This is an optimization exercise on Yosys and OpenROAD, whose aim is small area, a short achievable clock period and few clock cycles per item, not a production implementation. Only simulation tests tie the RTL to the original design; equivalence was not proved. Some runs may be left out. An edit can pass the tests and still lose a function that they never use. No activity file was given, so power comes from the tool's default toggle rates.

`design/flow/design.v`:
```
module fpadd (
    clk, reset, start,
    a, b,
    sum,
    done
);
    input clk, reset, start;
    input [31:0] a, b;
    output [31:0] sum;
    output done;
    reg        done;
    reg [31:0] sum;
    wire [31:0] res;
    fpadd_comb u_comb (.a(a), .b(b), .y(res));
    always @(posedge clk) begin
        if (reset)
            done <= 1'b0;
        else if (start)
            done <= 1'b1;
        if (start)
            sum <= res;
    end
endmodule
module fpadd_comb (
    input  [31:0] a,
    input  [31:0] b,
    output [31:0] y
);
    wire [7:0]  ea = a[30:23];
    wire [7:0]  eb = b[30:23];
    wire        a_inf  = &ea;
    wire        b_inf  = &eb;
    wire        a_zero = ~|a[30:0];
    wire        b_zero = ~|b[30:0];
    wire        a_ge = a[30:0] >= b[30:0];
    wire [31:0] L = a_ge ? a : b;
    wire [31:0] S = a_ge ? b : a;
    wire [7:0]  d  = L[30:23] - S[30:23];
    wire [4:0]  sh = (|d[7:5]) ? 5'd31 : d[4:0];
    wire [23:0] Ml = {1'b1, L[22:0]};
    wire [23:0] Ms = {1'b1, S[22:0]};
    wire [23:0] F  = Ms >> sh;
    wire [23:0] lost_mask = ~(24'hffffff << sh);
    wire        sticky = |(Ms & lost_mask);
    wire        sub = L[31] ^ S[31];
    wire        c   = S[31] & sticky;
    wire [24:0] Fx  = sub ? ~{1'b0, F} : {1'b0, F};
    wire [24:0] R   = {1'b0, Ml} + Fx + {24'd0, sub ^ c};
    reg  [4:0]  lz;
    integer i;
    always @* begin
        lz = 5'd0;
        for (i = 0; i <= 23; i = i + 1)
            if (R[i]) lz = 5'd23 - i[4:0];
    end
    wire [23:0] Rn = R[23:0] << lz;
    wire        r_zero = ~|R;
    wire [7:0]  e_n = R[24] ? L[30:23] + 8'd1 : L[30:23] - {3'd0, lz};
    wire [22:0] m_n = R[24] ? R[23:1] : Rn[22:0];
    wire [31:0] norm = r_zero ? 32'd0 : {L[31], e_n, m_n};
    assign y = a_inf  ? a :
               b_inf  ? b :
               b_zero ? a :
               a_zero ? b : norm;
endmodule
```
`design/flow/run.sh`:
```
#!/bin/bash
# synth_recipe.tcl (not shown) runs the flow's synth.tcl, then flattens the netlist and writes it again
# the make line also repeats each setting of config.mk as NAME=value (left out here)
make -C /OpenROAD-flow-scripts/flow DESIGN_CONFIG=/design/flow/config.mk WORK_HOME=/design/flow/orfs CLKGATE_MAP_FILE= SYNTH_SCRIPT=/design/flow/synth_recipe.tcl finish
```
`design/flow/constraint.sdc`:
```
create_clock -name core_clock -period 8.0 [get_ports {clk}]
set_input_delay 1.6000 -clock core_clock [delete_from_list [all_inputs] [get_ports {clk}]]
set_output_delay 1.6000 -clock core_clock [all_outputs]
set_load 0.01 [all_outputs]
```
`design/flow/config.mk`:
```
export PLATFORM = sky130hd
export DESIGN_NAME = fpadd
export DESIGN_NICKNAME = fpadd
export VERILOG_FILES = /design/flow/design.v
export SDC_FILE = /design/flow/constraint.sdc
export NUM_CORES = 4
export LEC_CHECK = 0
export CAP_MARGIN = 20
export CORE_MARGIN = 2
export CORE_UTILIZATION = 40
export PLACE_DENSITY = 0.6
export SLEW_MARGIN = 20
```
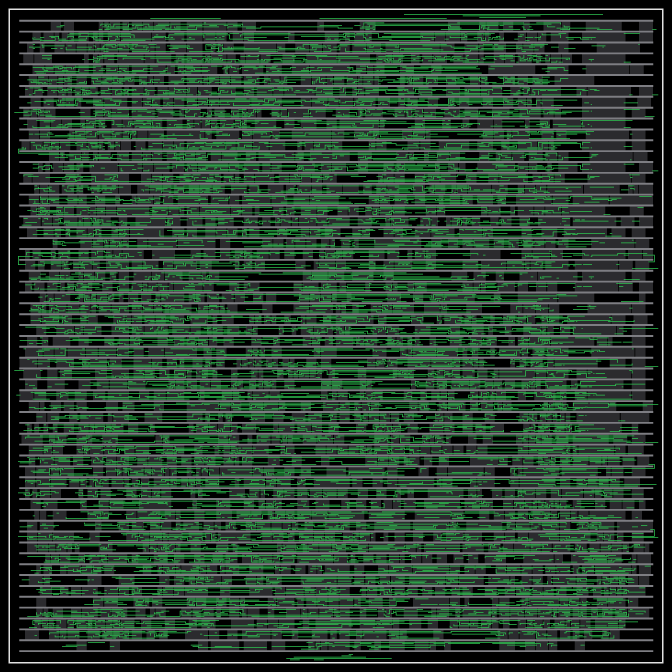
Run 1: metal 1
Supply wires on this layer in gray. Cells faint in the background.
main direction: horizontal
wire length on this layer: 23.5 mm
nets with wire on the layer: 2072
share of all routed wire: 39%
longest straight run: 57.5 µm

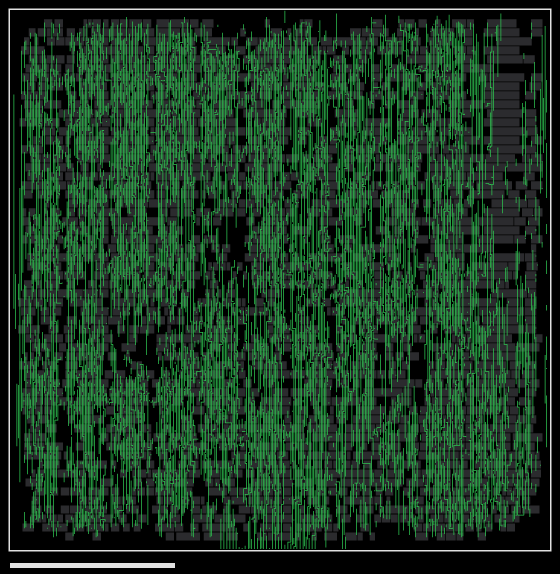
Run 1: metal 2
Bar = 50 µm. Cells faint in the background.
main direction: vertical
nets with wire on the layer: 1969
wire length on this layer: 26.6 mm
via count of the routed design: 15600
Final Routed Wirelength: 60200 µm

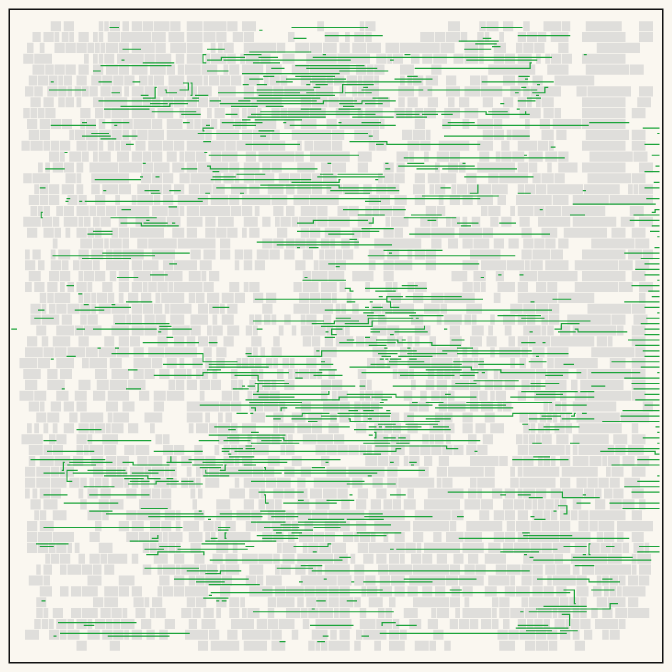
Run 1: met3 routing
Cells faint in the background.
wire length on this layer: 6260 µm
nets with wire on the layer: 464
global-route met3 utilization: 7.14%

## run 1: metrics by stage
step / total power [W] / setup TNS [ns] / setup WS, ns / instance area [µm²] / hold WS (ns)
after floorplan: 0.00252 / -85.56 / -3.84 / 10700 / 0.503
final: 0.00603 / -91.20 / -3.51 / 18300 / 0.531
after CTS: 0.00545 / -77.64 / -3.02 / 17500 / 0.542
after global routing: 0.00626 / -100.77 / -3.84 / 18300 / 0.569
after global placement: 0.00452 / -107.96 / -3.88 / 15600 / 0.462
after detailed placement: 0.00454 / -109.96 / -3.99 / 15700 / 0.481
## run 1: worst min-delay path: stages (launching register included)
cell and delay [ns]:
sky130_fd_sc_hd__dfxtp_1 0.32, sky130_fd_sc_hd__nor2_1 0.10, sky130_fd_sc_hd__nor2_1 0.06
## run 1: logic make-up after synthesis
kind of cell / Yosys count / share of synthesized area (%)
AO/OA/AOI/OAI: 518 / 35.0
XOR/XNOR: 51 / 4.63
adder cells (fa/ha/maj): 66 / 8.35
buffers and inverters: 152 / 6.22
flip-flops: 33 / 9.68
multiplexers: 102 / 10.6
AND/OR/NAND/NOR: 523 / 25.5
## run 1: state kept, by name, summed over array words and instances (netlist names)
signal,count
done,1
sum,32
==> impl.org, run 1 <==
** CTS
- The clock net in this run drives a total of 33 sinks.
- Worst-path clk slew :: 0.05 ns
- Maximum count of clock buffers along a single path :: 2
- Setup repair bufs after CTS :: 69
- TritonCTS built the clock tree.
- Clock latency on the worst-skew pair, taken at its later pin, is 0.28 ns.
- After clock tree synthesis, the flow added hold-fix buffers numbering 0.
- Cts repair resizes :: 370
- Number of levels in the clock H-tree :: 2

** Status
- The flow ran to the end, but the layout failed its checks.
- The checks that failed: setup timing.

** Yosys
- The commonest cells after synthesis are sky130_fd_sc_hd__nand2_1, sky130_fd_sc_hd__nor2_1, sky130_fd_sc_hd__o21ai_0, sky130_fd_sc_hd__a21oi_1, sky130_fd_sc_hd__mux2i_1.
- Yosys instantiated no cell more often than sky130_fd_sc_hd__nand2_1.
- Synth top area share :: 9.48%
- Flip-flop and latch count after synthesis :: 33
- Mapped Area :: 0.0101 mm²
- Yosys printed 2 warnings.
- After synthesis, the share of flip-flops with an asynchronous set or reset is 0%.
- Yosys mapped a number of flops with a built-in enable equal to 32.
- Count of distinct cell types in the synthesized netlist :: 97
- Counting every net in the synthesized netlist gives 1577.
- Dividing the synthesized area by the synthesized cell count gives 7.01 µm².
- Post-synthesis cell type with the largest combined area :: sky130_fd_sc_hd__edfxtp_1
- After synthesis, flip-flops and latches occupy 9.68% of the total area.

** Finish
- Clock network contribution to total cell area :: 1.04%
- After the last flow step, the layout net total stands at 2216.
- 2 antenna diodes ended up in the layout.
- Among all cell classes, the greatest summed area belongs to multi-input combinational cells.
- Sequential cells make up 5.37% of the cell area.
- Share of cell area taken by multi-input logic gates :: 57.5%
- Compared with the post-synthesis result, the final layout area differs by 80.2%.
- The top cell types in the final layout, fill and taps aside, are sky130_fd_sc_hd__buf_4, sky130_fd_sc_hd__nand2_1, sky130_fd_sc_hd__nor2_1.
- In the finished layout, the clock tree contains a buffer count of 5.
- Cells with a size suffix above 1 make up 49.2% of the layout.
- Number of inserted filler cells in the final layout :: 1957
- The design has 33 sequential cells.
- In the final layout, the multi-input gates occupy 0.0105 mm².
- The sequential cells in the finished layout cover a total of 981 µm².
- Cells fill 72.9% of the core in the end.
- The number of multi-input combinational cells in the layout is 1261.

** Power
- IR analysis of the VDD net gives a maximum drop of 0.238 mV.
- Clock Power :: 0.000245 W
- NetSw :: 0.00290 W
- Power attributed to sequential cells is 0.000354 W.
- Top Consumer :: combinational cells
- Switching share of power :: 48.0%
- Portion of total power attributed to the clock network :: 4.1%
- Power Combinational :: 0.00543 W
- Sequential share of power :: 5.9%

** GRT
- In the global route stage, overall resource usage came out at 42.3%.
- Most congested layer reported by global routing :: met2
- Global routing used 55.6% of the available met1 tracks.
- Overall overflow remaining after global route :: 0
- Entering global routing, the biggest net connects 45 pins.

** Worst setup path
- Required time of the critical path :: 8.13 ns
- Logic depth of the worst path, buffers included :: 50
- CP Data Arrival Time :: 11.65 ns
- The worst register-to-register path has a depth of 2.
- In this run the worst path has a maximum fanout of 4.
- The worst register-to-register path begins at done$_SDFFE_PP0P_.
- STA classifies the critical path startpoint as an input pin.
- In this design, the largest share of critical-path delay is due to compound AO/OA/AOI/OAI gates.
- Setup crit end kind :: flip-flop
- The worst register-to-register path ends at done$_SDFFE_PP0P_.
- On the critical path, the stage with the largest delay is an instance of sky130_fd_sc_hd__mux4_2.
- The critical path starts at a[29].
- WP buf/inv :: 5

** Timing
- Between clock sinks in the finished design, the worst skew comes to 0 ns.
- The worst path uses 144% of the clock period.
- Number of setup violations in the final report :: 32
- Maximum clock rate :: 86.8 MHz
- The number of endpoints with negative hold slack in the final report was 0.
- After layout, the worst setup slack is -3.51 ns.
- Minimum period implied by the final worst setup slack :: 11.51 ns
- Headroom to the max-slew limit :: 34.3%
- Slew of the pin with the lowest slew margin :: 0.976 ns

** Routing
- Met3 wire length :: 6260 µm
- For this block, the initial DRC count from the detailed router was 2099.
- WL met1 :: 23500 µm
- Number of iterations in the first detailed-routing pass :: 7
- In the routed design, unresolved DRC markers number 0.

** Floorplan
- From left edge to right edge, the die measures 163 µm.
- Standard cell core area :: 0.0250 mm²
- The flow inserted 330 tap cells.
- Die area :: 0.0266 mm²
- Number of ports placed on the die boundary :: 100
- FP Rows :: 58

** Run
- Count of maximum capacitance violations :: 0

** Hold path
- Hold Startpoint :: done$_SDFFE_PP0P_
- Instance count along the most critical hold path :: 2
- Worst Hold Endpoint :: done$_SDFFE_PP0P_

** Placed design
- The count of buffers added on input and output ports is 99.
- The congestion estimate from routability-driven global placement came to 1.07.
Testbench counts for the RTL of run 1, summed over its fixed seeds: cycles 2,408, items 2,400.
## Run 2: files that changed since run 1, shown whole
removed: design/flow/run.sh
==> design/flow/design.v <==
module fpadd (
    clk, reset, start,
    a, b,
    sum,
    done
);
    input clk, reset, start;
    input [31:0] a, b;
    output [31:0] sum;
    output done;
    reg        done;
    reg [31:0] sum;
    wire [31:0] res;
    fpadd_comb u_comb (.a(a), .b(b), .y(res));
    always @(posedge clk) begin
        if (reset)
            done <= 1'b0;
        else if (start)
            done <= 1'b1;
        if (start)
            sum <= res;
    end
endmodule
module pfx_add #(parameter W = 24) (
    input  [W-1:0] x,
    input  [W-1:0] y,
    input          cin,
    output [W-1:0] s,
    output         cout
);
    localparam L = (W >= 32) ? 6 : (W >= 16) ? 5 : (W >= 8) ? 4 : (W >= 4) ? 3 : (W >= 2) ? 2 : 1;
    wire [W:0] g [0:L];
    wire [W:0] p [0:L];
    assign g[0] = {x & y, cin};
    assign p[0] = {x ^ y, 1'b0};
    genvar l, i;
    generate
        for (l = 0; l < L; l = l + 1) begin : lev
            for (i = 0; i <= W; i = i + 1) begin : bt
                if ((i >> l) & 1) begin : comb
                    localparam integer J = ((i >> l) << l) - 1;
                    assign g[l+1][i] = g[l][i] | (p[l][i] & g[l][J]);
                    assign p[l+1][i] = p[l][i] & p[l][J];
                end else begin : pass
                    assign g[l+1][i] = g[l][i];
                    assign p[l+1][i] = p[l][i];
                end
            end
        end
    endgenerate
    assign s    = p[0][W:1] ^ g[L][W-1:0];
    assign cout = g[L][W];
endmodule
module fpadd_comb (
    input  [31:0] a,
    input  [31:0] b,
    output [31:0] y
);
    wire [7:0]  ea = a[30:23];
    wire [7:0]  eb = b[30:23];
    wire        sa = a[31];
    wire        sb = b[31];
    wire        sub = sa ^ sb;
    wire        a_inf  = &ea;
    wire        b_inf  = &eb;
    wire        a_zero = ~|a[30:0];
    wire        b_zero = ~|b[30:0];
    wire [7:0]  dab, dba;
    wire        a_ge, b_ge;
    pfx_add #(8) u_dab (.x(ea), .y(~eb), .cin(1'b1), .s(dab), .cout(a_ge));
    pfx_add #(8) u_dba (.x(eb), .y(~ea), .cin(1'b1), .s(dba), .cout(b_ge));
    wire        e_eq = (ea == eb);
    wire [22:0] m_unused;
    wire        m_age;
    pfx_add #(23) u_mcmp (.x(a[22:0]), .y(~b[22:0]), .cin(1'b1), .s(m_unused), .cout(m_age));
    wire        swap = e_eq ? ~m_age : ~a_ge;      
    wire [7:0]  d    = a_ge ? dab : dba;
    wire        near = sub & ~|d[7:1];
    wire [23:0] Ml = swap ? {1'b1, b[22:0]} : {1'b1, a[22:0]};
    wire [23:0] Ms = swap ? {1'b1, a[22:0]} : {1'b1, b[22:0]};
    wire        sL = swap ? sb : sa;
    wire        sS = swap ? sa : sb;
    wire [7:0]  eL = swap ? eb : ea;
    wire [4:0]  sh  = (|d[7:5]) ? 5'd31 : d[4:0];
    wire [23:0] F   = Ms >> sh;
    wire [23:0] lost_mask = ~(24'hffffff << sh);
    wire        sticky = |(Ms & lost_mask);
    wire        fc  = sS & sticky;
    wire [24:0] Fx  = sub ? ~{1'b0, F} : {1'b0, F};
    wire [24:0] Rf;
    wire        Rf_co;
    pfx_add #(25) u_far (.x({1'b0, Ml}), .y(Fx), .cin(sub ^ fc), .s(Rf), .cout(Rf_co));
    wire [7:0]  eL_p = eL + 8'd1;
    wire [7:0]  eL_m = eL - 8'd1;
    wire [7:0]  fe  = Rf[24] ? eL_p : Rf[23] ? eL : eL_m;
    wire [22:0] fm  = Rf[24] ? Rf[23:1] : Rf[23] ? Rf[22:0] : {Rf[21:0], 1'b0};
    wire        n_d1 = ea[0] ^ eb[0];              
    wire [23:0] nF  = n_d1 ? {1'b0, Ms[23:1]} : Ms;
    wire        nc  = n_d1 & sS & Ms[0];
    wire [23:0] Rn;
    wire        Rn_co;
    pfx_add #(24) u_near (.x(Ml), .y(~nF), .cin(~nc), .s(Rn), .cout(Rn_co));
    wire        z16 = ~|Rn[23:8];
    wire [23:0] s1  = z16 ? {Rn[7:0], 16'd0} : Rn;
    wire        z8  = ~|s1[23:16];
    wire [23:0] s2  = z8 ? {s1[15:0], 8'd0} : s1;
    wire        z4  = ~|s2[23:20];
    wire [23:0] s3  = z4 ? {s2[19:0], 4'd0} : s2;
    wire        z2  = ~|s3[23:22];
    wire [23:0] s4  = z2 ? {s3[21:0], 2'd0} : s3;
    wire        z1  = ~s4[23];
    wire [22:0] nm  = z1 ? {s4[21:0], 1'b0} : s4[22:0];
    wire [4:0]  lz  = {z16, z8, z4, z2, z1};
    wire        n_zero = ~|Rn;
    wire [7:0]  ne  = eL - {3'd0, lz};
    wire [30:0] norm = near ? {ne, nm} : {fe, fm};
    wire        sel_a = a_inf | (~b_inf & b_zero);
    wire        sel_b = ~a_inf & (b_inf | (~b_zero & a_zero));
    wire        sel_n = ~sel_a & ~sel_b & ~(near & n_zero);
    assign y = ({32{sel_a}} & a) | ({32{sel_b}} & b) | ({32{sel_n}} & {sL, norm});
endmodule
==> design/flow/flow/run.sh <==
#!/bin/bash
# The standard layout, with Yosys's full/half-adder extraction turned off
# (ADDER_MAP_FILE empty) so that ABC maps the adders and comparators as plain
# gates. Synthesis is otherwise the standard one, so the registers keep the
# standard synthesis's names and cell types.
set -euo pipefail
bash standard.sh ADDER_MAP_FILE= finish > make_finish.log 2>&1
==> design/flow/standard.sh <==
#!/bin/bash
# synth_recipe.tcl (not shown) runs the flow's synth.tcl, then flattens the netlist and writes it again
# the make line also repeats each setting of config.mk as NAME=value (left out here)
make -C /OpenROAD-flow-scripts/flow DESIGN_CONFIG=/design/flow/config.mk WORK_HOME=/design/flow/orfs CLKGATE_MAP_FILE= SYNTH_SCRIPT=/design/flow/synth_recipe.tcl "${@:-finish}"
==> design/flow/config.mk <==
export PLATFORM = sky130hd
export DESIGN_NAME = fpadd
export DESIGN_NICKNAME = fpadd
export VERILOG_FILES = /design/flow/design.v
export SDC_FILE = /design/flow/constraint.sdc
export NUM_CORES = 4
export LEC_CHECK = 0
export ABC_AREA = 1
export CAP_MARGIN = 20
export CORE_MARGIN = 2
export CORE_UTILIZATION = 40
export PLACE_DENSITY = 0.6
export SLEW_MARGIN = 20
==> run 2 against run 1 <==
  * Now clean on timing, DRC and antenna
  * Critical path type unchanged
  * Wire length fell by 16%
  * Global-route usage fell by 7.5 points
  * Critical endpoint is now sum[6]$_DFFE_PP_
  * Die area rose by 3.4%
  * Non-clock buffer count fell by 434
  * Power fell by 54%
  * Utilization fell by 20 points
  * Maximum frequency rose by 51%
  * Largest power group unchanged
==> impl.org, run 2 <==
** Status
- The flow ran to the end and the layout has no timing, DRC or antenna violations.

** GRT
- Entering global routing, the biggest net connects 53 pins.
- Overall overflow remaining after global route :: 0
- Total track usage :: 34.8%

** Yosys
- The number of nets handed over by synthesis was 2132.
- Of all flip-flops after synthesis, the portion carrying an async set or reset was 0%.
- By area, the combinational part of the netlist is dominated by simple AND/OR/NAND/NOR gates.
- The synthesized design devotes to its leading area cell type 29.0% of total area.
- Count of distinct cell types in the synthesized netlist :: 55
- Post-synthesis cell type with the largest combined area :: sky130_fd_sc_hd__nand2_1
- Of the total synthesized cell area, the portion taken by AND, OR, NAND and NOR gates is 53.4%.
- Leading post-synthesis cells by instance count :: sky130_fd_sc_hd__nand2_1, sky130_fd_sc_hd__nand3_1, sky130_fd_sc_hd__inv_1, sky130_fd_sc_hd__nor2_1, sky130_fd_sc_hd__o21ai_0
- In this run, synthesis inferred 32 flip-flops with an integrated enable.
- Average cell area after synthesis :: 5.08 µm²
- Of the total synthesized cell area, the portion taken by full adders, half adders and majority gates is 0%.
- Mapped Area :: 0.0105 mm²
- In the synthesized netlist, mux cells make up 0.954% of the area.

** Floorplan
- Num tapcells :: 335
- The floorplan step defined a core boundary enclosing 0.0259 mm².
- After floorplanning, the core was divided into 59 placement rows.
- Number of ports placed on the die boundary :: 100
- Die area :: 0.0275 mm²

** Power
- Per report_power, the sequential group accounts for 10.3% of the total.
- Summed over the clock group, the power is 0.000188 W.
- Power attributed to combinational cells is 0.00232 W.
- Top Consumer :: combinational cells
- Total chip power :: 0.00279 W
- Portion of total power attributed to the clock network :: 6.7%
- In this run switching power makes up 55.3% of total power.

** Finish
- In the final layout, flip-flops and latches occupy 981 µm².
- Clock network contribution to total cell area :: 1.02%
- Fraction of final layout cells sized beyond drive strength 1 :: 17.0%
- Area grow syn2layout :: 29.5%
- In the final layout, flip-flops and latches take up 7.22% of the cell area.
- Register ranked first by flip-flop count :: sum
- Number of multi-input combinational cells in the layout :: 1707
- Largest registers :: sum x32, done x1
- Sequential cells placed in the final layout were counted as 33.
- The layout has 6 clock buffers.
- Summing all multi-input logic gate instances after layout gives 0.00843 mm².
- After routing the design area is 0.0136 mm².
- Cells fill 52.4% of the core in the end.
- Among all cell classes, the greatest summed area belongs to multi-input combinational cells.

** Timing
- Minimum period implied by the final worst setup slack :: 7.63 ns
- Derived from the worst setup path, the maximum achievable clock frequency is 131 MHz.
- Period utilization :: 95.3%
- Sum Neg Setup Slack :: 0 ns
- On the final layout, the worst hold slack is 0.471 ns.
- The worst pin sits at a relative slew slack of 40.3%.
- Setup slack closes at 0.374 ns.
- On the final layout, the worst clock skew is 0 ns.

** Worst setup path
- Setup crit end kind :: flip-flop
- Reg2reg end :: done$_SDFFE_PP0P_
- Biggest fanout along the worst timing path :: 13
- Startpoint of the lowest-slack register-to-register path :: done$_SDFFE_PP0P_
- In this run the worst setup path begins at b[28].
- Critical path startpoint category :: input pin
- At the worst endpoint, the required time is 8.00 ns.

** Routing
- First-iteration detailed-routing DRC count :: 1584
- For this run, design rule violations remaining after detail routing come to 0.
- The first TritonRoute pass finished after 12 iterations.

** Placed design
- In this run the cell area measured after placement is 0.0129 mm².
- OpenSTA, run right after detailed placement, puts the worst setup slack at -0.130 ns.
- During placement, the flow inserted port buffers numbering 99.

** CTS
- CTS built an H-tree with a depth of 2.
- Clock tree synthesis found a total of 33 sinks.
- The clock passes through at most 2 buffers.
- Worst-path clk slew :: 0.06 ns
- Hold buffer count at CTS :: 0

** Run
- The tool flagged a number of max-cap violations equal to 0.

** Hold path
- For hold timing, the worst endpoint is done$_SDFFE_PP0P_.
Testbench counts for the RTL of run 2, summed over its fixed seeds: cycles 2,408, items 2,400.
## run 2: cell count changes after synthesis, moves of 59 or more
| cell | previous run | this run |
|---|---|---|
| sky130_fd_sc_hd__nand2_1 | 142 | 810 |
| sky130_fd_sc_hd__nand3_1 | 36 | 216 |
| sky130_fd_sc_hd__mux2i_1 | 74 | 10 |
| sky130_fd_sc_hd__ha_1 | 62 | 0 |
| sky130_fd_sc_hd__o21ai_1 | 9 | 68 |
| sky130_fd_sc_hd__inv_1 | 57 | 204 |
## run 2: logic make-up (layout without fill, tap and decap cells)
group           after synthesis  after routing
compound gates              345            345
xor+xnor                     45             45
buf+inv                     326            549
flops                        33             33
mux                          10             10
simple gates               1306           1307
## run 2: per-layer routing
layer	global-route usage, %	up-vias	part of all wire [%]
li1	-	7150	-
met1	45.8	6584	42
met2	57.4	695	45
met3	3.24	137	7.7
met4	16.3	0	5.3
met5	0	-	0
## run 2: what timing repair did
item	in CTS	in global routing
buffers inserted	0	6
gates resized for setup	0	97
hold endpoints to repair	0	0
setup endpoints to repair	0	31
## run 2: worst max-delay path: cells and delay by family
family	cells	cell delay (ns)
AND/OR/NAND/NOR	34	3.78
AO/OA/AOI/OAI	4	0.64
buffers and inverters	9	1.56
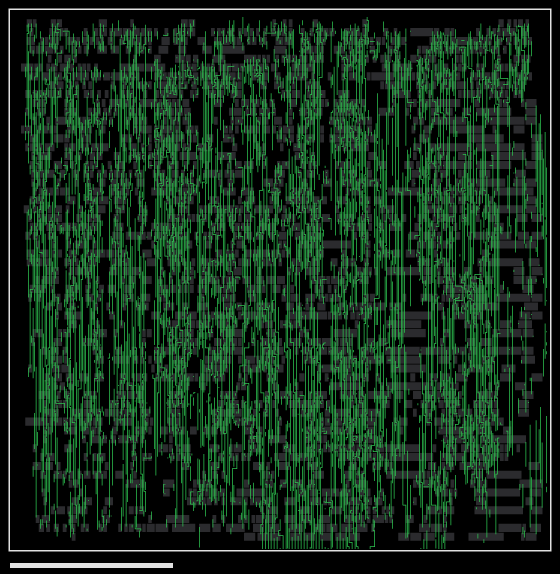
Run 2: metal 2
Bar = 50 µm. Cells faint in the background.
longest straight run: 70.4 µm
share of all routed wire: 45%

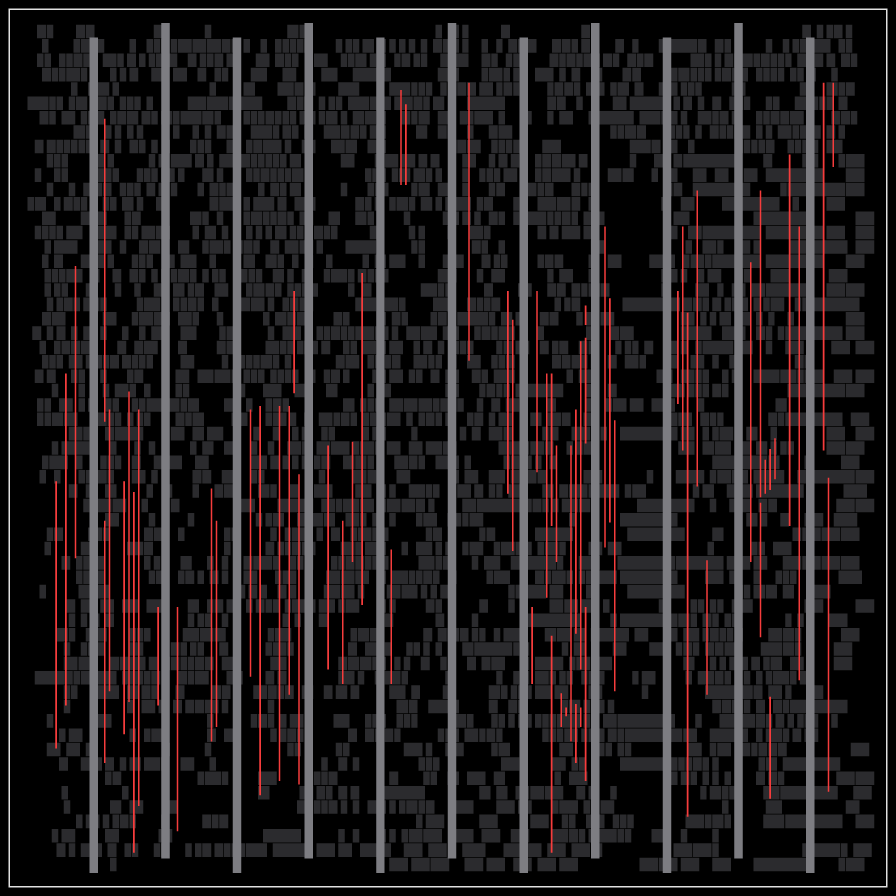
Run 2: metal 4
Supply wires on this layer in gray. Cells faint in the background.
longest straight run: 95.2 µm
main direction: vertical

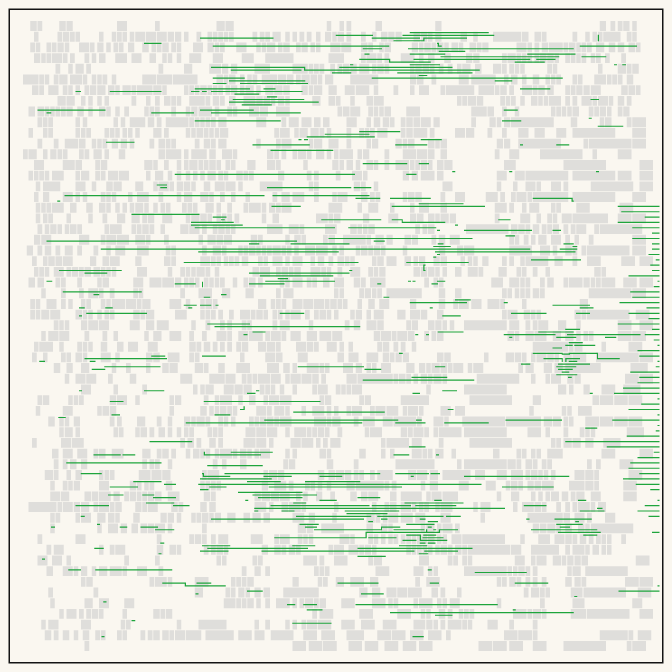
Run 2: met3 routing
Cells faint in the background.
main direction: horizontal
share of all routed wire: 7.7%
wire length on this layer: 3910 µm
global-route met3 utilization: 3.24%
via count of the routed design: 14600
Final Routed Wirelength: 50700 µm

==> inputs of run 3 (changes only) <==
--- a/design/flow/config.mk
+++ b/design/flow/config.mk
@@ -10,4 +10,4 @@
 export CORE_MARGIN = 2
-export CORE_UTILIZATION = 40
-export PLACE_DENSITY = 0.6
+export CORE_UTILIZATION = 65
+export PLACE_DENSITY = 0.8
 export SLEW_MARGIN = 20
==> run 3 against run 2 <==
  * Still clean on timing, DRC and antenna
  * Die area down 38%
  * First-iteration DRC count increased by 48%
  * Via count grew 1.8%
  * Final area fell by 9.5%
  * Clock-buffer cell count is the same
  * Worst setup slack got worse by 0.14 ns
  * Maximum frequency fell by 1.7%
  * Sequential power hardly changed
  * Power shrank 7.5%
  * Flip-flop and latch count stayed put
  * Sequential share of layout area up 0.76 points
  * Hold slack better by 0.0090 ns
  * Critical endpoint is now sum[8]$_DFFE_PP_
==> impl.org, run 3 <==
** Status
- The flow ran to the end and the layout has no timing, DRC or antenna violations.

** Routing
- After detailed routing, the average wire length per cell comes to 18.2 µm.
- Routed met2 length :: 17800 µm
- First-iteration detailed-routing DRC count :: 2341
- Number of remaining DRC errors :: 0
- Number of iterations in the first detailed-routing pass :: 10
- WL met1 :: 15500 µm
- Via-to-Cell Ratio :: 6.22
- Max Used Layer :: met4
- Met3 wire length :: 6830 µm
- Antenna Nets Post-Route :: 0

** Power
- Worst IR drop on VDD :: 0.112 mV
- PD cells :: 210 mW/mm²
- Total chip power :: 0.00258 W
- Standby leakage power :: 6.49 nW

** GRT
- Entering global routing, the biggest net connects 71 pins.
- Antenna violations before repair :: 0
- After global routing, the most crowded layer is met2.
- The first global-routing pass estimated 64100 µm of wire.
- Global-route met3 utilization :: 13.4%
- The number of global-route vias before repair came to 12100.
- For this run the aggregate overflow at the end of global routing stands at 0.
- Global routing used 47.9% of the available tracks across all layers.

** Floorplan
- Initial core utilization :: 66.3%
- The die covers 0.0172 mm².
- The floorplan step defined a core boundary enclosing 0.0158 mm².
- 100 I/O pins were placed.
- The die is 131 µm tall.
- In this run the horizontal extent of the chip is 131 µm.

** Placed design
- After legalization and detailed placement, the total HPWL measured 33400 µm.
- Dpl ws :: 0.0152 ns
- Counting tap cells, the placed design contains a total of 2357 instances.
- The placed instances occupy a cell area of 0.0117 mm².
- I/O Buffers :: 99
- Routability congestion estimate :: 1.18

** Finish
- 0 antenna diodes ended up in the layout.
- Most common library cell in the layout ignoring fill and taps :: sky130_fd_sc_hd__nand2_1
- Fraction of final layout cells sized beyond drive strength 1 :: 10.9%
- Largest registers :: sum x32, done x1
- With fillers left out, the area of the finished cells amounts to 0.0123 mm².
- The register with the most flip-flops in the layout has 32 of them.
- Commonest cells after routing, fill and taps aside :: sky130_fd_sc_hd__nand2_1, sky130_fd_sc_hd__nand3_1, sky130_fd_sc_hd__inv_1
- Layout Utilization :: 77.7%
- At the end of the flow, the number of nets in the layout was 2231.
- Relative to the synthesized area, the layout overhead comes to 17.3%.
- sum holds more flip-flops than any other register.

** CTS
- Clock root buffer :: sky130_fd_sc_hd__clkbuf_16
- In this run the deepest clock path goes through 2 buffers.
- Sinks on the clock net :: 33
- Hold buffer count at CTS :: 0
- At the later pin of the worst-skew pair, clock insertion delay measures 0.28 ns.
- Buffers inserted during clock tree synthesis total 5.
- Number of levels in the clock H-tree :: 2
- After clock tree synthesis, the repair step resized 0 gates.
- Setup repair bufs after CTS :: 0
- Clock-pin slew was measured on the worst setup and hold paths at 0.05 ns.
- TritonCTS clock tree :: built

** Worst setup path
- The worst setup path is launched from an input pin.
- Among the stages of the critical path, the cell type that occurs most often is sky130_fd_sc_hd__nand2_1.
- Reg2reg end :: done$_SDFFE_PP0P_
- CP Data Arrival Time :: 7.75 ns
- On the critical path, the stage with the largest delay is an instance of sky130_fd_sc_hd__clkdlybuf4s50_1.
- The worst register-to-register path begins at done$_SDFFE_PP0P_.
- Setup crit start :: b[24]
- Setup crit end kind :: flip-flop
- The worst setup path is of the in -> reg kind.
- In this run the register-to-register setup slack is 7.45 ns.
- Of all nets on the critical path, the largest fanout is 16.
- Critical path's largest stage delay :: 0.53 ns
- Counting cells, the worst reg-to-reg path comes to 2.
- Required time of the critical path :: 7.99 ns
- In this run the worst setup path terminates at sum[8]$_DFFE_PP_.

** Hold path
- The path with the worst hold slack has its endpoint at done$_SDFFE_PP0P_.
- Hold Startpoint :: done$_SDFFE_PP0P_
- Hold Crit Class :: reg -> reg
- Counting instances, the worst hold path has a depth of 2.

** Yosys
- Average cell area after synthesis :: 5.08 µm²
- Leading post-synthesis cells by instance count :: sky130_fd_sc_hd__nand2_1, sky130_fd_sc_hd__nand3_1, sky130_fd_sc_hd__inv_1, sky130_fd_sc_hd__nor2_1, sky130_fd_sc_hd__o21ai_0
- Flip-flop and latch count after synthesis :: 33
- In this run, synthesis inferred 32 flip-flops with an integrated enable.
- The synthesized netlist contains 55 unique library cells.
- For this run, the number of Yosys warnings is 5.
- The top cell type by area accounts for 29.0% of the synthesized area.
- The most common cell in the synthesized netlist is sky130_fd_sc_hd__nand2_1.
- Register area share after synthesis :: 9.35%
- Among all flip-flop cells after synthesis, the most frequent one is sky130_fd_sc_hd__edfxtp_1.
- By area the synthesized netlist is led by sky130_fd_sc_hd__nand2_1, sky130_fd_sc_hd__nand3_1, sky130_fd_sc_hd__edfxtp_1.
- In the synthesized netlist the async set-or-reset flop fraction comes to 0%.
- Mapped Area :: 0.0105 mm²
- Post-synth net total :: 2132
- The largest total area in the synthesized netlist belongs to sky130_fd_sc_hd__nand2_1.
- Synthesis handed over a netlist of 2065 instances.

** Timing
- The number of pins with negative max-slew slack in the final report is 0.
- The tightest hold path in the finished design has a slack of 0.480 ns.
- In this run the tightest slew margin relative to its limit is 30.5%.
- Clk_skew :: 0 ns
- In the finished design, the share of the clock period the worst path needs comes to 97.0%.
- Minimum period implied by the final worst setup slack :: 7.76 ns
- For this run, the top clock speed supported by timing is 129 MHz.
- Slew of the pin with the lowest slew margin :: 1.03 ns
- Sum Neg Setup Slack :: 0 ns
- Setup violations remaining at the end of the flow were counted as 0.
- Post-route setup slack :: 0.238 ns
- Number of failing hold endpoints at the final stage :: 0

** Run
- Max-cap violations in this run came to 0.
## run 3: cell types whose count changed in the layout (fill, tap and decap cells not counted), sizes merged
cell / delta
clkbuf: -1
bufinv: +1
buf: -123
clkinvlp: +1
inv: -2
dlymetal6s2s: +10
clkdlybuf4s50: -10
## run 3: worst max-delay path: cells and delay by family
family	cells	cell delay, ns
AOI/OAI and AO/OA	4	1.00
buffers and inverters	5	1.10
and+or+nand+nor	34	4.02
## run 3: area by class of cell
cell class | instances | area (µm²)
Clock buffer | 6 | 129
Clock inverter | 2 | 33.8
Fill cell | 1357 | 3530
Inverter | 251 | 955
Multi-Input combinational cell | 1707 | 8280
Sequential cell | 33 | 981
Tap cell | 216 | 270
Timing Repair Buffer | 166 | 1650
## run 3: cells by family (layout without fill, tap and decap cells)
group | count (synthesis) | count (layout) | share of synthesized area, %
compound gates | 345 | 345 | 19.3
flops | 33 | 33 | 9.35
simple gates | 1306 | 1307 | 53.4
buf+inv | 326 | 425 | 13.3
xor+xnor | 45 | 45 | 3.76
mux | 10 | 10 | 0.954
## run 3: power breakdown
group / switching, W / internal (W)
clock: 0.0000726 / 0.000146
combinational: 0.00137 / 0.000702
sequential: 0.0000207 / 0.000264
total: 0.00147 / 0.00111
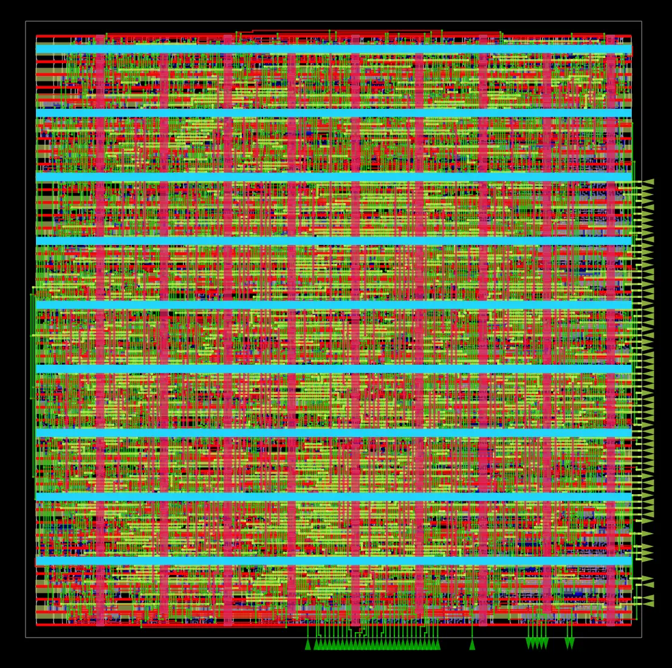
Run 3: final layout
FP Rows: 46
Layout Cells excl Fill: 2381

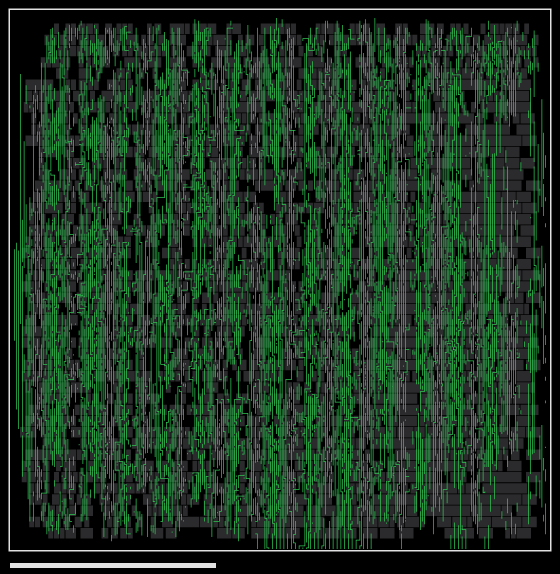
Run 3: metal 2
Bar = 50 µm. Cells faint in the background.
met2 Use GR: 72.1%
Final Routed Wirelength: 43400 µm

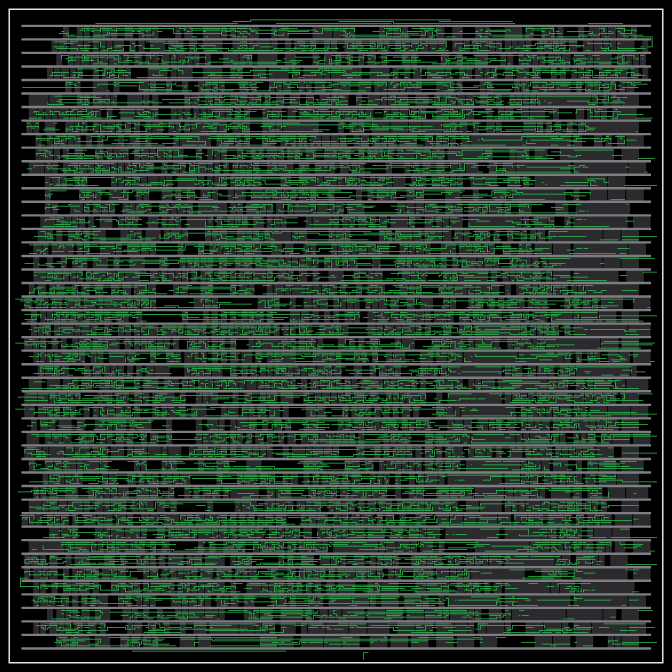
Run 3: metal 1
Supply wires on this layer in gray. Cells faint in the background.
global routing usage on met1: 61.4%
via count of the routed design: 14800

==> inputs of run 4 (changes only) <==
==> design/flow/flow/run.sh (replaced) <==
#!/bin/bash
# The standard layout, with two changes:
# - Yosys's full/half-adder extraction is turned off (ADDER_MAP_FILE empty) so
#   that ABC maps the adders and comparators as plain gates. Synthesis is
#   otherwise the standard one, so the registers keep the standard
#   synthesis's names and cell types.
# - every input and output port still gets a buffer, but a plain buf_2 rather
#   than the default pick (a slow delay buffer).
set -euo pipefail
bash standard.sh ADDER_MAP_FILE= "BUFFER_PORTS_ARGS=-buffer_cell sky130_fd_sc_hd__buf_2" finish > make_finish.log 2>&1
==> run 4 against run 3 <==
  * Power down 5.1%
  * Wire length decreased by 4.4%
  * Die area stayed put
  * Hold slack got worse by 0.0098 ns
  * Largest cell class unchanged
  * Sequential power is 2% lower
  * Area after synthesis unchanged
  * Sequential share of layout area is 0.58 points higher
==> impl.org, run 4 <==
** Yosys
- Measured against the total synthesized area, the mux share comes to 0.954%.
- Sorting the synthesized cells by area gives the leading types as sky130_fd_sc_hd__nand2_1, sky130_fd_sc_hd__nand3_1, sky130_fd_sc_hd__edfxtp_1.
- For this run, the register share of the synthesized area comes to 9.35%.
- Yosys mapped a number of flops with a built-in enable equal to 32.
- In this run, distinct cell masters in the synthesized netlist total 55.
- Cells after Synth :: 2065
- In the synthesized netlist the dominant register cell turns out to be sky130_fd_sc_hd__edfxtp_1.
- After synthesis, the largest family of logic cells by area is simple AND/OR/NAND/NOR gates.
- Summing the areas of all xor and xnor instances in the mapped netlist gives 3.76% of the synthesized area.
- After Yosys synthesis, full adders, half adders and majority gates account for 0% of the synthesized area.
- For this run, the number of Yosys warnings is 5.
- Average cell area after synthesis :: 5.08 µm²
- Synth top area share :: 29.0%
- Post-synth net total :: 2132
- After synthesis, the share of flip-flops with an asynchronous set or reset is 0%.
- Most frequent cell after synthesis :: sky130_fd_sc_hd__nand2_1
- Mapped Area :: 0.0105 mm²
- Leading post-synthesis cells by instance count :: sky130_fd_sc_hd__nand2_1, sky130_fd_sc_hd__nand3_1, sky130_fd_sc_hd__inv_1, sky130_fd_sc_hd__nor2_1, sky130_fd_sc_hd__o21ai_0
- After Yosys synthesis, and, or, nand and nor cells account for 53.4% of the synthesized area.
- The largest total area in the synthesized netlist belongs to sky130_fd_sc_hd__nand2_1.
- Flip-flop and latch count after synthesis :: 33
- Share of the synthesized area in compound gates (AO/OA/AOI/OAI) :: 19.3%

** GRT
- Antenna violations before repair :: 0
- Via count of the first global-routing pass :: 12200
- Total track usage :: 47.0%
- Overall overflow remaining after global route :: 0
- The first global-routing pass estimated 62500 µm of wire.
- Entering global routing, the biggest net connects 44 pins.

** Floorplan
- After floorplanning, the core was divided into 46 placement rows.
- Num tapcells :: 216
- Standard cell core area :: 0.0158 mm²
- For this configuration, the core starts out at a cell density of 66.3%.
- Number of ports placed on the die boundary :: 100

** CTS
- Maximum count of clock buffers along a single path :: 2
- Worst-path clk slew :: 0.05 ns
- TritonCTS clock tree :: built
- Clock tree synthesis found a total of 33 sinks.
- The tree is rooted in a sky130_fd_sc_hd__clkbuf_16.
- Counting the buffers created by CTS gives 5.
- Hold buffer count at CTS :: 0
- Clock latency on the worst-skew pair, taken at its later pin, is 0.28 ns.
- The H-tree was split into 2 levels.

** Worst setup path
- Start-to-end type of the worst setup path :: in -> reg
- STA classifies the critical path endpoint as a flip-flop.
- For the worst setup path, the data arrival time is 7.64 ns.
- For this run, the slowest stage of the critical path takes 0.33 ns.
- Slowest cell on crit path :: sky130_fd_sc_hd__a21oi_1
- Cell repeated most along the worst path :: sky130_fd_sc_hd__nand2_1
- Setup crit start :: b[24]
- Across all register-to-register paths, the minimum setup slack is 7.44 ns.
- In this run the critical register-to-register path is captured at done$_SDFFE_PP0P_.
- Startpoint of the lowest-slack register-to-register path :: done$_SDFFE_PP0P_
- For the worst setup path, the data required time is 8.00 ns.
- The most critical setup path has its endpoint at sum[1]$_DFFE_PP_.
- STA classifies the critical path startpoint as an input pin.
- Of all nets on the critical path, the largest fanout is 16.
- The worst register-to-register path has a depth of 2.

** Routing
- Once detail routing completed, the nets flagged for antenna violations numbered 0.
- Number of remaining DRC errors :: 0
- After the first detailed-routing iteration, the DRC count stood at 2242.
- Routed length per instance :: 17.6 µm
- Before antenna repair, the detailed router went through 14 iterations.
- Via count of the routed design :: 14700
- Via-to-Cell Ratio :: 6.25

** Timing
- The clock arrives with 0 ns of skew.
- For this run, the top clock speed supported by timing is 131 MHz.
- In the finished design, the share of the clock period the worst path needs comes to 95.5%.
- Sum Neg Setup Slack :: 0 ns
- Setup violations remaining at the end of the flow were counted as 0.
- The worst path needs 7.64 ns of the cycle, external delays included.
- Post-route setup slack :: 0.363 ns
- Measured against its own limit, the worst slew margin works out to 14.7%.
- At the pin with the least slew margin, the transition time is 1.27 ns.
- The number of pins with negative max-slew slack in the final report came to 0.
- Worst hold slack after final layout :: 0.470 ns
- The number of endpoints with negative hold slack in the final report came to 0.

** Power
- VDD sags by at most 0.132 mV.
- After layout, the design draws a total of 0.00245 W.
- The analysis attributes to cell leakage a power of 6.21 nW.
- PD cells :: 213 mW/mm²

** Finish
- Largest registers :: sum x32, done x1
- The register with the most flip-flops in the layout has 32 of them.
- In the final layout, clock buffers and inverters account for 1.21% of the cell area.
- Area grow syn2layout :: 9.37%
- Register ranked first by flip-flop count :: sum
- Summing all multi-input logic gate instances after layout gives 0.00825 mm².
- Fin area :: 0.0115 mm²
- Most common library cell in the layout ignoring fill and taps :: sky130_fd_sc_hd__nand2_1
- The final layout contains a sequential cell count of 33.
- Share of cell area taken by multi-input logic gates :: 71.9%
- Sequential cells make up 8.55% of the cell area.
- Layout Utilization :: 72.5%
- Commonest cells after routing, fill and taps aside :: sky130_fd_sc_hd__nand2_1, sky130_fd_sc_hd__nand3_1, sky130_fd_sc_hd__inv_1
- Combined flip-flop and latch cell area :: 981 µm²
- For this run, combinational gates with multiple inputs come to 1707.
- The number of antenna diodes in the final layout is 0.
- Clock buffers in the final layout number 6.
- Counting the fill cells in the layout gives 1443.
- Leaving out the clock tree, the finished layout contains a buffer count of 143.
- Inverters :: 251
- The biggest slice of the area belongs to multi-input combinational cells.
- Number of nets in the layout :: 2208
- Signal buffers share of area :: 7.59%
- The count of cells in the finished layout, fillers not included, comes to 2358.
- Fraction of final layout cells sized beyond drive strength 1 :: 13.9%

** Placed design
- DP Area :: 0.0110 mm²
- Routability congestion estimate :: 1.15
- DPL Wire Length :: 32700 µm
- I/O Buffers :: 99
- OpenSTA, run right after detailed placement, puts the worst setup slack at 0.0862 ns.
- # placed instances :: 2333

** Status
- Status :: complete, no violations

** Run
- Count of maximum capacitance violations :: 0

** Hold path
- The worst hold path was traced through 2 stages.
- In this run the most critical hold path is launched from done$_SDFFE_PP0P_.
- The worst hold path belongs to the class reg -> reg.
- The path with the worst hold slack has its endpoint at done$_SDFFE_PP0P_.
-- run 4: cell types whose count changed in the layout (fill, tap and decap cells not counted), sizes merged --
cell           delta
clkbuf            -3
clkinvlp          +2
dlymetal6s2s     -15
inv               -1
buf              +79
bufinv            -1
clkdlybuf4s50    -84
-- run 4: report_power, final --
group | leakage (nW) | total (W) | internal [W] | switching, W
Sequential | 0.322 | 0.000278 | 0.000264 | 0.0000147
Clock | 0.0706 | 0.000186 | 0.000114 | 0.0000717
Combinational | 5.82 | 0.00198 | 0.000608 | 0.00138
-- run 4: timing repair --
action | CTS | global route
buffers inserted | 0 | 16
resized for setup | 0 | 39
endpoints found under the setup margin | 0 | 31
-- run 4: worst max-delay path: cells and delay by family --
family	cells	cell delay, ns
AO/OA/AOI/OAI	6	1.06
buffers and inverters	8	1.01
XOR/XNOR	1	0.16
AND/OR/NAND/NOR	32	3.77
-- run 4: routing by layer --
metal,routed length [µm],track usage [%],up-vias
met3,6950,15.7,311
met2,16500,69.2,1243
met4,3590,31.2,0
li1,-,-,6862
met5,0,0,-
met1,14500,58.2,6324
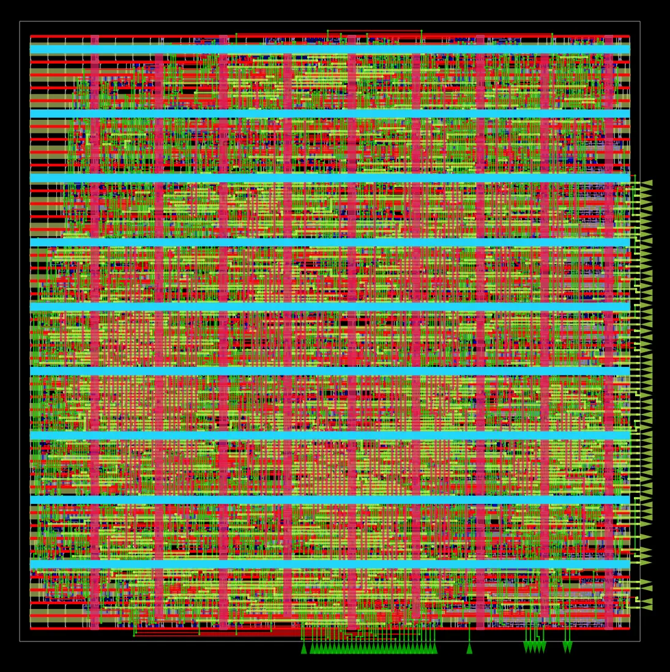
Run 4: final layout
Die Span X: 131 µm
die area: 0.0172 mm²

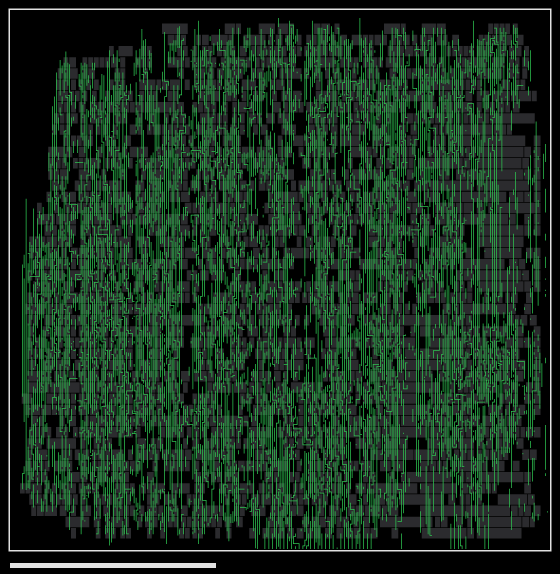
Run 4: metal 2
Bar = 50 µm. Cells faint in the background.
Final Routed Wirelength: 41500 µm
met2 Use GR: 69.2%

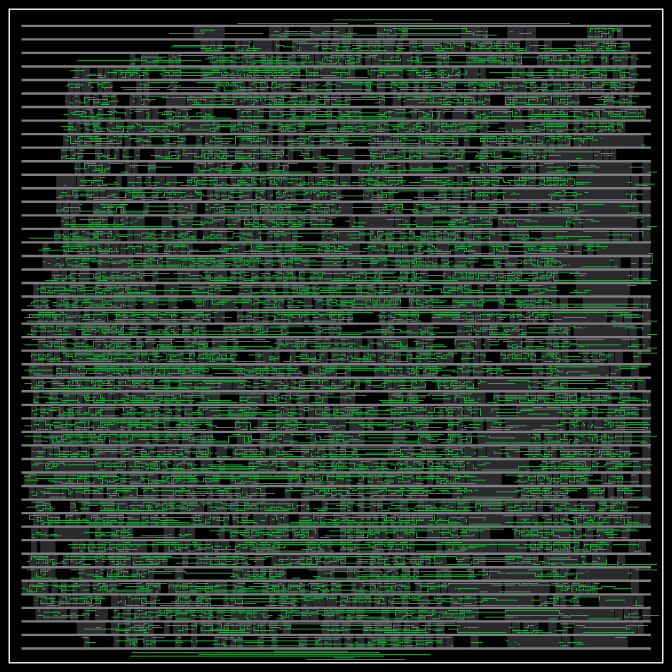
Run 4: metal 1
Supply wires on this layer in gray. Cells faint in the background.
wire length on this layer: 14500 µm
main direction: horizontal

==> inputs of run 5 (changes only) <==
--- a/design/flow/config.mk
+++ b/design/flow/config.mk
@@ -12,2 +12,3 @@
 export PLACE_DENSITY = 0.8
+export SETUP_SLACK_MARGIN = 1.5
 export SLEW_MARGIN = 20
==> run 5 against run 4 <==
  * Area after synthesis unchanged
  * Synthesized cell count is the same
  * The flow now stops in 5_1_grt
==> impl.org, run 5 <==
** Status
- The run stopped with a tool error.
- The run ended at 5_1_grt.
- Error :: [ERROR GRT-0232] Routing congestion too high. Check the congestion heatmap in the GUI.

** Placed design
- Detailed placement finished with a half-perimeter wire length of 32700 µm.
- Routability congestion estimate :: 1.15
- The placed instances occupy a cell area of 0.0110 mm².
- I/O Buffers :: 99
- At the placement stage, the worst setup path has a slack of 0.0862 ns.

** Yosys
- Register area share after synthesis :: 9.35%
- Post-synthesis cell type with the largest combined area :: sky130_fd_sc_hd__nand2_1
- Count of distinct cell types in the synthesized netlist :: 55
- The mapped netlist covers 0.0105 mm².
- Post-synth net total :: 2132
- Primary FF master, synth :: sky130_fd_sc_hd__edfxtp_1
- Share of synthesized flip-flops with an asynchronous set or reset :: 0%
- Synth warn :: 5
- Leading post-synthesis cells by instance count :: sky130_fd_sc_hd__nand2_1, sky130_fd_sc_hd__nand3_1, sky130_fd_sc_hd__inv_1, sky130_fd_sc_hd__nor2_1, sky130_fd_sc_hd__o21ai_0
- Count of flip-flops with a built-in enable after synthesis :: 32
- Of the post-synthesis cell area, the dominant cell type holds 29.0%.
- Most frequent cell after synthesis :: sky130_fd_sc_hd__nand2_1
- In this run the mean area of a mapped cell was 5.08 µm².
- Synthesis inferred 33 register bits.
- The cell count after synthesis came out at 2065.
- By area the synthesized netlist is led by sky130_fd_sc_hd__nand2_1, sky130_fd_sc_hd__nand3_1, sky130_fd_sc_hd__edfxtp_1.

** Floorplan
- Measured along the x axis, the die boundary spans 131 µm.
- Pin placement for this block handled 100 I/O pins.
- The die is 131 µm tall.
- Initial core utilization :: 66.3%
- After floorplanning, the core was divided into 46 placement rows.

** CTS
- The clock passes through at most 2 buffers.
- Number of buffers created by CTS :: 5
- The tree is rooted in a sky130_fd_sc_hd__clkbuf_16.
- Number of levels in the clock H-tree :: 2
- Sinks on the clock net :: 33

** Timing
- Crit. endpoint post-GRT repair :: sum[30]$_DFFE_PP_/D
- Worst endpoint kind after the last repair :: register input

** GRT
- Overall overflow remaining after global route :: 872
- For this run, the total global-route usage over all layers was measured as 96.5%.
- Largest net degree at the start of global routing :: 44
-- run 5: cell counts after synthesis --
Identical to the previous run, type by type.
-- run 5: logic make-up after synthesis --
logic type / after synthesis / share of synthesized area, %
xor+xnor: 45 / 3.76
simple gates: 1306 / 53.4
flops: 33 / 9.35
buf+inv: 326 / 13.3
mux: 10 / 0.954
compound gates: 345 / 19.3
-- run 5: what timing repair did --
| item | 4_1_cts |
|---|---|
| gates cloned | 18 |
| endpoints found under the hold margin | 0 |
| setup endpoints to repair | 32 |
| hold buffers | 0 |
| setup buffers | 79 |
| pin swaps | 85 |
| resized for setup | 270 |
-- run 5: per-layer routing --
layer  global-route usage [%]  GRT overflow
met1                     88.1            17
met2                      117           584
met3                     79.3            31
met4                      111           236
met5                     59.1             4
-- run 5: power groups by stage --
stage,registers [W],clock network (W),logic (W)
after CTS,0.000278,0.000185,0.00219
after detailed placement,0.000281,0,0.00181
after global placement,0.000281,0,0.00178
after floorplan,0.000307,0,0.00130
-- run 5: through the flow --
| step | hold WS [ns] | cells |
|---|---|---|
| global placement | 0.455 | 2333 |
| CTS | 0.482 | 2438 |
| detailed placement | 0.469 | 2333 |
| floorplan | 0.503 | 2065 |
==> inputs of run 6 (changes only) <==
--- a/design/flow/design.v
+++ b/design/flow/design.v
@@ -53,2 +53,43 @@
 endmodule
+module lzc32 (
+    input  [31:0] x,
+    output [4:0]  cnt,
+    output        nz
+);
+    wire [15:0] v1;
+    wire [15:0] c1;
+    genvar i;
+    generate
+        for (i = 0; i < 16; i = i + 1) begin : l1
+            assign v1[i] = x[2*i+1] | x[2*i];
+            assign c1[i] = ~x[2*i+1];
+        end
+    endgenerate
+    wire [7:0]  v2;
+    wire [15:0] c2;
+    generate
+        for (i = 0; i < 8; i = i + 1) begin : l2
+            assign v2[i] = v1[2*i+1] | v1[2*i];
+            assign c2[2*i+1:2*i] = v1[2*i+1] ? {1'b0, c1[2*i+1]} : {1'b1, c1[2*i]};
+        end
+    endgenerate
+    wire [3:0]  v3;
+    wire [11:0] c3;
+    generate
+        for (i = 0; i < 4; i = i + 1) begin : l3
+            assign v3[i] = v2[2*i+1] | v2[2*i];
+            assign c3[3*i+2:3*i] = v2[2*i+1] ? {1'b0, c2[4*i+3:4*i+2]} : {1'b1, c2[4*i+1:4*i]};
+        end
+    endgenerate
+    wire [1:0]  v4;
+    wire [7:0]  c4;
+    generate
+        for (i = 0; i < 2; i = i + 1) begin : l4
+            assign v4[i] = v3[2*i+1] | v3[2*i];
+            assign c4[4*i+3:4*i] = v3[2*i+1] ? {1'b0, c3[6*i+5:6*i+3]} : {1'b1, c3[6*i+2:6*i]};
+        end
+    endgenerate
+    assign nz  = v4[1] | v4[0];
+    assign cnt = v4[1] ? {1'b0, c4[7:4]} : {1'b1, c4[3:0]};
+endmodule
 module fpadd_comb (
@@ -102,14 +143,11 @@
     pfx_add #(24) u_near (.x(Ml), .y(~nF), .cin(~nc), .s(Rn), .cout(Rn_co));
-    wire        z16 = ~|Rn[23:8];
-    wire [23:0] s1  = z16 ? {Rn[7:0], 16'd0} : Rn;
-    wire        z8  = ~|s1[23:16];
-    wire [23:0] s2  = z8 ? {s1[15:0], 8'd0} : s1;
-    wire        z4  = ~|s2[23:20];
-    wire [23:0] s3  = z4 ? {s2[19:0], 4'd0} : s2;
-    wire        z2  = ~|s3[23:22];
-    wire [23:0] s4  = z2 ? {s3[21:0], 2'd0} : s3;
-    wire        z1  = ~s4[23];
-    wire [22:0] nm  = z1 ? {s4[21:0], 1'b0} : s4[22:0];
-    wire [4:0]  lz  = {z16, z8, z4, z2, z1};
-    wire        n_zero = ~|Rn;
+    wire [4:0]  lz;
+    wire        n_nz;
+    lzc32 u_lzc (.x({Rn, 8'd0}), .cnt(lz), .nz(n_nz));
+    wire [23:0] s1  = lz[4] ? {Rn[7:0], 16'd0} : Rn;
+    wire [23:0] s2  = lz[3] ? {s1[15:0], 8'd0} : s1;
+    wire [23:0] s3  = lz[2] ? {s2[19:0], 4'd0} : s2;
+    wire [23:0] s4  = lz[1] ? {s3[21:0], 2'd0} : s3;
+    wire [22:0] nm  = lz[0] ? {s4[21:0], 1'b0} : s4[22:0];
+    wire        n_zero = ~n_nz;
     wire [7:0]  ne  = eL - {3'd0, lz};
--- a/design/flow/config.mk
+++ b/design/flow/config.mk
@@ -12,3 +12,2 @@
 export PLACE_DENSITY = 0.8
-export SETUP_SLACK_MARGIN = 1.5
 export SLEW_MARGIN = 20
==> run 6 against run 5 <==
  * Now clean on timing, DRC and antenna
  * Synthesized cell count grew 12%
  * Area after synthesis grew 11%
==> impl.org, run 6 <==
** Power
- In this run the power spent charging and discharging nets is 0.00172 W.
- PD cells :: 228 mW/mm²
- Power Combinational :: 0.00226 W
- Top Consumer :: combinational cells
- The clock network consumes a total of 0.000233 W.
- The share of total power dissipated in sequential elements is 11.0%.
- Internal power comes to 0.00109 W.
- The worst-case IR drop observed on VDD is 0.181 mV.

** Hold path
- The path with the worst hold slack has its endpoint at done$_SDFFE_PP0P_.
- Hold Startpoint :: done$_SDFFE_PP0P_
- Instance count along the most critical hold path :: 2
- Hold Crit Class :: reg -> reg

** Yosys
- Simple-gate portion of the synthesized area :: 62.3%
- Synthesis handed over a netlist of 2311 instances.
- Dividing the synthesized area by the synthesized cell count gives 5.05 µm².
- In this run, synthesis inferred 32 flip-flops with an integrated enable.
- The netlist uses 54 different library cells.
- Share of synthesized flip-flops with an asynchronous set or reset :: 0%
- Post-synthesis cell type with the largest combined area :: sky130_fd_sc_hd__nand2_1
- Fraction of synthesized area in multiplexers :: 0%
- By area the synthesized netlist is led by sky130_fd_sc_hd__nand2_1, sky130_fd_sc_hd__nand3_1, sky130_fd_sc_hd__edfxtp_1.
- Leading post-synthesis cells by instance count :: sky130_fd_sc_hd__nand2_1, sky130_fd_sc_hd__nand3_1, sky130_fd_sc_hd__inv_1, sky130_fd_sc_hd__nor2_1, sky130_fd_sc_hd__o21ai_1
- Most frequent cell after synthesis :: sky130_fd_sc_hd__nand2_1
- The synthesized netlist occupies a cell area of 0.0117 mm².
- Post-synth net total :: 2378

** Placed design
- The number of placed instances, taps included, is 2584.
- DPL Wire Length :: 38800 µm
- DP Area :: 0.0121 mm²
- At the end of routability-driven placement, the weighted congestion stood at 1.15.
- I/O Buffers :: 99

** Finish
- In the final design, more cell area goes to multi-input combinational cells than to any other class.
- The plain and repair buffers instantiated in the layout total 121.
- Register ranked first by flip-flop count :: sum
- 3 antenna diodes ended up in the layout.
- For this run, combinational gates with multiple inputs come to 1926.
- Summing all multi-input logic gate instances after layout gives 0.00913 mm².
- In the final layout, non-clock buffers account for 5.53% of the cell area.
- Number of inserted filler cells in the final layout :: 1671
- The register with the most flip-flops in the layout has 32 of them.
- Num sequential :: 33
- Sequential cells make up 7.97% of the cell area.
- From synthesis to final layout, the design area changed by 5.56%.
- Commonest cells after routing, fill and taps aside :: sky130_fd_sc_hd__nand2_1, sky130_fd_sc_hd__nand3_1, sky130_fd_sc_hd__inv_1
- Clock buffer count in the final layout :: 7

** GRT
- Overall overflow remaining after global route :: 0
- Total track usage :: 50.5%
- The initial antenna violation count is 4.
- Global-route met3 utilization :: 21.3%
- In the global route stage, met2 resource usage came out at 74.1%.
- Largest net degree at the start of global routing :: 81
- Global routing usage on met1 :: 59.3%
- Global-route wire length before repair :: 74000 µm
- Via count of the first global-routing pass :: 14200

** Run
- The tool flagged a number of max-cap violations equal to 0.

** Floorplan
- Number of ports placed on the die boundary :: 100
- In this run the horizontal extent of the chip is 138 µm.
- Initial core utilization :: 67.0%
- Die area :: 0.0190 mm²
- Measured along the y axis, the die boundary spans 138 µm.

** CTS
- Counting the buffers created by CTS gives 5.
- Maximum count of clock buffers along a single path :: 2
- TritonCTS clock tree :: built
- Worst-path clk slew :: 0.06 ns
- After clock tree synthesis, the setup repair step added 0 buffers.

** Status
- Status :: complete, no violations

** Worst setup path
- Setup crit end kind :: flip-flop
- For the worst flop-to-flop path, the logic depth is 2.
- At the worst endpoint, the arrival time is 7.62 ns.
- Data on the critical path is required at its endpoint by 8.03 ns.
- Reg-to-reg slack, setup :: 7.44 ns
- The critical path contains buffers and inverters numbering 5 combined.
- Critical path startpoint category :: input pin
- In this design, the stage delay of the slowest critical-path cell is 0.43 ns.
- Along the worst path, the maximum fanout reaches 80.

** Routing
- The first TritonRoute pass finished after 9 iterations.
- The detail route stage leaves a number of antenna-violating nets equal to 0.
- Number of remaining DRC errors :: 0
- In the routed layout, each cell is associated on average with a via count of 6.35.
- WL met1 :: 17000 µm

** Timing
- Maximum clock rate :: 132 MHz
- Period utilization :: 94.8%
- Slew of the pin with the lowest slew margin :: 1.09 ns
- Post-route setup slack :: 0.413 ns
- Minimum period implied by the final worst setup slack :: 7.59 ns
- Headroom to the max-slew limit came out at 27.2%.
- Final Max Slew Viols :: 0
Testbench counts for the RTL of run 6, summed over its fixed seeds: cycles 2,408, items 2,400.
==> run 6: cell count changes after synthesis, moves of 10 or more <==
cell                       change
sky130_fd_sc_hd__nand3_1     +114
sky130_fd_sc_hd__a21oi_1      -10
sky130_fd_sc_hd__nand2_2      +14
sky130_fd_sc_hd__mux2i_1      -10
sky130_fd_sc_hd__buf_2        -10
sky130_fd_sc_hd__o211ai_1     -20
sky130_fd_sc_hd__nand2_4      +12
sky130_fd_sc_hd__inv_1        +21
sky130_fd_sc_hd__or2_2        -19
sky130_fd_sc_hd__o21ai_0      -52
sky130_fd_sc_hd__o22ai_1      +12
sky130_fd_sc_hd__nand2_1     +146
sky130_fd_sc_hd__nor2_1       +28
==> run 6: worst max-delay path by stage <==
stage | startpoint | to | slack, ns | depth (start not counted)
detailed placement | a[23] | sum[10]$_DFFE_PP_ | 0.55 | 38
finish | a[27] | sum[15]$_DFFE_PP_ | 0.41 | 36
global route | a[26] | sum[15]$_DFFE_PP_ | 0.006 | 41
CTS | a[23] | sum[10]$_DFFE_PP_ | 0.84 | 38
global placement | b[23] | sum[10]$_DFFE_PP_ | 0.63 | 39
floorplan | b[24] | sum[30]$_DFFE_PP_ | 2.55 | 40
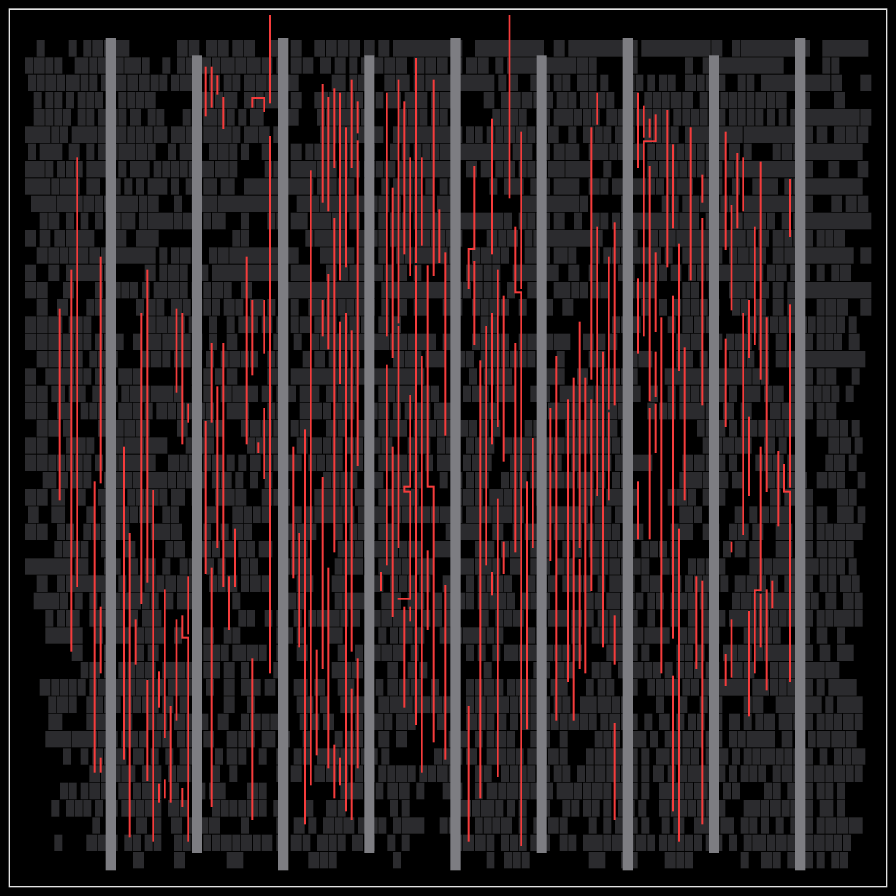
Run 6: metal 4
Supply wires on this layer in gray. Cells faint in the background.
via count of the routed design: 16500
Final Routed Wirelength: 49200 µm

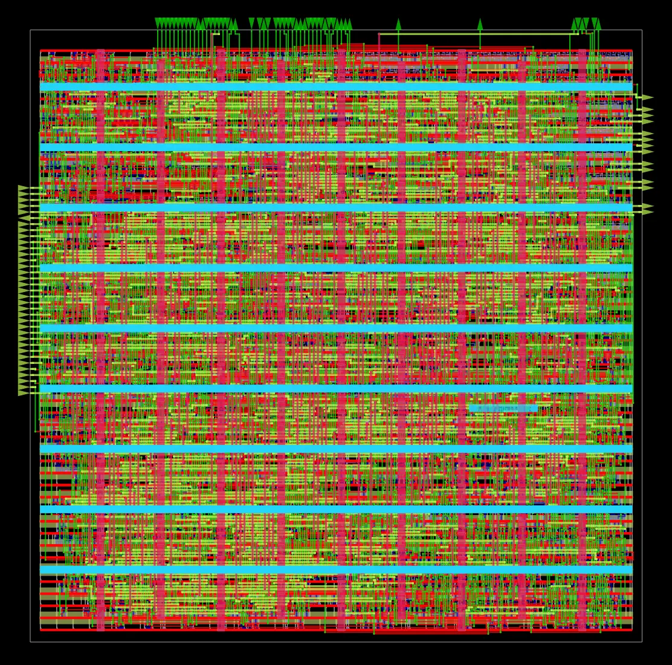
Run 6: final layout
Layout Cells excl Fill: 2596
fin area: 0.0123 mm²
FP Rows: 48

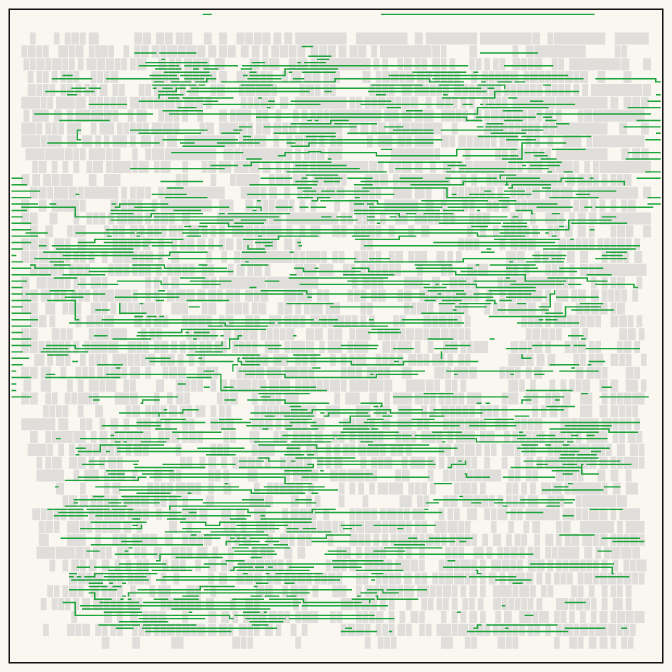
Run 6: met3 routing
Cells faint in the background.
share of all routed wire: 17%
main direction: horizontal
wire length on this layer: 8200 µm
nets with wire on the layer: 515

==> inputs of run 7 (changes only) <==
--- a/design/flow/design.v
+++ b/design/flow/design.v
@@ -118,3 +118,4 @@
     wire [7:0]  d    = a_ge ? dab : dba;
-    wire        near = sub & ~|d[7:1];
+    wire        d01  = e_eq | (dab == 8'd1) | (dba == 8'd1);
+    wire        near = sub & d01;
     wire [23:0] Ml = swap ? {1'b1, b[22:0]} : {1'b1, a[22:0]};
@@ -124,25 +125,23 @@
     wire [7:0]  eL = swap ? eb : ea;
-    wire [4:0]  sh  = (|d[7:5]) ? 5'd31 : d[4:0];
-    wire [23:0] F   = Ms >> sh;
-    wire [23:0] lost_mask = ~(24'hffffff << sh);
-    wire        sticky = |(Ms & lost_mask);
-    wire        fc  = sS & sticky;
+    wire        big = (|d[7:5]) | (d[4] & d[3]);    
+    wire [23:0] Fs  = Ms >> d[4:0];
+    wire [23:0] lost_mask = ~(24'hffffff << d[4:0]);
+    wire        st_f = big | (|(Ms & lost_mask));
+    wire        n_d1 = ea[0] ^ eb[0];              
+    wire [23:0] nF  = n_d1 ? {1'b0, Ms[23:1]} : Ms;
+    wire        st_n = n_d1 & Ms[0];
+    wire [23:0] F   = near ? nF : (big ? 24'd0 : Fs);
+    wire        c   = sS & (near ? st_n : st_f);
     wire [24:0] Fx  = sub ? ~{1'b0, F} : {1'b0, F};
-    wire [24:0] Rf;
-    wire        Rf_co;
-    pfx_add #(25) u_far (.x({1'b0, Ml}), .y(Fx), .cin(sub ^ fc), .s(Rf), .cout(Rf_co));
+    wire [24:0] R;
+    wire        R_co;
+    pfx_add #(25) u_add (.x({1'b0, Ml}), .y(Fx), .cin(sub ^ c), .s(R), .cout(R_co));
     wire [7:0]  eL_p = eL + 8'd1;
     wire [7:0]  eL_m = eL - 8'd1;
-    wire [7:0]  fe  = Rf[24] ? eL_p : Rf[23] ? eL : eL_m;
-    wire [22:0] fm  = Rf[24] ? Rf[23:1] : Rf[23] ? Rf[22:0] : {Rf[21:0], 1'b0};
-    wire        n_d1 = ea[0] ^ eb[0];              
-    wire [23:0] nF  = n_d1 ? {1'b0, Ms[23:1]} : Ms;
-    wire        nc  = n_d1 & sS & Ms[0];
-    wire [23:0] Rn;
-    wire        Rn_co;
-    pfx_add #(24) u_near (.x(Ml), .y(~nF), .cin(~nc), .s(Rn), .cout(Rn_co));
+    wire [7:0]  fe  = R[24] ? eL_p : R[23] ? eL : eL_m;
+    wire [22:0] fm  = R[24] ? R[23:1] : R[23] ? R[22:0] : {R[21:0], 1'b0};
     wire [4:0]  lz;
     wire        n_nz;
-    lzc32 u_lzc (.x({Rn, 8'd0}), .cnt(lz), .nz(n_nz));
-    wire [23:0] s1  = lz[4] ? {Rn[7:0], 16'd0} : Rn;
+    lzc32 u_lzc (.x({R[23:0], 8'd0}), .cnt(lz), .nz(n_nz));
+    wire [23:0] s1  = lz[4] ? {R[7:0], 16'd0} : R[23:0];
     wire [23:0] s2  = lz[3] ? {s1[15:0], 8'd0} : s1;
==> run 7 against run 6 <==
  * Worst setup slack improved by 0.14 ns
  * Maximum frequency increased by 1.8%
  * First-iteration DRC count increased by 16%
  * Global-route usage decreased by 1.2 points
  * Hold slack improved by 0.031 ns
  * Critical path depth increased by 6
  * Sequential power decreased by 7.7%
  * Critical endpoint is now sum[3]$_DFFE_PP_
  * Largest cell class unchanged
==> impl.org, run 7 <==
** CTS
- Cts repair resizes :: 0
- TritonCTS built the clock tree.
- Number of levels in the clock H-tree :: 2
- After clock tree synthesis, the clock-pin slew on the worst setup and hold paths is 0.06 ns.
- CTS saw 33 sinks.
- TritonCTS created 5 clock buffers.
- Worst-skew pair later-pin latency :: 0.28 ns
- After clock tree synthesis, the setup repair step added 0 buffers.
- Hold repair after CTS inserted 0 buffers.
- The clock passes through at most 2 buffers.
- Clock tree synthesis selected as its root buffer the cell sky130_fd_sc_hd__clkbuf_16.

** Timing
- The number of endpoints with negative hold slack in the final report was 0.
- Final Max Slew Viols :: 0
- Adding up every negative setup slack in the final design gives 0 ns.
- Period utilization :: 93.1%
- Clk_skew :: 0 ns
- Number of setup violations in the final report :: 0
- Slew of the pin with the lowest slew margin :: 1.04 ns
- Maximum clock rate :: 134 MHz
- After layout, the minimum clock period comes to 7.45 ns.
- RSZ-0062 raised after global routing :: false
- The worst pin sits at a relative slew slack of 30.2%.

** Finish
- Of all the cell area in the finished design, non-clock buffers hold 6.66%.
- Fraction of final layout cells sized beyond drive strength 1 :: 13.9%
- For this run, the number of standard cells in the final layout without fillers is 2129.
- Largest registers :: sum x32, done x1
- Counting the inverters off the clock network in the layout gives 206.
- The multi-input combinational cells in the finished layout cover a total of 0.00772 mm².
- Register ranked first by flip-flop count :: sum
- Flip-flop count of the largest register, all copies and words added :: 32
- Number of inserted filler cells in the final layout :: 1394
- Counting plain and timing-repair buffers in the layout gives 126.
- Largest cell class by area :: multi-input combinational cells
- Combined flip-flop and latch cell area :: 981 µm²
- Sequential cells make up 9.26% of the cell area.
- Num sequential :: 33
- The layout contains a multi-input combinational cell count of 1570.
- Clock buffer count in the final layout :: 5
- Share of cell area taken by multi-input logic gates :: 72.9%
- At the end of the flow, the number of nets in the layout was 2009.
- Leaving out fill and tap cells, the most frequent cells in the layout are sky130_fd_sc_hd__nand2_1, sky130_fd_sc_hd__nand3_1, sky130_fd_sc_hd__inv_1.
- Layout Utilization :: 72.4%
- Clock network contribution to total cell area :: 1.62%
- The library cell used most frequently in the layout, excluding fill and tap cells, is sky130_fd_sc_hd__nand2_1.
- Compared with the post-synthesis result, the final layout area differs by 7.97%.
- 2 antenna diodes ended up in the layout.

** Yosys
- Register area share after synthesis :: 10.0%
- Among all flip-flop cells after synthesis, the most frequent one is sky130_fd_sc_hd__edfxtp_1.
- Share of the synthesized area in compound gates (AO/OA/AOI/OAI) :: 17.9%
- Summing the areas of all fa, ha and maj instances in the mapped netlist gives 0% of the synthesized area.
- Flip-flop and latch count after synthesis :: 33
- Of the total synthesized cell area, the portion taken by AND, OR, NAND and NOR gates is 58.5%.
- Main combinational cell family by area after synthesis :: simple AND/OR/NAND/NOR gates
- Yosys mapped the design onto 58 distinct sky130hd cell types.
- Of all cell types, the one taking the most synthesized area is sky130_fd_sc_hd__nand2_1.
- Fraction of synthesized area in multiplexers :: 0%
- Ranked by total cell area, the synthesized netlist is headed by sky130_fd_sc_hd__nand2_1, sky130_fd_sc_hd__nand3_1, sky130_fd_sc_hd__edfxtp_1.
- The synthesized design devotes to its leading area cell type 27.0% of total area.
- Yosys printed 4 warnings.
- Post-synth net total :: 1942
- Average cell area after synthesis :: 5.23 µm²
- Of the total synthesized cell area, the portion taken by XOR and XNOR cells is 1.79%.
- After synthesis, the share of flip-flops with an asynchronous set or reset is 0%.
- Leading post-synthesis cells by instance count :: sky130_fd_sc_hd__nand2_1, sky130_fd_sc_hd__nand3_1, sky130_fd_sc_hd__inv_1, sky130_fd_sc_hd__nor2_1, sky130_fd_sc_hd__o21ai_0
- Cells after Synth :: 1875
- Summing every instance area after synthesis gives 0.00981 mm².
- Yosys instantiated no cell more often than sky130_fd_sc_hd__nand2_1.
- The synthesized design contains 32 enable-type register cells.

** Routing
- Routed met2 length :: 16300 µm
- Number of remaining DRC errors :: 0
- For this run, the detailed router's first-pass iteration total came to 12.
- After detailed routing, the wire length on met1 is 14500 µm.
- In this run the remaining antenna-violating nets after routing total 0.
- Summed over all nets, wire length on met3 after detailed routing comes to 6480 µm.
- Via-to-Cell Ratio :: 6.49
- Routed length per instance :: 19.2 µm
- Max Used Layer :: met4
- For this block, the initial DRC count from the detailed router was 2759.

** Worst setup path
- Reg2reg end :: done$_SDFFE_PP0P_
- Slowest cell on crit path :: sky130_fd_sc_hd__inv_2
- Critical path startpoint category :: input pin
- Biggest fanout along the worst timing path :: 27
- Reg-to-reg slack, setup :: 7.42 ns
- The critical path starts at b[28].
- Required time of the critical path :: 7.97 ns
- CP Data Arrival Time :: 7.42 ns
- WP buf/inv :: 5
- Count of cells along the worst register-to-register path :: 2
- Start-to-end type of the worst setup path :: in -> reg
- Cell repeated most along the worst path :: sky130_fd_sc_hd__nand2_1
- Kind of cell with the highest combined delay on the critical path :: simple AND/OR/NAND/NOR gates
- Critical path's largest stage delay :: 0.37 ns
- The worst setup path is captured at a flip-flop.
- Startpoint of the lowest-slack register-to-register path :: done$_SDFFE_PP0P_

** Run
- Count of maximum capacitance violations :: 0

** Floorplan
- From left edge to right edge, the die measures 127 µm.
- Die Y-Extent :: 127 µm
- The die covers 0.0161 mm².
- FP Rows :: 44
- Standard cell core area :: 0.0146 mm²
- Number of ports placed on the die boundary :: 100
- The initial utilization of the core area, before any placement, comes to 67.0%.
- The design received a total of 184 well taps at floorplan.

** Power
- Power Combinational :: 0.00197 W
- Internal power comes to 0.00100 W.
- Top Consumer :: combinational cells
- Portion of total power attributed to the clock network :: 9.1%
- The completed layout was analyzed and its total power is 0.00249 W.
- Worst IR drop on VDD :: 0.136 mV
- Of the total power, registers draw 11.5%.
- For this design the total switching power over the nets is 0.00149 W.
- Sequential Power :: 0.000286 W
- Comb pwr share :: 79.4%
- Per report_power, the Clock row totals 0.000226 W.
- Standby leakage power :: 5.61 nW
- Of the total power, the share spent switching nets is 59.8%.
- PD cells :: 235 mW/mm²

** GRT
- Global routing used 49.2% of the available tracks across all layers.
- Global-route wire length before repair :: 63100 µm
- The initial antenna violation count was 3.
- Global-route met3 utilization :: 12.9%
- Largest net degree at the start of global routing :: 59
- Via count of the first global-routing pass :: 11900
- Global routing used 72.2% of the available met2 tracks.
- After global routing, the most crowded layer is met2.
- Overall overflow remaining after global route :: 0
- Global routing usage on met1 :: 64.6%

** Placed design
- DPL Wire Length :: 32400 µm
- Including well taps, the total number of placed cells is 2115.
- Routability-driven placement finished with a final weighted congestion of 1.15.
- During placement, the flow inserted port buffers numbering 99.

** Hold path
- Worst Hold Endpoint :: done$_SDFFE_PP0P_
- Hold Crit Class :: reg -> reg
- The worst hold path was traced through 2 stages.
- Hold Startpoint :: done$_SDFFE_PP0P_

** Status
- Status :: complete, no violations
Testbench counts for the RTL of run 7, summed over its fixed seeds: cycles 2,408, items 2,400.
run 7: cell count changes after synthesis, sizes merged, moves of 9 or more:
cell | previous run | this run
o21ai | 130 | 103
xor2 | 33 | 15
o221ai | 2 | 21
inv | 277 | 201
nor2 | 200 | 123
o22ai | 28 | 10
buf | 55 | 46
nand3 | 343 | 324
nand2 | 1015 | 755
o211ai | 13 | 41
run 7: worst max-delay path by stage:
stage	end	depth (start not counted)	slack, ns
3_5_place_dp	sum[11]$_DFFE_PP_	40	0.43
5_1_grt	sum[30]$_DFFE_PP_	52	0.006
3_3_place_gp	sum[11]$_DFFE_PP_	45	0.47
2_1_floorplan	sum[17]$_DFFE_PP_	44	2.03
6_report	sum[3]$_DFFE_PP_	42	0.55
4_1_cts	sum[6]$_DFFE_PP_	40	0.69
run 7: through the flow:
| stage | instance area, µm² | worst slack [ns] | hold WS (ns) |
|---|---|---|---|
| after floorplan | 9810 | 2.03 | 0.503 |
| after global placement | 10300 | 0.474 | 0.443 |
| after detailed placement | 10300 | 0.430 | 0.503 |
| after CTS | 10500 | 0.688 | 0.510 |
| after global routing | 10600 | 0.00580 | 0.564 |
| final | 10600 | 0.550 | 0.509 |
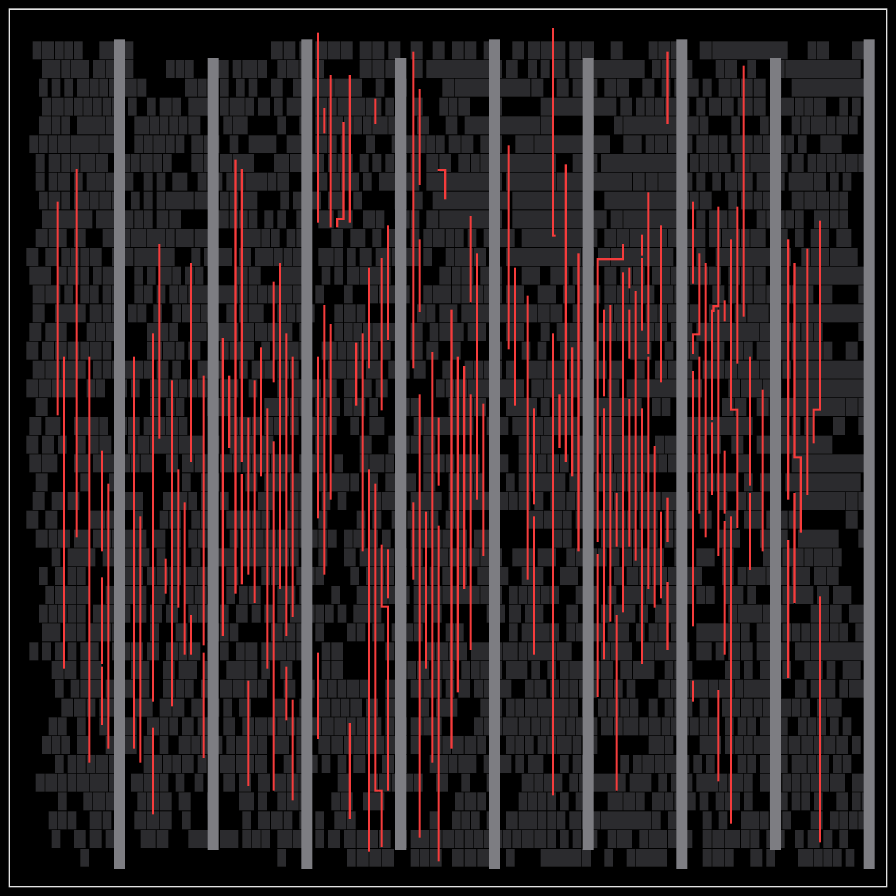
Run 7: metal 4
Supply wires on this layer in gray. Cells faint in the background.
Final Routed Wirelength: 41000 µm
via count of the routed design: 13800

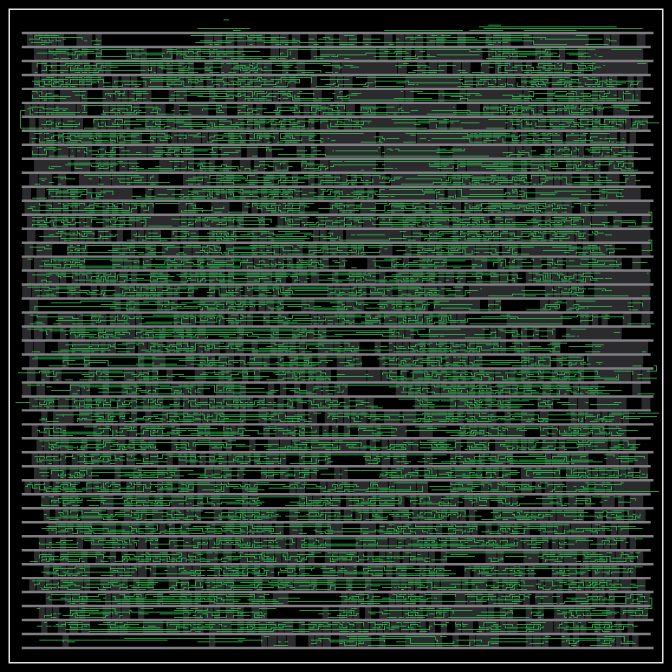
Run 7: metal 1
Supply wires on this layer in gray. Cells faint in the background.
longest straight run: 53.4 µm
share of all routed wire: 35%
nets with wire on the layer: 1880
main direction: horizontal
wire length on this layer: 14500 µm

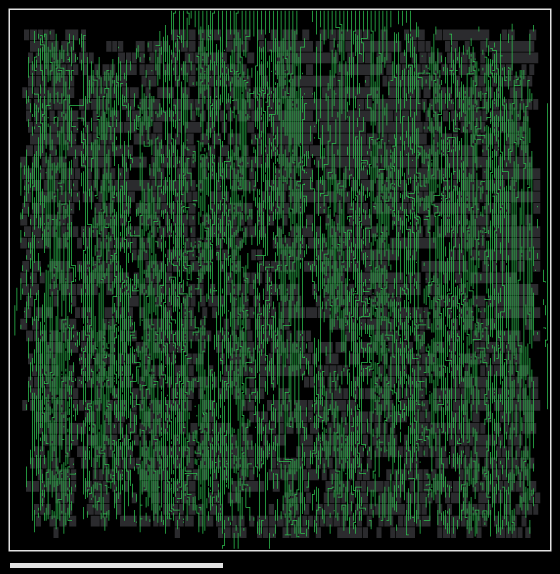
Run 7: metal 2
Bar = 50 µm. Cells faint in the background.
main direction: vertical
wire length on this layer: 16300 µm
share of all routed wire: 40%
longest straight run: 70.7 µm

==> inputs of run 8 (changes only) <==
--- a/design/flow/design.v
+++ b/design/flow/design.v
@@ -113,6 +113,6 @@
     wire        e_eq = (ea == eb);
-    wire [22:0] m_unused;
-    wire        m_age;
-    pfx_add #(23) u_mcmp (.x(a[22:0]), .y(~b[22:0]), .cin(1'b1), .s(m_unused), .cout(m_age));
-    wire        swap = e_eq ? ~m_age : ~a_ge;      
+    wire [30:0] c_unused;
+    wire        mag_ge;
+    pfx_add #(31) u_cmp (.x(a[30:0]), .y(~b[30:0]), .cin(1'b1), .s(c_unused), .cout(mag_ge));
+    wire        swap = ~mag_ge;                    
     wire [7:0]  d    = a_ge ? dab : dba;
==> design/flow/flow/run.sh (replaced) <==
#!/bin/bash
# The standard layout, with three changes:
# - Yosys's full/half-adder extraction is turned off (ADDER_MAP_FILE empty) so
#   that ABC maps the adders and comparators as plain gates.
# - ABC maps for area without its own buffering and upsizing (the layout's
#   repair sizes the gates with real wire loads instead). This uses a copy of
#   ORFS's scripts folder in which only abc_area.script differs.
# - every input and output port still gets a buffer, but a plain buf_2 rather
#   than the default pick (a slow delay buffer).
# Synthesis is otherwise the standard one, so the registers keep the standard
# synthesis's names and cell types.
set -euo pipefail
here=$(pwd)
cp -r "$FLOW_HOME/scripts" "$here/scripts_mod"
cp "$here/flow/abc_area.script" "$here/scripts_mod/abc_area.script"
bash standard.sh SCRIPTS_DIR="$here/scripts_mod" ADDER_MAP_FILE= \
  "BUFFER_PORTS_ARGS=-buffer_cell sky130_fd_sc_hd__buf_2" finish > make_finish.log 2>&1
==> design/flow/flow/abc_area.script (new file) <==
strash
dch
map -B 0.9
topo
stime -c
dnsize -c
==> run 8 against run 7 <==
  * Register-to-register slack is essentially flat
  * Clock power fell by 14%
  * Critical path type unchanged
  * Area after synthesis is 7.9% lower
  * Non-clock buffer count increased by 34
  * Critical path depth is 2 higher
  * Global-route usage up 1.4 points
  * Clock skew unchanged
  * Power shrank 11%
  * Utilization grew 5.0 points
  * Worst setup slack lost 0.20 ns
  * Die area down 7.6%
==> impl.org, run 8 <==
** Run
- The tool flagged a number of max-cap violations equal to 0.

** Worst setup path
- Data on the critical path is required at its endpoint by 7.99 ns.
- The critical path contains buffers and inverters numbering 7 combined.
- On the critical path the largest part of the delay comes from simple AND/OR/NAND/NOR gates.
- Slowest cell on crit path :: sky130_fd_sc_hd__clkinvlp_4
- STA classifies the critical path startpoint as an input pin.
- CP Data Arrival Time :: 7.63 ns
- Start-to-end type of the worst setup path :: in -> reg
- Setup crit end kind :: flip-flop
- Of all nets on the critical path, the largest fanout is 25.
- For this run, the slowest stage of the critical path takes 0.30 ns.
- For flop-to-flop paths, the worst setup slack is 7.43 ns.
- Cell repeated most along the worst path :: sky130_fd_sc_hd__nand2_1

** Yosys
- Count of flip-flops with a built-in enable after synthesis :: 32
- Post-synthesis cell type with the largest combined area :: sky130_fd_sc_hd__nand2_1
- Count of distinct cell types in the synthesized netlist :: 27
- Mapped Area :: 0.00904 mm²
- Summing the areas of all fa, ha and maj instances in the mapped netlist gives 0% of the synthesized area.
- Summing the areas of all xor and xnor instances in the mapped netlist gives 2.03% of the synthesized area.
- Main combinational cell family by area after synthesis :: simple AND/OR/NAND/NOR gates
- Flip-flop and latch count after synthesis :: 33
- Among all flip-flop cells after synthesis, the most frequent one is sky130_fd_sc_hd__edfxtp_1.
- Fraction of synthesized area in multiplexers :: 0.221%
- The cell count after synthesis came out at 1840.
- Share of the synthesized area in compound gates (AO/OA/AOI/OAI) :: 16.1%
- Synth top area share :: 31.1%
- Synthesis produced a netlist with a net count of 1907.
- The Yosys step of the flow raised 4 warnings.
- Averaged over all synthesized cells, the footprint is 4.91 µm².
- Cells taking the most area after synthesis :: sky130_fd_sc_hd__nand2_1, sky130_fd_sc_hd__nand3_1, sky130_fd_sc_hd__edfxtp_1
- The commonest cells after synthesis are sky130_fd_sc_hd__nand2_1, sky130_fd_sc_hd__nand3_1, sky130_fd_sc_hd__clkinv_1, sky130_fd_sc_hd__nor2_1, sky130_fd_sc_hd__o21ai_0.
- Simple-gate portion of the synthesized area :: 61.8%
- Most frequent cell after synthesis :: sky130_fd_sc_hd__nand2_1
- Share of synthesized flip-flops with an asynchronous set or reset :: 0%
- For this run, the register share of the synthesized area comes to 10.8%.

** Finish
- Cells fill 77.4% of the core in the end.
- Area grow syn2layout :: 17.4%
- The largest registers in the layout are sum x32, done x1.
- Number of nets in the layout :: 2077
- The number of antenna diodes in the final layout is 0.
- Ranked by flip-flop count, first place goes to sum.
- Commonest cells after routing, fill and taps aside :: sky130_fd_sc_hd__nand2_1, sky130_fd_sc_hd__nand3_1, sky130_fd_sc_hd__clkinv_1
- Once layout is complete, the cells apart from fillers number 2191.
- Most common library cell in the layout ignoring fill and taps :: sky130_fd_sc_hd__nand2_1
- Fraction of final layout cells sized beyond drive strength 1 :: 10.9%
- Flip-flop count of the largest register, all copies and words added :: 32
- Fin area :: 0.0106 mm²
- Number of inserted filler cells in the final layout :: 1263

** Timing
- In this run the tightest slew margin relative to its limit is 39.5%.
- Post-route setup slack :: 0.352 ns
- After routing, the total negative slack on setup checks comes to 0 ns.
- Static timing analysis puts the maximum clock frequency at 131 MHz.
- Number of setup violations in the final report :: 0
- Number of failing hold endpoints at the final stage :: 0
- Slew of the pin with the lowest slew margin :: 0.899 ns
- After layout, the worst path uses 95.6% of the clock period.
- Worst hold slack after final layout :: 0.498 ns
- Minimum period implied by the final worst setup slack :: 7.65 ns
- For the final database, setup skew stands at 0 ns.
- Final Max Slew Viols :: 0

** GRT
- Antenna violations before repair :: 0
- In the global route stage, met3 resource usage came out at 17.4%.
- Global routing finished with a remaining overflow of 0.
- Entering global routing, the biggest net connects 52 pins.
- Total track usage :: 50.7%
- The layer flagged by global routing as most heavily used is met2.
- Global-route wire length before repair :: 59600 µm
- The number of global-route vias before repair is 11900.

** Routing
- Max Used Layer :: met4
- For this block, wires on met1 add up to 14200 µm.
- The routed design uses 6460 µm of met3 wire.
- Dividing the detail-routed wire length by the instance count gives 17.7 µm.
- The pre-antenna-repair detailed-routing pass consisted of 12 iterations.
- Via-to-Cell Ratio :: 6.46
- Number of remaining DRC errors :: 0
- In the detailed route, the total length drawn on met2 is 15400 µm.
- Once detail routing completed, the nets flagged for antenna violations numbered 0.
- First-iteration detailed-routing DRC count :: 3001

** CTS
- The tree is rooted in a sky130_fd_sc_hd__clkbuf_16.
- TritonCTS built the clock tree.
- The H-tree was split into 2 levels.
- The clock net in this run drives a total of 33 sinks.
- Number of buffers created by CTS :: 5
- No sink is reached through more buffers than the 2 on the longest clock path.
- After clock tree synthesis, the repair step resized 0 gates.
- After clock tree synthesis, the flow added hold-fix buffers numbering 0.
- Worst-path clk slew :: 0.06 ns
- The number of setup buffers added after CTS is 0.
- For the worst-skew pair, the clock arrives at the later sink with an insertion delay of 0.29 ns.

** Placed design
- I/O Buffers :: 99
- DPL Wire Length :: 29900 µm
- Once placement finished, the instance area stood at 0.0103 mm².
- At the placement stage, the worst setup path has a slack of -0.114 ns.
- Counting tap cells, the placed design contains a total of 2177 instances.
- The congestion estimate from routability-driven global placement came to 1.21.

** Floorplan
- The die covers 0.0149 mm².
- In this run the count of I/O pins placed on the die edge is 100.
- The floorplan step set the die height to 122 µm.
- Measured along the x axis, the die boundary spans 122 µm.
- The total area inside the core boundary comes to 0.0137 mm².
- For this configuration, the core starts out at a cell density of 65.9%.
- FP Rows :: 43

** Power
- Standby leakage power :: 5.00 nW
- IR analysis of the VDD net gives a maximum drop of 0.108 mV.
- Power spread over the standard cell area amounts to 208 mW/mm².
- Total chip power :: 0.00221 W

** Hold path
- Hold Crit Class :: reg -> reg

** Status
- The flow ran to the end and the layout has no timing, DRC or antenna violations.
Testbench counts for the RTL of run 8, summed over its fixed seeds: cycles 2,408, items 2,400.
-- run 8: cell count changes in the layout (fill, tap and decap cells not counted), sizes merged, moves of 6 or more --
cell and delta:
a22oi -6, nand2 -6, a31oi +8, o211ai -21, nand3 +32, inv -199, o21ai +7, nand4 +6
clkinv +207, buf +34
-- run 8: final cells by class --
class                   instances  area, µm²  area share [%]
flip-flops and latches         33        981            9.24
repair buffers                160        998            9.41
multi-input cells            1593       7430            70.0
repair inverters                1       7.51          0.0707
well taps                     180        225            2.12
clock buffers                   6        129            1.21
inverters                     216        831            7.83
clock inverters                 2       10.0          0.0943
-- run 8: power by group --
group          total (W)  internal [W]  switching (W)
Clock           0.000195      0.000114      0.0000801
Sequential      0.000278      0.000262      0.0000160
Combinational    0.00174      0.000550        0.00119
-- run 8: worst paths after layout --
| kind | start | end | cells past startpoint |
|---|---|---|---|
| worst min-delay path | done$_SDFFE_PP0P_ | done$_SDFFE_PP0P_ | 2 |
| worst max register to register | done$_SDFFE_PP0P_ | done$_SDFFE_PP0P_ | 2 |
| worst min register to register | done$_SDFFE_PP0P_ | done$_SDFFE_PP0P_ | 2 |
| worst max-delay path | b[1] | sum[6]$_DFFE_PP_ | 44 |
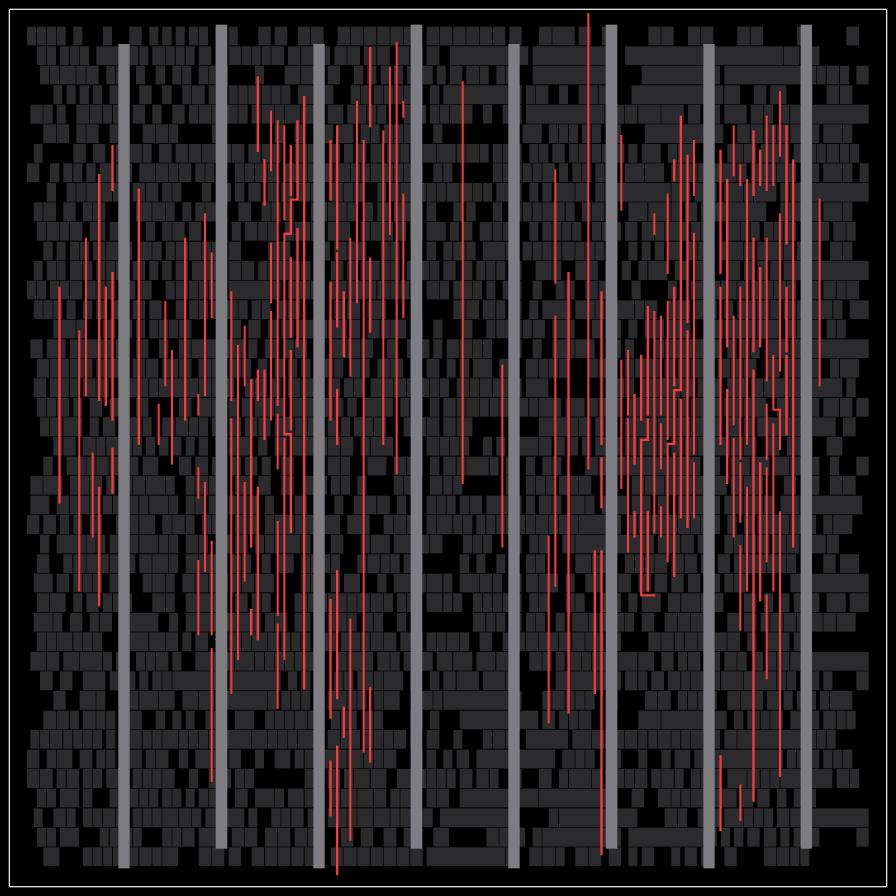
Run 8: metal 4
Supply wires on this layer in gray. Cells faint in the background.
share of all routed wire: 7.2%
longest straight run: 85.0 µm
wire length on this layer: 2820 µm
Final Routed Wirelength: 38900 µm
via count of the routed design: 14100

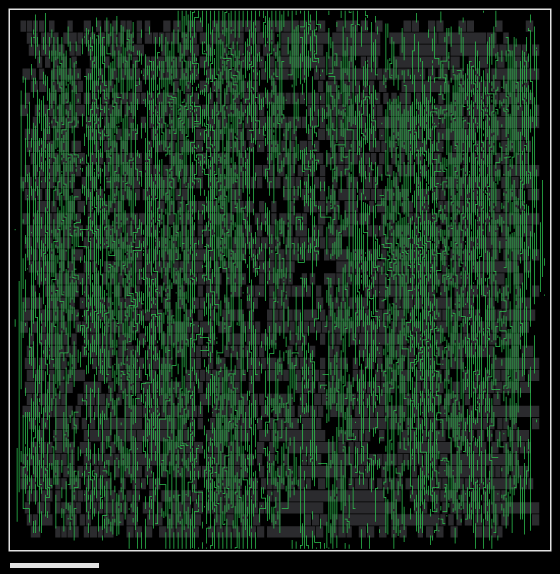
Run 8: metal 2
Bar = 20 µm. Cells faint in the background.
longest straight run: 67.3 µm
wire length on this layer: 15400 µm
nets with wire on the layer: 1702
share of all routed wire: 40%
main direction: vertical
met2 Use GR: 72.6%

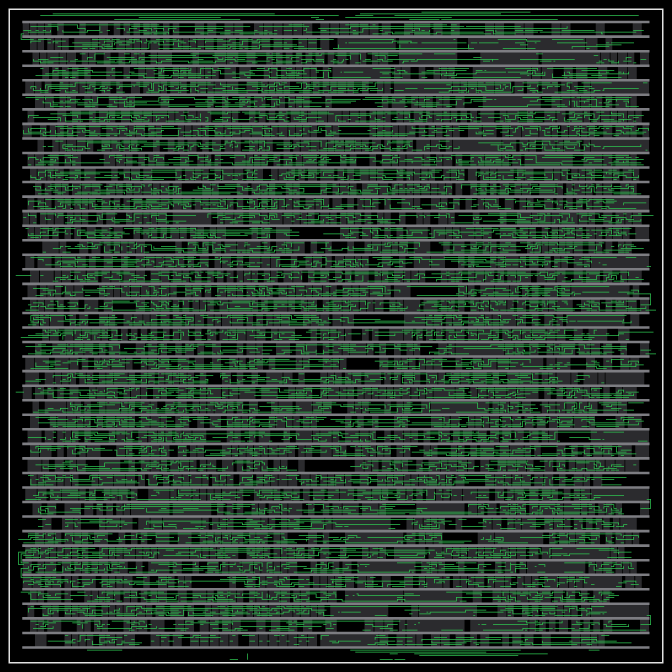
Run 8: metal 1
Supply wires on this layer in gray. Cells faint in the background.
share of all routed wire: 36%
main direction: horizontal
global routing usage on met1: 68.0%

==> inputs of run 9 (changes only) <==
--- a/design/flow/design.v
+++ b/design/flow/design.v
@@ -103,3 +103,2 @@
     wire        sb = b[31];
-    wire        sub = sa ^ sb;
     wire        a_inf  = &ea;
@@ -108,2 +107,5 @@
     wire        b_zero = ~|b[30:0];
+    wire        pick_a = a_inf | (~b_inf & b_zero);
+    wire        pick_b = ~a_inf & (b_inf | (~b_zero & a_zero));
+    wire        pick   = pick_a | pick_b;
     wire [7:0]  dab, dba;
@@ -116,4 +118,5 @@
     pfx_add #(31) u_cmp (.x(a[30:0]), .y(~b[30:0]), .cin(1'b1), .s(c_unused), .cout(mag_ge));
-    wire        swap = ~mag_ge;                    
+    wire        swap = pick ? pick_b : ~mag_ge;    
     wire [7:0]  d    = a_ge ? dab : dba;
+    wire        sub  = (sa ^ sb) & ~pick;
     wire        d01  = e_eq | (dab == 8'd1) | (dba == 8'd1);
@@ -126,2 +129,3 @@
     wire        big = (|d[7:5]) | (d[4] & d[3]);    
+    wire        kill = big | pick;
     wire [23:0] Fs  = Ms >> d[4:0];
@@ -132,4 +136,4 @@
     wire        st_n = n_d1 & Ms[0];
-    wire [23:0] F   = near ? nF : (big ? 24'd0 : Fs);
-    wire        c   = sS & (near ? st_n : st_f);
+    wire [23:0] F   = near ? nF : (kill ? 24'd0 : Fs);
+    wire        c   = sS & ~pick & (near ? st_n : st_f);
     wire [24:0] Fx  = sub ? ~{1'b0, F} : {1'b0, F};
@@ -150,9 +154,4 @@
     wire [22:0] nm  = lz[0] ? {s4[21:0], 1'b0} : s4[22:0];
-    wire        n_zero = ~n_nz;
-    wire [7:0]  ne  = eL - {3'd0, lz};
-    wire [30:0] norm = near ? {ne, nm} : {fe, fm};
-    wire        sel_a = a_inf | (~b_inf & b_zero);
-    wire        sel_b = ~a_inf & (b_inf | (~b_zero & a_zero));
-    wire        sel_n = ~sel_a & ~sel_b & ~(near & n_zero);
-    assign y = ({32{sel_a}} & a) | ({32{sel_b}} & b) | ({32{sel_n}} & {sL, norm});
+    wire [7:0]  ne  = n_nz ? eL - {3'd0, lz} : 8'd0;
+    assign y = near ? {sL & n_nz, ne, nm} : {sL, fe, fm};
 endmodule
==> design/flow/flow/run.sh (replaced) <==
#!/bin/bash
# The standard layout, with two changes:
# - Yosys's full/half-adder extraction is turned off (ADDER_MAP_FILE empty) so
#   that ABC maps the adders and comparators as plain gates. Synthesis is
#   otherwise the standard one, so the registers keep the standard
#   synthesis's names and cell types.
# - every input and output port still gets a buffer, but a plain buf_2 rather
#   than the default pick (a slow delay buffer).
set -euo pipefail
bash standard.sh ADDER_MAP_FILE= "BUFFER_PORTS_ARGS=-buffer_cell sky130_fd_sc_hd__buf_2" finish > make_finish.log 2>&1
removed: design/flow/flow/abc_area.script
==> run 9 against run 8 <==
  * Global-route usage decreased by 11 points
  * Flip-flop and latch count unchanged
  * Hold slack got worse by 0.039 ns
  * Sequential power about the same
  * Via count decreased by 14%
  * Register-to-register slack improved by 0.02 ns
  * Critical path depth decreased by 2
  * Clock skew unchanged
  * Critical endpoint is now sum[11]$_DFFE_PP_
==> impl.org, run 9 <==
** Timing
- Counting I/O delays and the setup requirement, the final critical path takes 7.41 ns.
- For the final routed database, the setup TNS stands at 0 ns.
- RSZ-0062 raised after global routing :: false
- Number of failing hold endpoints at the final stage :: 0
- Setup violations remaining at the end of the flow were counted as 0.
- In the post-route analysis, the smallest setup slack over all paths is 0.588 ns.
- In this run the tightest slew margin relative to its limit is 35.9%.
- At the pin with the least slew margin, the transition time is 0.951 ns.
- The tightest hold path in the finished design has a slack of 0.459 ns.
- Maximum clock rate :: 135 MHz
- Clock skew on the completed layout was measured at 0 ns.

** Finish
- In the final layout, the registers with the most flip-flops are sum x32, done x1.
- Diodes inserted :: 0
- Leaving out filler cells and counting taps, the final layout contains 2045.
- Leaving out fill and tap cells, the most frequent cell in the layout is sky130_fd_sc_hd__nand2_1.

** Routing
- Dividing the detail-routed wire length by the instance count gives 15.6 µm.
- Via-to-Cell Ratio :: 5.98
- The pre-antenna-repair detailed-routing pass consisted of 6 iterations.
- In this run the remaining antenna-violating nets after routing total 0.

** Yosys
- Average cell area after synthesis :: 5.25 µm²
- Post-synthesis adder-cell area fraction :: 0%
- Post-synth net total :: 1865
- Share of synthesized flip-flops with an asynchronous set or reset :: 0%
- Synth top area share :: 25.0%
- In the post-synthesis netlist, the cell with the most instances is sky130_fd_sc_hd__nand2_1.
- The synthesized netlist devotes 13.6% of its cell area to compound gates.
- By area, the combinational part of the netlist is dominated by simple AND/OR/NAND/NOR gates.
- Flip-flop and latch count after synthesis :: 33
- Count of distinct cell types in the synthesized netlist :: 60
- After synthesis the cells add up to 0.00944 mm².
- Simple-gate portion of the synthesized area :: 61.0%
- In this run, synthesis inferred 32 flip-flops with an integrated enable.
- Post-synthesis cell type with the largest combined area :: sky130_fd_sc_hd__nand2_1
- The synthesized netlist devotes 2.13% of its cell area to XOR and XNOR gates.
- Measured against the total synthesized area, the mux share comes to 0.530%.
- After technology mapping, the gate count stands at 1798.
- During synthesis, Yosys emitted a total of 4 warnings.

** CTS
- The number of hold buffers added after CTS was 0.
- Clock latency on the worst-skew pair, taken at its later pin, is 0.28 ns.
- Number of buffers created by CTS :: 5
- Clock root buffer :: sky130_fd_sc_hd__clkbuf_16
- The number of setup buffers added after CTS is 0.
- Clock-pin slew was measured on the worst setup and hold paths at 0.05 ns.
- TritonCTS built the clock tree.
- For this design, the sink count on the clock tree is 33.

** Worst setup path
- STA puts the critical path data arrival time at 7.44 ns.
- By startpoint and endpoint, the worst setup path is classified as in -> reg.
- Data on the critical path is required at its endpoint by 8.02 ns.
- Among the stages of the critical path, the cell type that occurs most often is sky130_fd_sc_hd__nand2_1.
- Among all stages on the critical path, the largest delay is contributed by sky130_fd_sc_hd__inv_1.
- Biggest fanout along the worst timing path :: 61
- STA classifies the critical path endpoint as a flip-flop.

** Power
- Sequential Power :: 0.000276 W
- The internal portion of the total power is 0.000915 W.
- Switching share of power :: 57.6%
- Sequential share of power :: 12.8%
- NetSw :: 0.00125 W
- In this run, power in the clock network comes to 0.000226 W.
- Across the VDD grid, the largest voltage drop is 0.136 mV.
- PD cells :: 215 mW/mm²
- The largest share of the power goes to combinational cells.
- Power Combinational :: 0.00166 W
- Portion of total power attributed to the clock network :: 10.5%
- Comb pwr share :: 76.7%

** Placed design
- DPL Wire Length :: 25900 µm
- # placed instances :: 2037
- I/O Buffers :: 99
- Dpl ws :: 0.518 ns

** Floorplan
- In this run the count of I/O pins placed on the die edge is 100.
- In this run the core area contains 44 standard-cell rows.
- Die Span X :: 124 µm
- The floorplan step defined a core boundary enclosing 0.0144 mm².
- Once the floorplan was initialized, standard cells occupied 65.7% of the core.

** GRT
- Entering global routing, the biggest net connects 62 pins.
- Across every metal layer, demand over resource in global routing totals 39.4%.
- Global-route met3 utilization :: 3.87%
- The number of global-route vias before repair was 11000.
- Most congested layer reported by global routing :: met2
- Antenna violations before repair :: 0

** Status
- The flow ran to the end and the layout has no timing, DRC or antenna violations.

** Hold path
- The tightest min-delay check is of the reg -> reg type.

** Run
- Max-cap violations in this run came to 0.
Testbench counts for the RTL of run 9, summed over its fixed seeds: cycles 2,408, items 2,400.
## run 9: cell type report
class | instances | area, µm²
tap | 184 | 230
multi-input combinational | 1505 | 7280
inverter | 197 | 743
fill | 1332 | 4320
clock buffer | 7 | 143
sequential | 33 | 981
clock inverter | 1 | 30.0
timing repair buffer | 118 | 638
## run 9: path summary, 6_finish.rpt
check / startpoint / end / slack, ns / cells past startpoint
worst max-delay path: b[30] / sum[11]$_DFFE_PP_ / 0.59 / 42
worst min-delay path: done$_SDFFE_PP0P_ / done$_SDFFE_PP0P_ / 0.46 / 2
worst max register to register: done$_SDFFE_PP0P_ / done$_SDFFE_PP0P_ / 7.45 / 2
worst min register to register: done$_SDFFE_PP0P_ / done$_SDFFE_PP0P_ / 0.46 / 2
## run 9: metrics by stage
step	area (µm²)	power, W
floorplan	9440	0.00149
global placement	9880	0.00184
detailed placement	9880	0.00187
CTS	10000	0.00211
global route	10000	0.00233
finish	10000	0.00216
## run 9: layer usage
metal	wire length, µm	vias to the layer above
li1	-	6035
met1	12700	5339
met2	14900	704
met3	2730	148
met4	1600	0
met5	0	-
## run 9: worst max-delay path, delay by kind of cell
family / cells / cell delay (ns)
buf+inv: 3 / 0.72
simple gates: 39 / 5.05
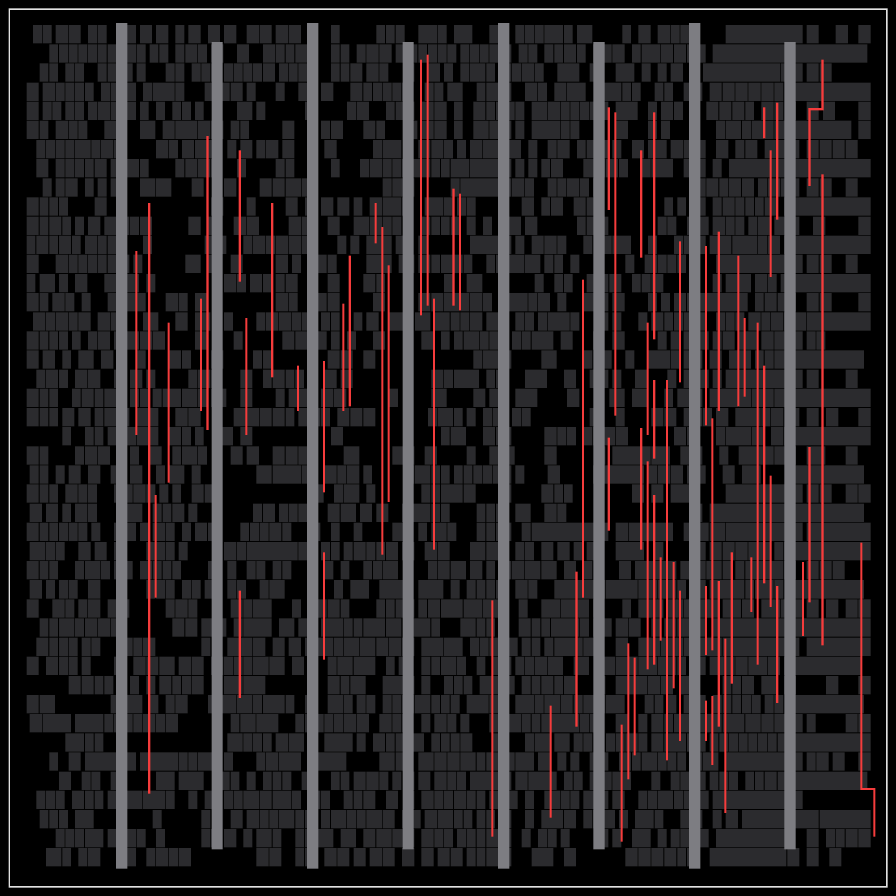
Run 9: metal 4
Supply wires on this layer in gray. Cells faint in the background.
wire length on this layer: 1600 µm
longest straight run: 83.6 µm
Final Routed Wirelength: 31900 µm
via count of the routed design: 12200

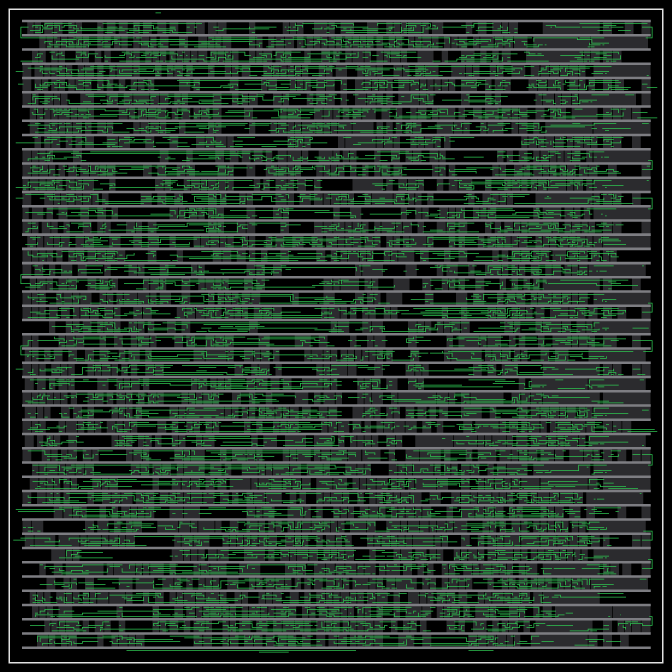
Run 9: metal 1
Supply wires on this layer in gray. Cells faint in the background.
nets with wire on the layer: 1799
longest straight run: 50.4 µm
wire length on this layer: 12700 µm
share of all routed wire: 40%
global routing usage on met1: 48.9%

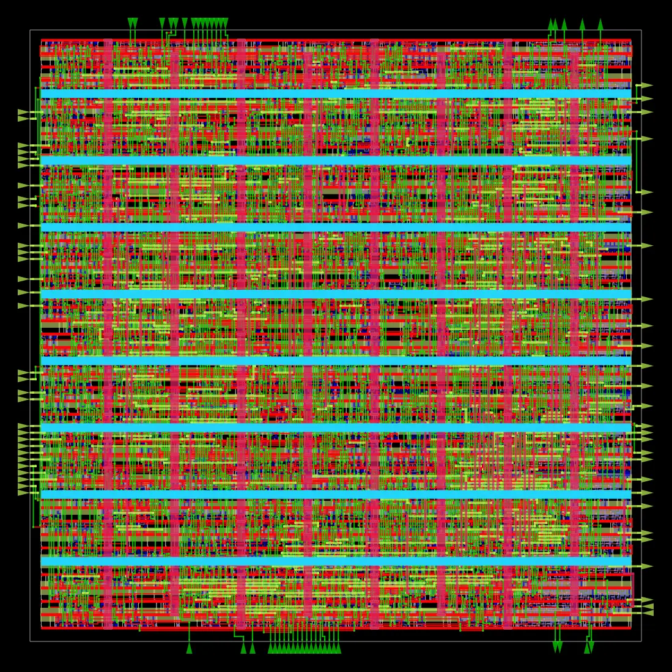
Run 9: final layout
Die Y-Extent: 124 µm
die area: 0.0155 mm²
Layout Utilization: 69.9%

==> inputs of run 10 (changes only) <==
--- a/design/flow/design.v
+++ b/design/flow/design.v
@@ -119,3 +119,3 @@
     wire        swap = pick ? pick_b : ~mag_ge;    
-    wire [7:0]  d    = a_ge ? dab : dba;
+    wire [7:0]  d    = mag_ge ? dab : dba;
     wire        sub  = (sa ^ sb) & ~pick;
@@ -128,7 +128,15 @@
     wire [7:0]  eL = swap ? eb : ea;
-    wire        big = (|d[7:5]) | (d[4] & d[3]);    
+    wire        big = |d[7:5];                     
     wire        kill = big | pick;
-    wire [23:0] Fs  = Ms >> d[4:0];
-    wire [23:0] lost_mask = ~(24'hffffff << d[4:0]);
-    wire        st_f = big | (|(Ms & lost_mask));
+    wire [23:0] r4  = d[4] ? {16'd0, Ms[23:16]} : Ms;
+    wire        k4  = d[4] & (|Ms[15:0]);
+    wire [23:0] r3  = d[3] ? {8'd0, r4[23:8]} : r4;
+    wire        k3  = d[3] & (|r4[7:0]);
+    wire [23:0] r2  = d[2] ? {4'd0, r3[23:4]} : r3;
+    wire        k2  = d[2] & (|r3[3:0]);
+    wire [23:0] r1  = d[1] ? {2'd0, r2[23:2]} : r2;
+    wire        k1  = d[1] & (|r2[1:0]);
+    wire [23:0] Fs  = d[0] ? {1'd0, r1[23:1]} : r1;
+    wire        k0  = d[0] & r1[0];
+    wire        st_f = big | k4 | k3 | k2 | k1 | k0;
     wire        n_d1 = ea[0] ^ eb[0];              
==> run 10 against run 9 <==
  * Sequential power about the same
  * Critical path depth rose by 1
  * Global-route usage grew 1.2 points
  * Still clean
  * Clock power shrank 16%
  * Clock-buffer cell count down 2
  * Maximum frequency down 0.46%
  * Final area fell by 5.6%
  * Utilization rose by 2.0 points
  * Critical endpoint is now sum[6]$_DFFE_PP_
  * Critical path type unchanged
  * Non-clock buffer count grew 2
==> impl.org, run 10 <==
** Power
- Per report_power, the Combinational row totals 0.00172 W.
- The worst-case IR drop observed on VDD is 0.130 mV.
- Top Consumer :: combinational cells
- Combinational cells account for 78.6% of the total power.
- Sequential share of power :: 12.7%
- Summed over all sequential cells, the power is 0.000278 W.
- NetSw :: 0.00128 W
- Summed over all cells, the static leakage comes to 5.08 nW.
- Switching share of power :: 58.4%
- The clock network burns 8.7% of the power.
- PD cells :: 230 mW/mm²

** Routing
- The first detailed-routing pass took 8 iterations.
- After the first detailed-routing iteration, the DRC count stood at 1513.
- Via-to-Cell Ratio :: 6.06
- Dividing the detail-routed wire length by the instance count gives 15.1 µm.

** Worst setup path
- Count of cells along the worst register-to-register path :: 2
- Reg-to-reg slack, setup :: 7.42 ns
- Cell repeated most along the worst path :: sky130_fd_sc_hd__nand2_1
- For the worst setup path, the data required time is 8.01 ns.
- Counting buffers and inverters, the worst setup path is 43 cells deep.
- The most critical setup path has its startpoint at b[14].
- The worst setup path is captured at a flip-flop.
- Start-to-end type of the worst setup path :: in -> reg
- The worst register-to-register path begins at done$_SDFFE_PP0P_.
- Critical path's largest stage delay :: 0.36 ns
- Critical path startpoint category :: input pin
- The critical path contains buffers and inverters numbering 7 combined.
- Termination of the worst setup path :: sum[6]$_DFFE_PP_
- Biggest fanout along the worst timing path :: 50
- Slowest cell on crit path :: sky130_fd_sc_hd__buf_4
- STA puts the critical path data arrival time at 7.46 ns.

** Timing
- In this run the tightest slew margin relative to its limit is 43.2%.
- Setup violations remaining at the end of the flow were counted as 0.
- Maximum clock rate :: 134 MHz
- Period utilization :: 93.1%
- For the final database, setup skew stands at 0 ns.
- Sum Neg Setup Slack :: 0 ns
- Setup repair after global routing left no endpoint under its margin.
- Minimum period implied by the final worst setup slack :: 7.45 ns

** CTS
- Maximum count of clock buffers along a single path :: 2
- After clock tree synthesis, the clock-pin slew on the worst setup and hold paths is 0.06 ns.
- The clock net in this run drives a total of 33 sinks.
- In this run the post-CTS setup repair buffer count came out at 0.
- Buffers inserted to repair hold after CTS numbered 0.
- Cts repair resizes :: 0
- Number of levels in the clock H-tree :: 2
- In this run, CTS created clock tree buffers numbering 5.
- Clock root buffer :: sky130_fd_sc_hd__clkbuf_16

** Yosys
- Main combinational cell family by area after synthesis :: simple AND/OR/NAND/NOR gates
- Summed over its instances, the top area cell type makes up 26.3% of the synthesized netlist area.
- Share of the synthesized area in compound gates (AO/OA/AOI/OAI) :: 15.7%
- Of the total synthesized cell area, the portion taken by XOR and XNOR cells is 2.90%.
- Of the total synthesized cell area, the portion taken by full adders, half adders and majority gates is 0%.
- In this run the cell area of the synthesized design comes to 0.00876 mm².
- Cells taking the most area after synthesis :: sky130_fd_sc_hd__nand2_1, sky130_fd_sc_hd__nand3_1, sky130_fd_sc_hd__edfxtp_1
- Primary FF master, synth :: sky130_fd_sc_hd__edfxtp_1
- Count of flip-flops with a built-in enable after synthesis :: 32
- Of the post-synthesis cell area, the part taken by muxes is 0.114%.
- Of the total synthesized cell area, the portion taken by AND, OR, NAND and NOR gates is 57.7%.
- Post-synthesis cell type with the largest combined area :: sky130_fd_sc_hd__nand2_1
- Synth warn :: 4
- The synthesized design contains 33 register bits.
- For this run, asynchronously set or reset flops after synthesis account for 0%.
- Post-synth net total :: 1764
- Count of distinct cell types in the synthesized netlist :: 50
- The commonest cells after synthesis are sky130_fd_sc_hd__nand2_1, sky130_fd_sc_hd__nand3_1, sky130_fd_sc_hd__inv_1, sky130_fd_sc_hd__nor2_1, sky130_fd_sc_hd__o21ai_0.

** Finish
- The largest registers in the layout are sum x32, done x1.
- Cells fill 72.0% of the core in the end.
- Compared with the post-synthesis result, the final layout area differs by 8.34%.
- Most common library cell in the layout ignoring fill and taps :: sky130_fd_sc_hd__nand2_1
- Register ranked first by flip-flop count :: sum
- Fraction of final layout cells sized beyond drive strength 1 :: 12.8%
- Diodes inserted :: 0
- The register with the most flip-flops in the layout has 32 of them.
- Number of nets in the layout :: 1834

** GRT
- Largest net degree at the start of global routing :: 51
- Via count of the first global-routing pass :: 10400
- Total track usage :: 40.6%
- Global routing finished with a remaining overflow of 0.
- The first global-routing pass estimated 48300 µm of wire.
- Antenna violations before repair :: 0

** Hold path
- Hold Startpoint :: done$_SDFFE_PP0P_
- Instance count along the most critical hold path :: 2
- The min-delay analysis places its worst path in the category reg -> reg.

** Floorplan
- Once the floorplan was initialized, standard cells occupied 66.4% of the core.
- In this run the count of I/O pins placed on the die edge is 100.
- Die area :: 0.0144 mm²
- Die Span X :: 120 µm

** Placed design
- Buffers placed on the I/O ports in this run total 99.
- Routability congestion estimate :: 1.06
- DPL Wire Length :: 23800 µm

** Run
- Max-cap violations in this run came to 0.

** Status
- Status :: complete, no violations
Testbench counts for the RTL of run 10, summed over its fixed seeds: cycles 2,408, items 2,400.
[run 10: cell types whose count changed after synthesis, sizes merged, moves of 7 or more]
cell    previous run  this run
a21oi             57        46
and2               9         1
o211ai            13        21
clkbuf            10        22
nand3            324       268
buf               51        35
xor2              21        28
o22ai              4        14
nor2             149       124
nand2            692       651
[run 10: through the flow]
stage,hold slack [ns],cell area (µm²),power (W),cells
2_1_floorplan,0.503,8760,0.00151,1697
3_3_place_gp,0.444,9320,0.00191,1935
3_5_place_dp,0.479,9320,0.00193,1936
4_1_cts,0.492,9470,0.00212,1944
5_1_grt,0.516,9490,0.00238,1944
6_report,0.481,9490,0.00219,1944
[run 10: final cells by class]
| cell class | instances | area, µm² |
|---|---|---|
| inverters | 202 | 764 |
| flip-flops and latches | 33 | 981 |
| clock inverters | 3 | 17.5 |
| clock buffers | 5 | 125 |
| well taps | 176 | 220 |
| multi-input cells | 1405 | 6720 |
| repair buffers | 120 | 666 |
| fillers | 1218 | 3700 |
[run 10: routing by layer]
layer  GRT usage [%]  up-vias  part of all wire [%]
met2            67.6      749                    46
li1                -     5758                     -
met3            4.61      170                   8.8
met4            25.1        0                   6.9
met5               0        -                     0
met1            49.8     5106                    39
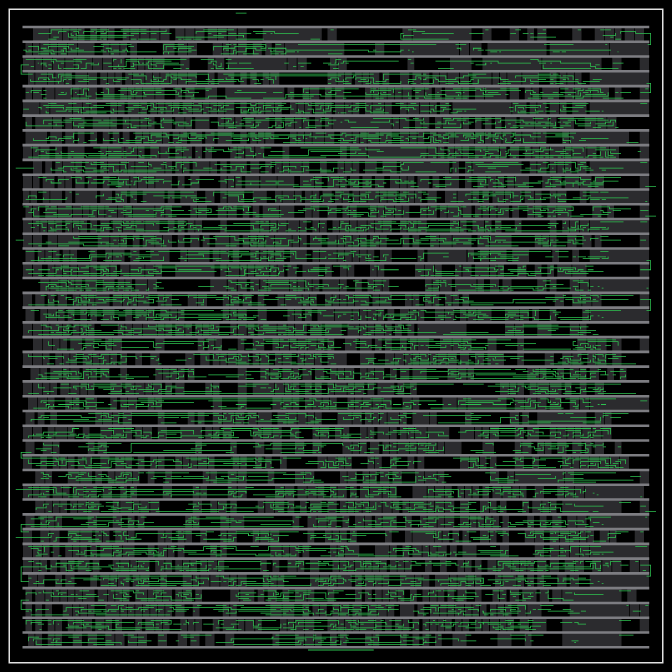
Run 10: metal 1
Supply wires on this layer in gray. Cells faint in the background.
nets with wire on the layer: 1711
share of all routed wire: 39%
global routing usage on met1: 49.8%
Final Routed Wirelength: 29400 µm

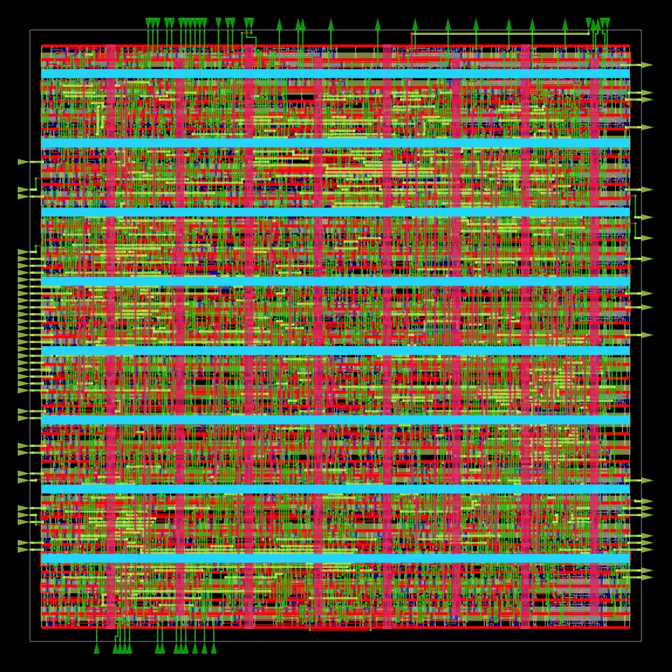
Run 10: final layout
FP Rows: 42
Die Y-Extent: 120 µm

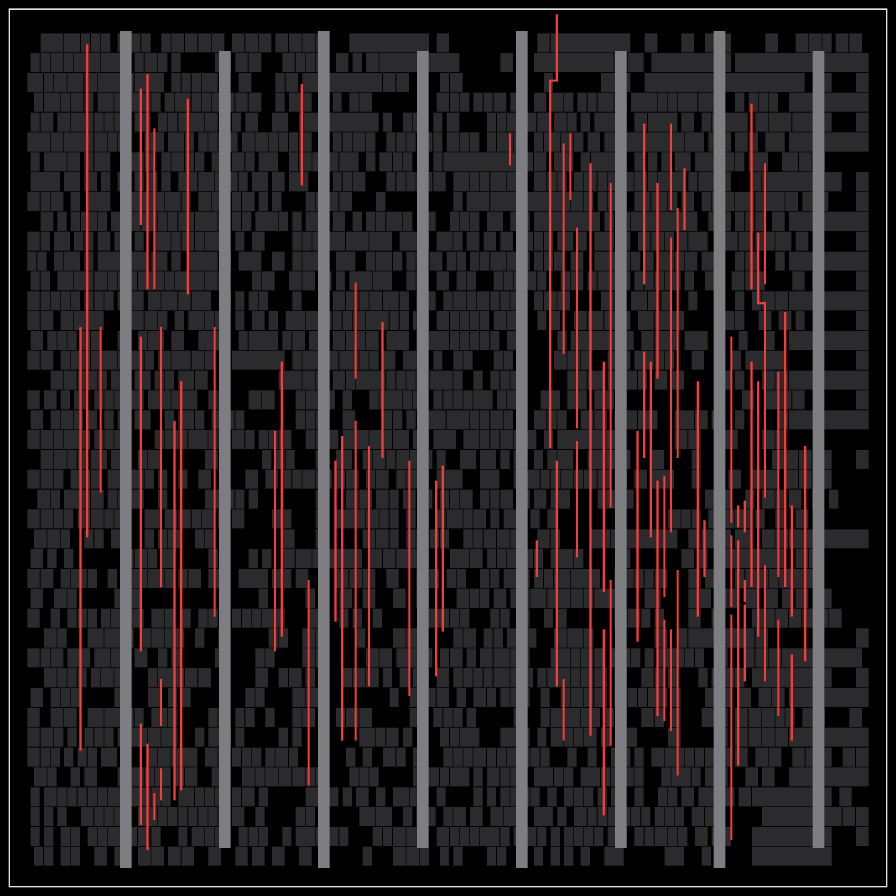
Run 10: metal 4
Supply wires on this layer in gray. Cells faint in the background.
wire length on this layer: 2020 µm
main direction: vertical
nets with wire on the layer: 78
share of all routed wire: 6.9%
via count of the routed design: 11800

## port drivers added, routing unchanged
The flow's constraints put no driver on any port. The routed layouts listed below were extracted and timed again, unchanged, in two steps.
Step 1: set_driving_cell puts a clkbuf_16 on clk and a buf_2 on each other input, an assumption about the parent block.
Step 2 moves the port delays by t, midway between the first and last clock arrival at a register: inputs arrive t later, outputs are due t later. That takes back most of the time a late clock gives input paths.
Slacks: ideal / step 1 / step 2; pairs: ideal / step 1.
run | shift t [ns] | slack for setup (ns) | hold slack, ns | cell pins on the clock port's net
run 1 | 0.308 | -3.514 / -3.525 / -3.833 | 0.531 / 0.531 / 0.531 | 1
run 2 | 0.321 | 0.374 / 0.378 / 0.058 | 0.471 / 0.471 / 0.471 | 1
run 3 | 0.321 | 0.238 / 0.246 / -0.075 | 0.480 / 0.480 / 0.480 | 1
run 4 | 0.322 | 0.363 / 0.380 / 0.058 | 0.470 / 0.470 / 0.470 | 1
run 6 | 0.316 | 0.413 / 0.417 / 0.101 | 0.477 / 0.477 / 0.477 | 1
run 7 | 0.309 | 0.550 / 0.555 / 0.246 | 0.509 / 0.509 / 0.509 | 1
run 8 | 0.329 | 0.352 / 0.370 / 0.041 | 0.498 / 0.498 / 0.498 | 1
run 9 | 0.310 | 0.588 / 0.598 / 0.288 | 0.459 / 0.459 / 0.459 | 1
run 10 | 0.320 | 0.554 / 0.568 / 0.248 | 0.481 / 0.481 / 0.481 | 1
With both steps, setup timing fails in run 3, where it was met with ideal ports. The setup slack of run 1, which loses most, moves by -0.011 ns with the drivers and by -0.319 ns with both steps.
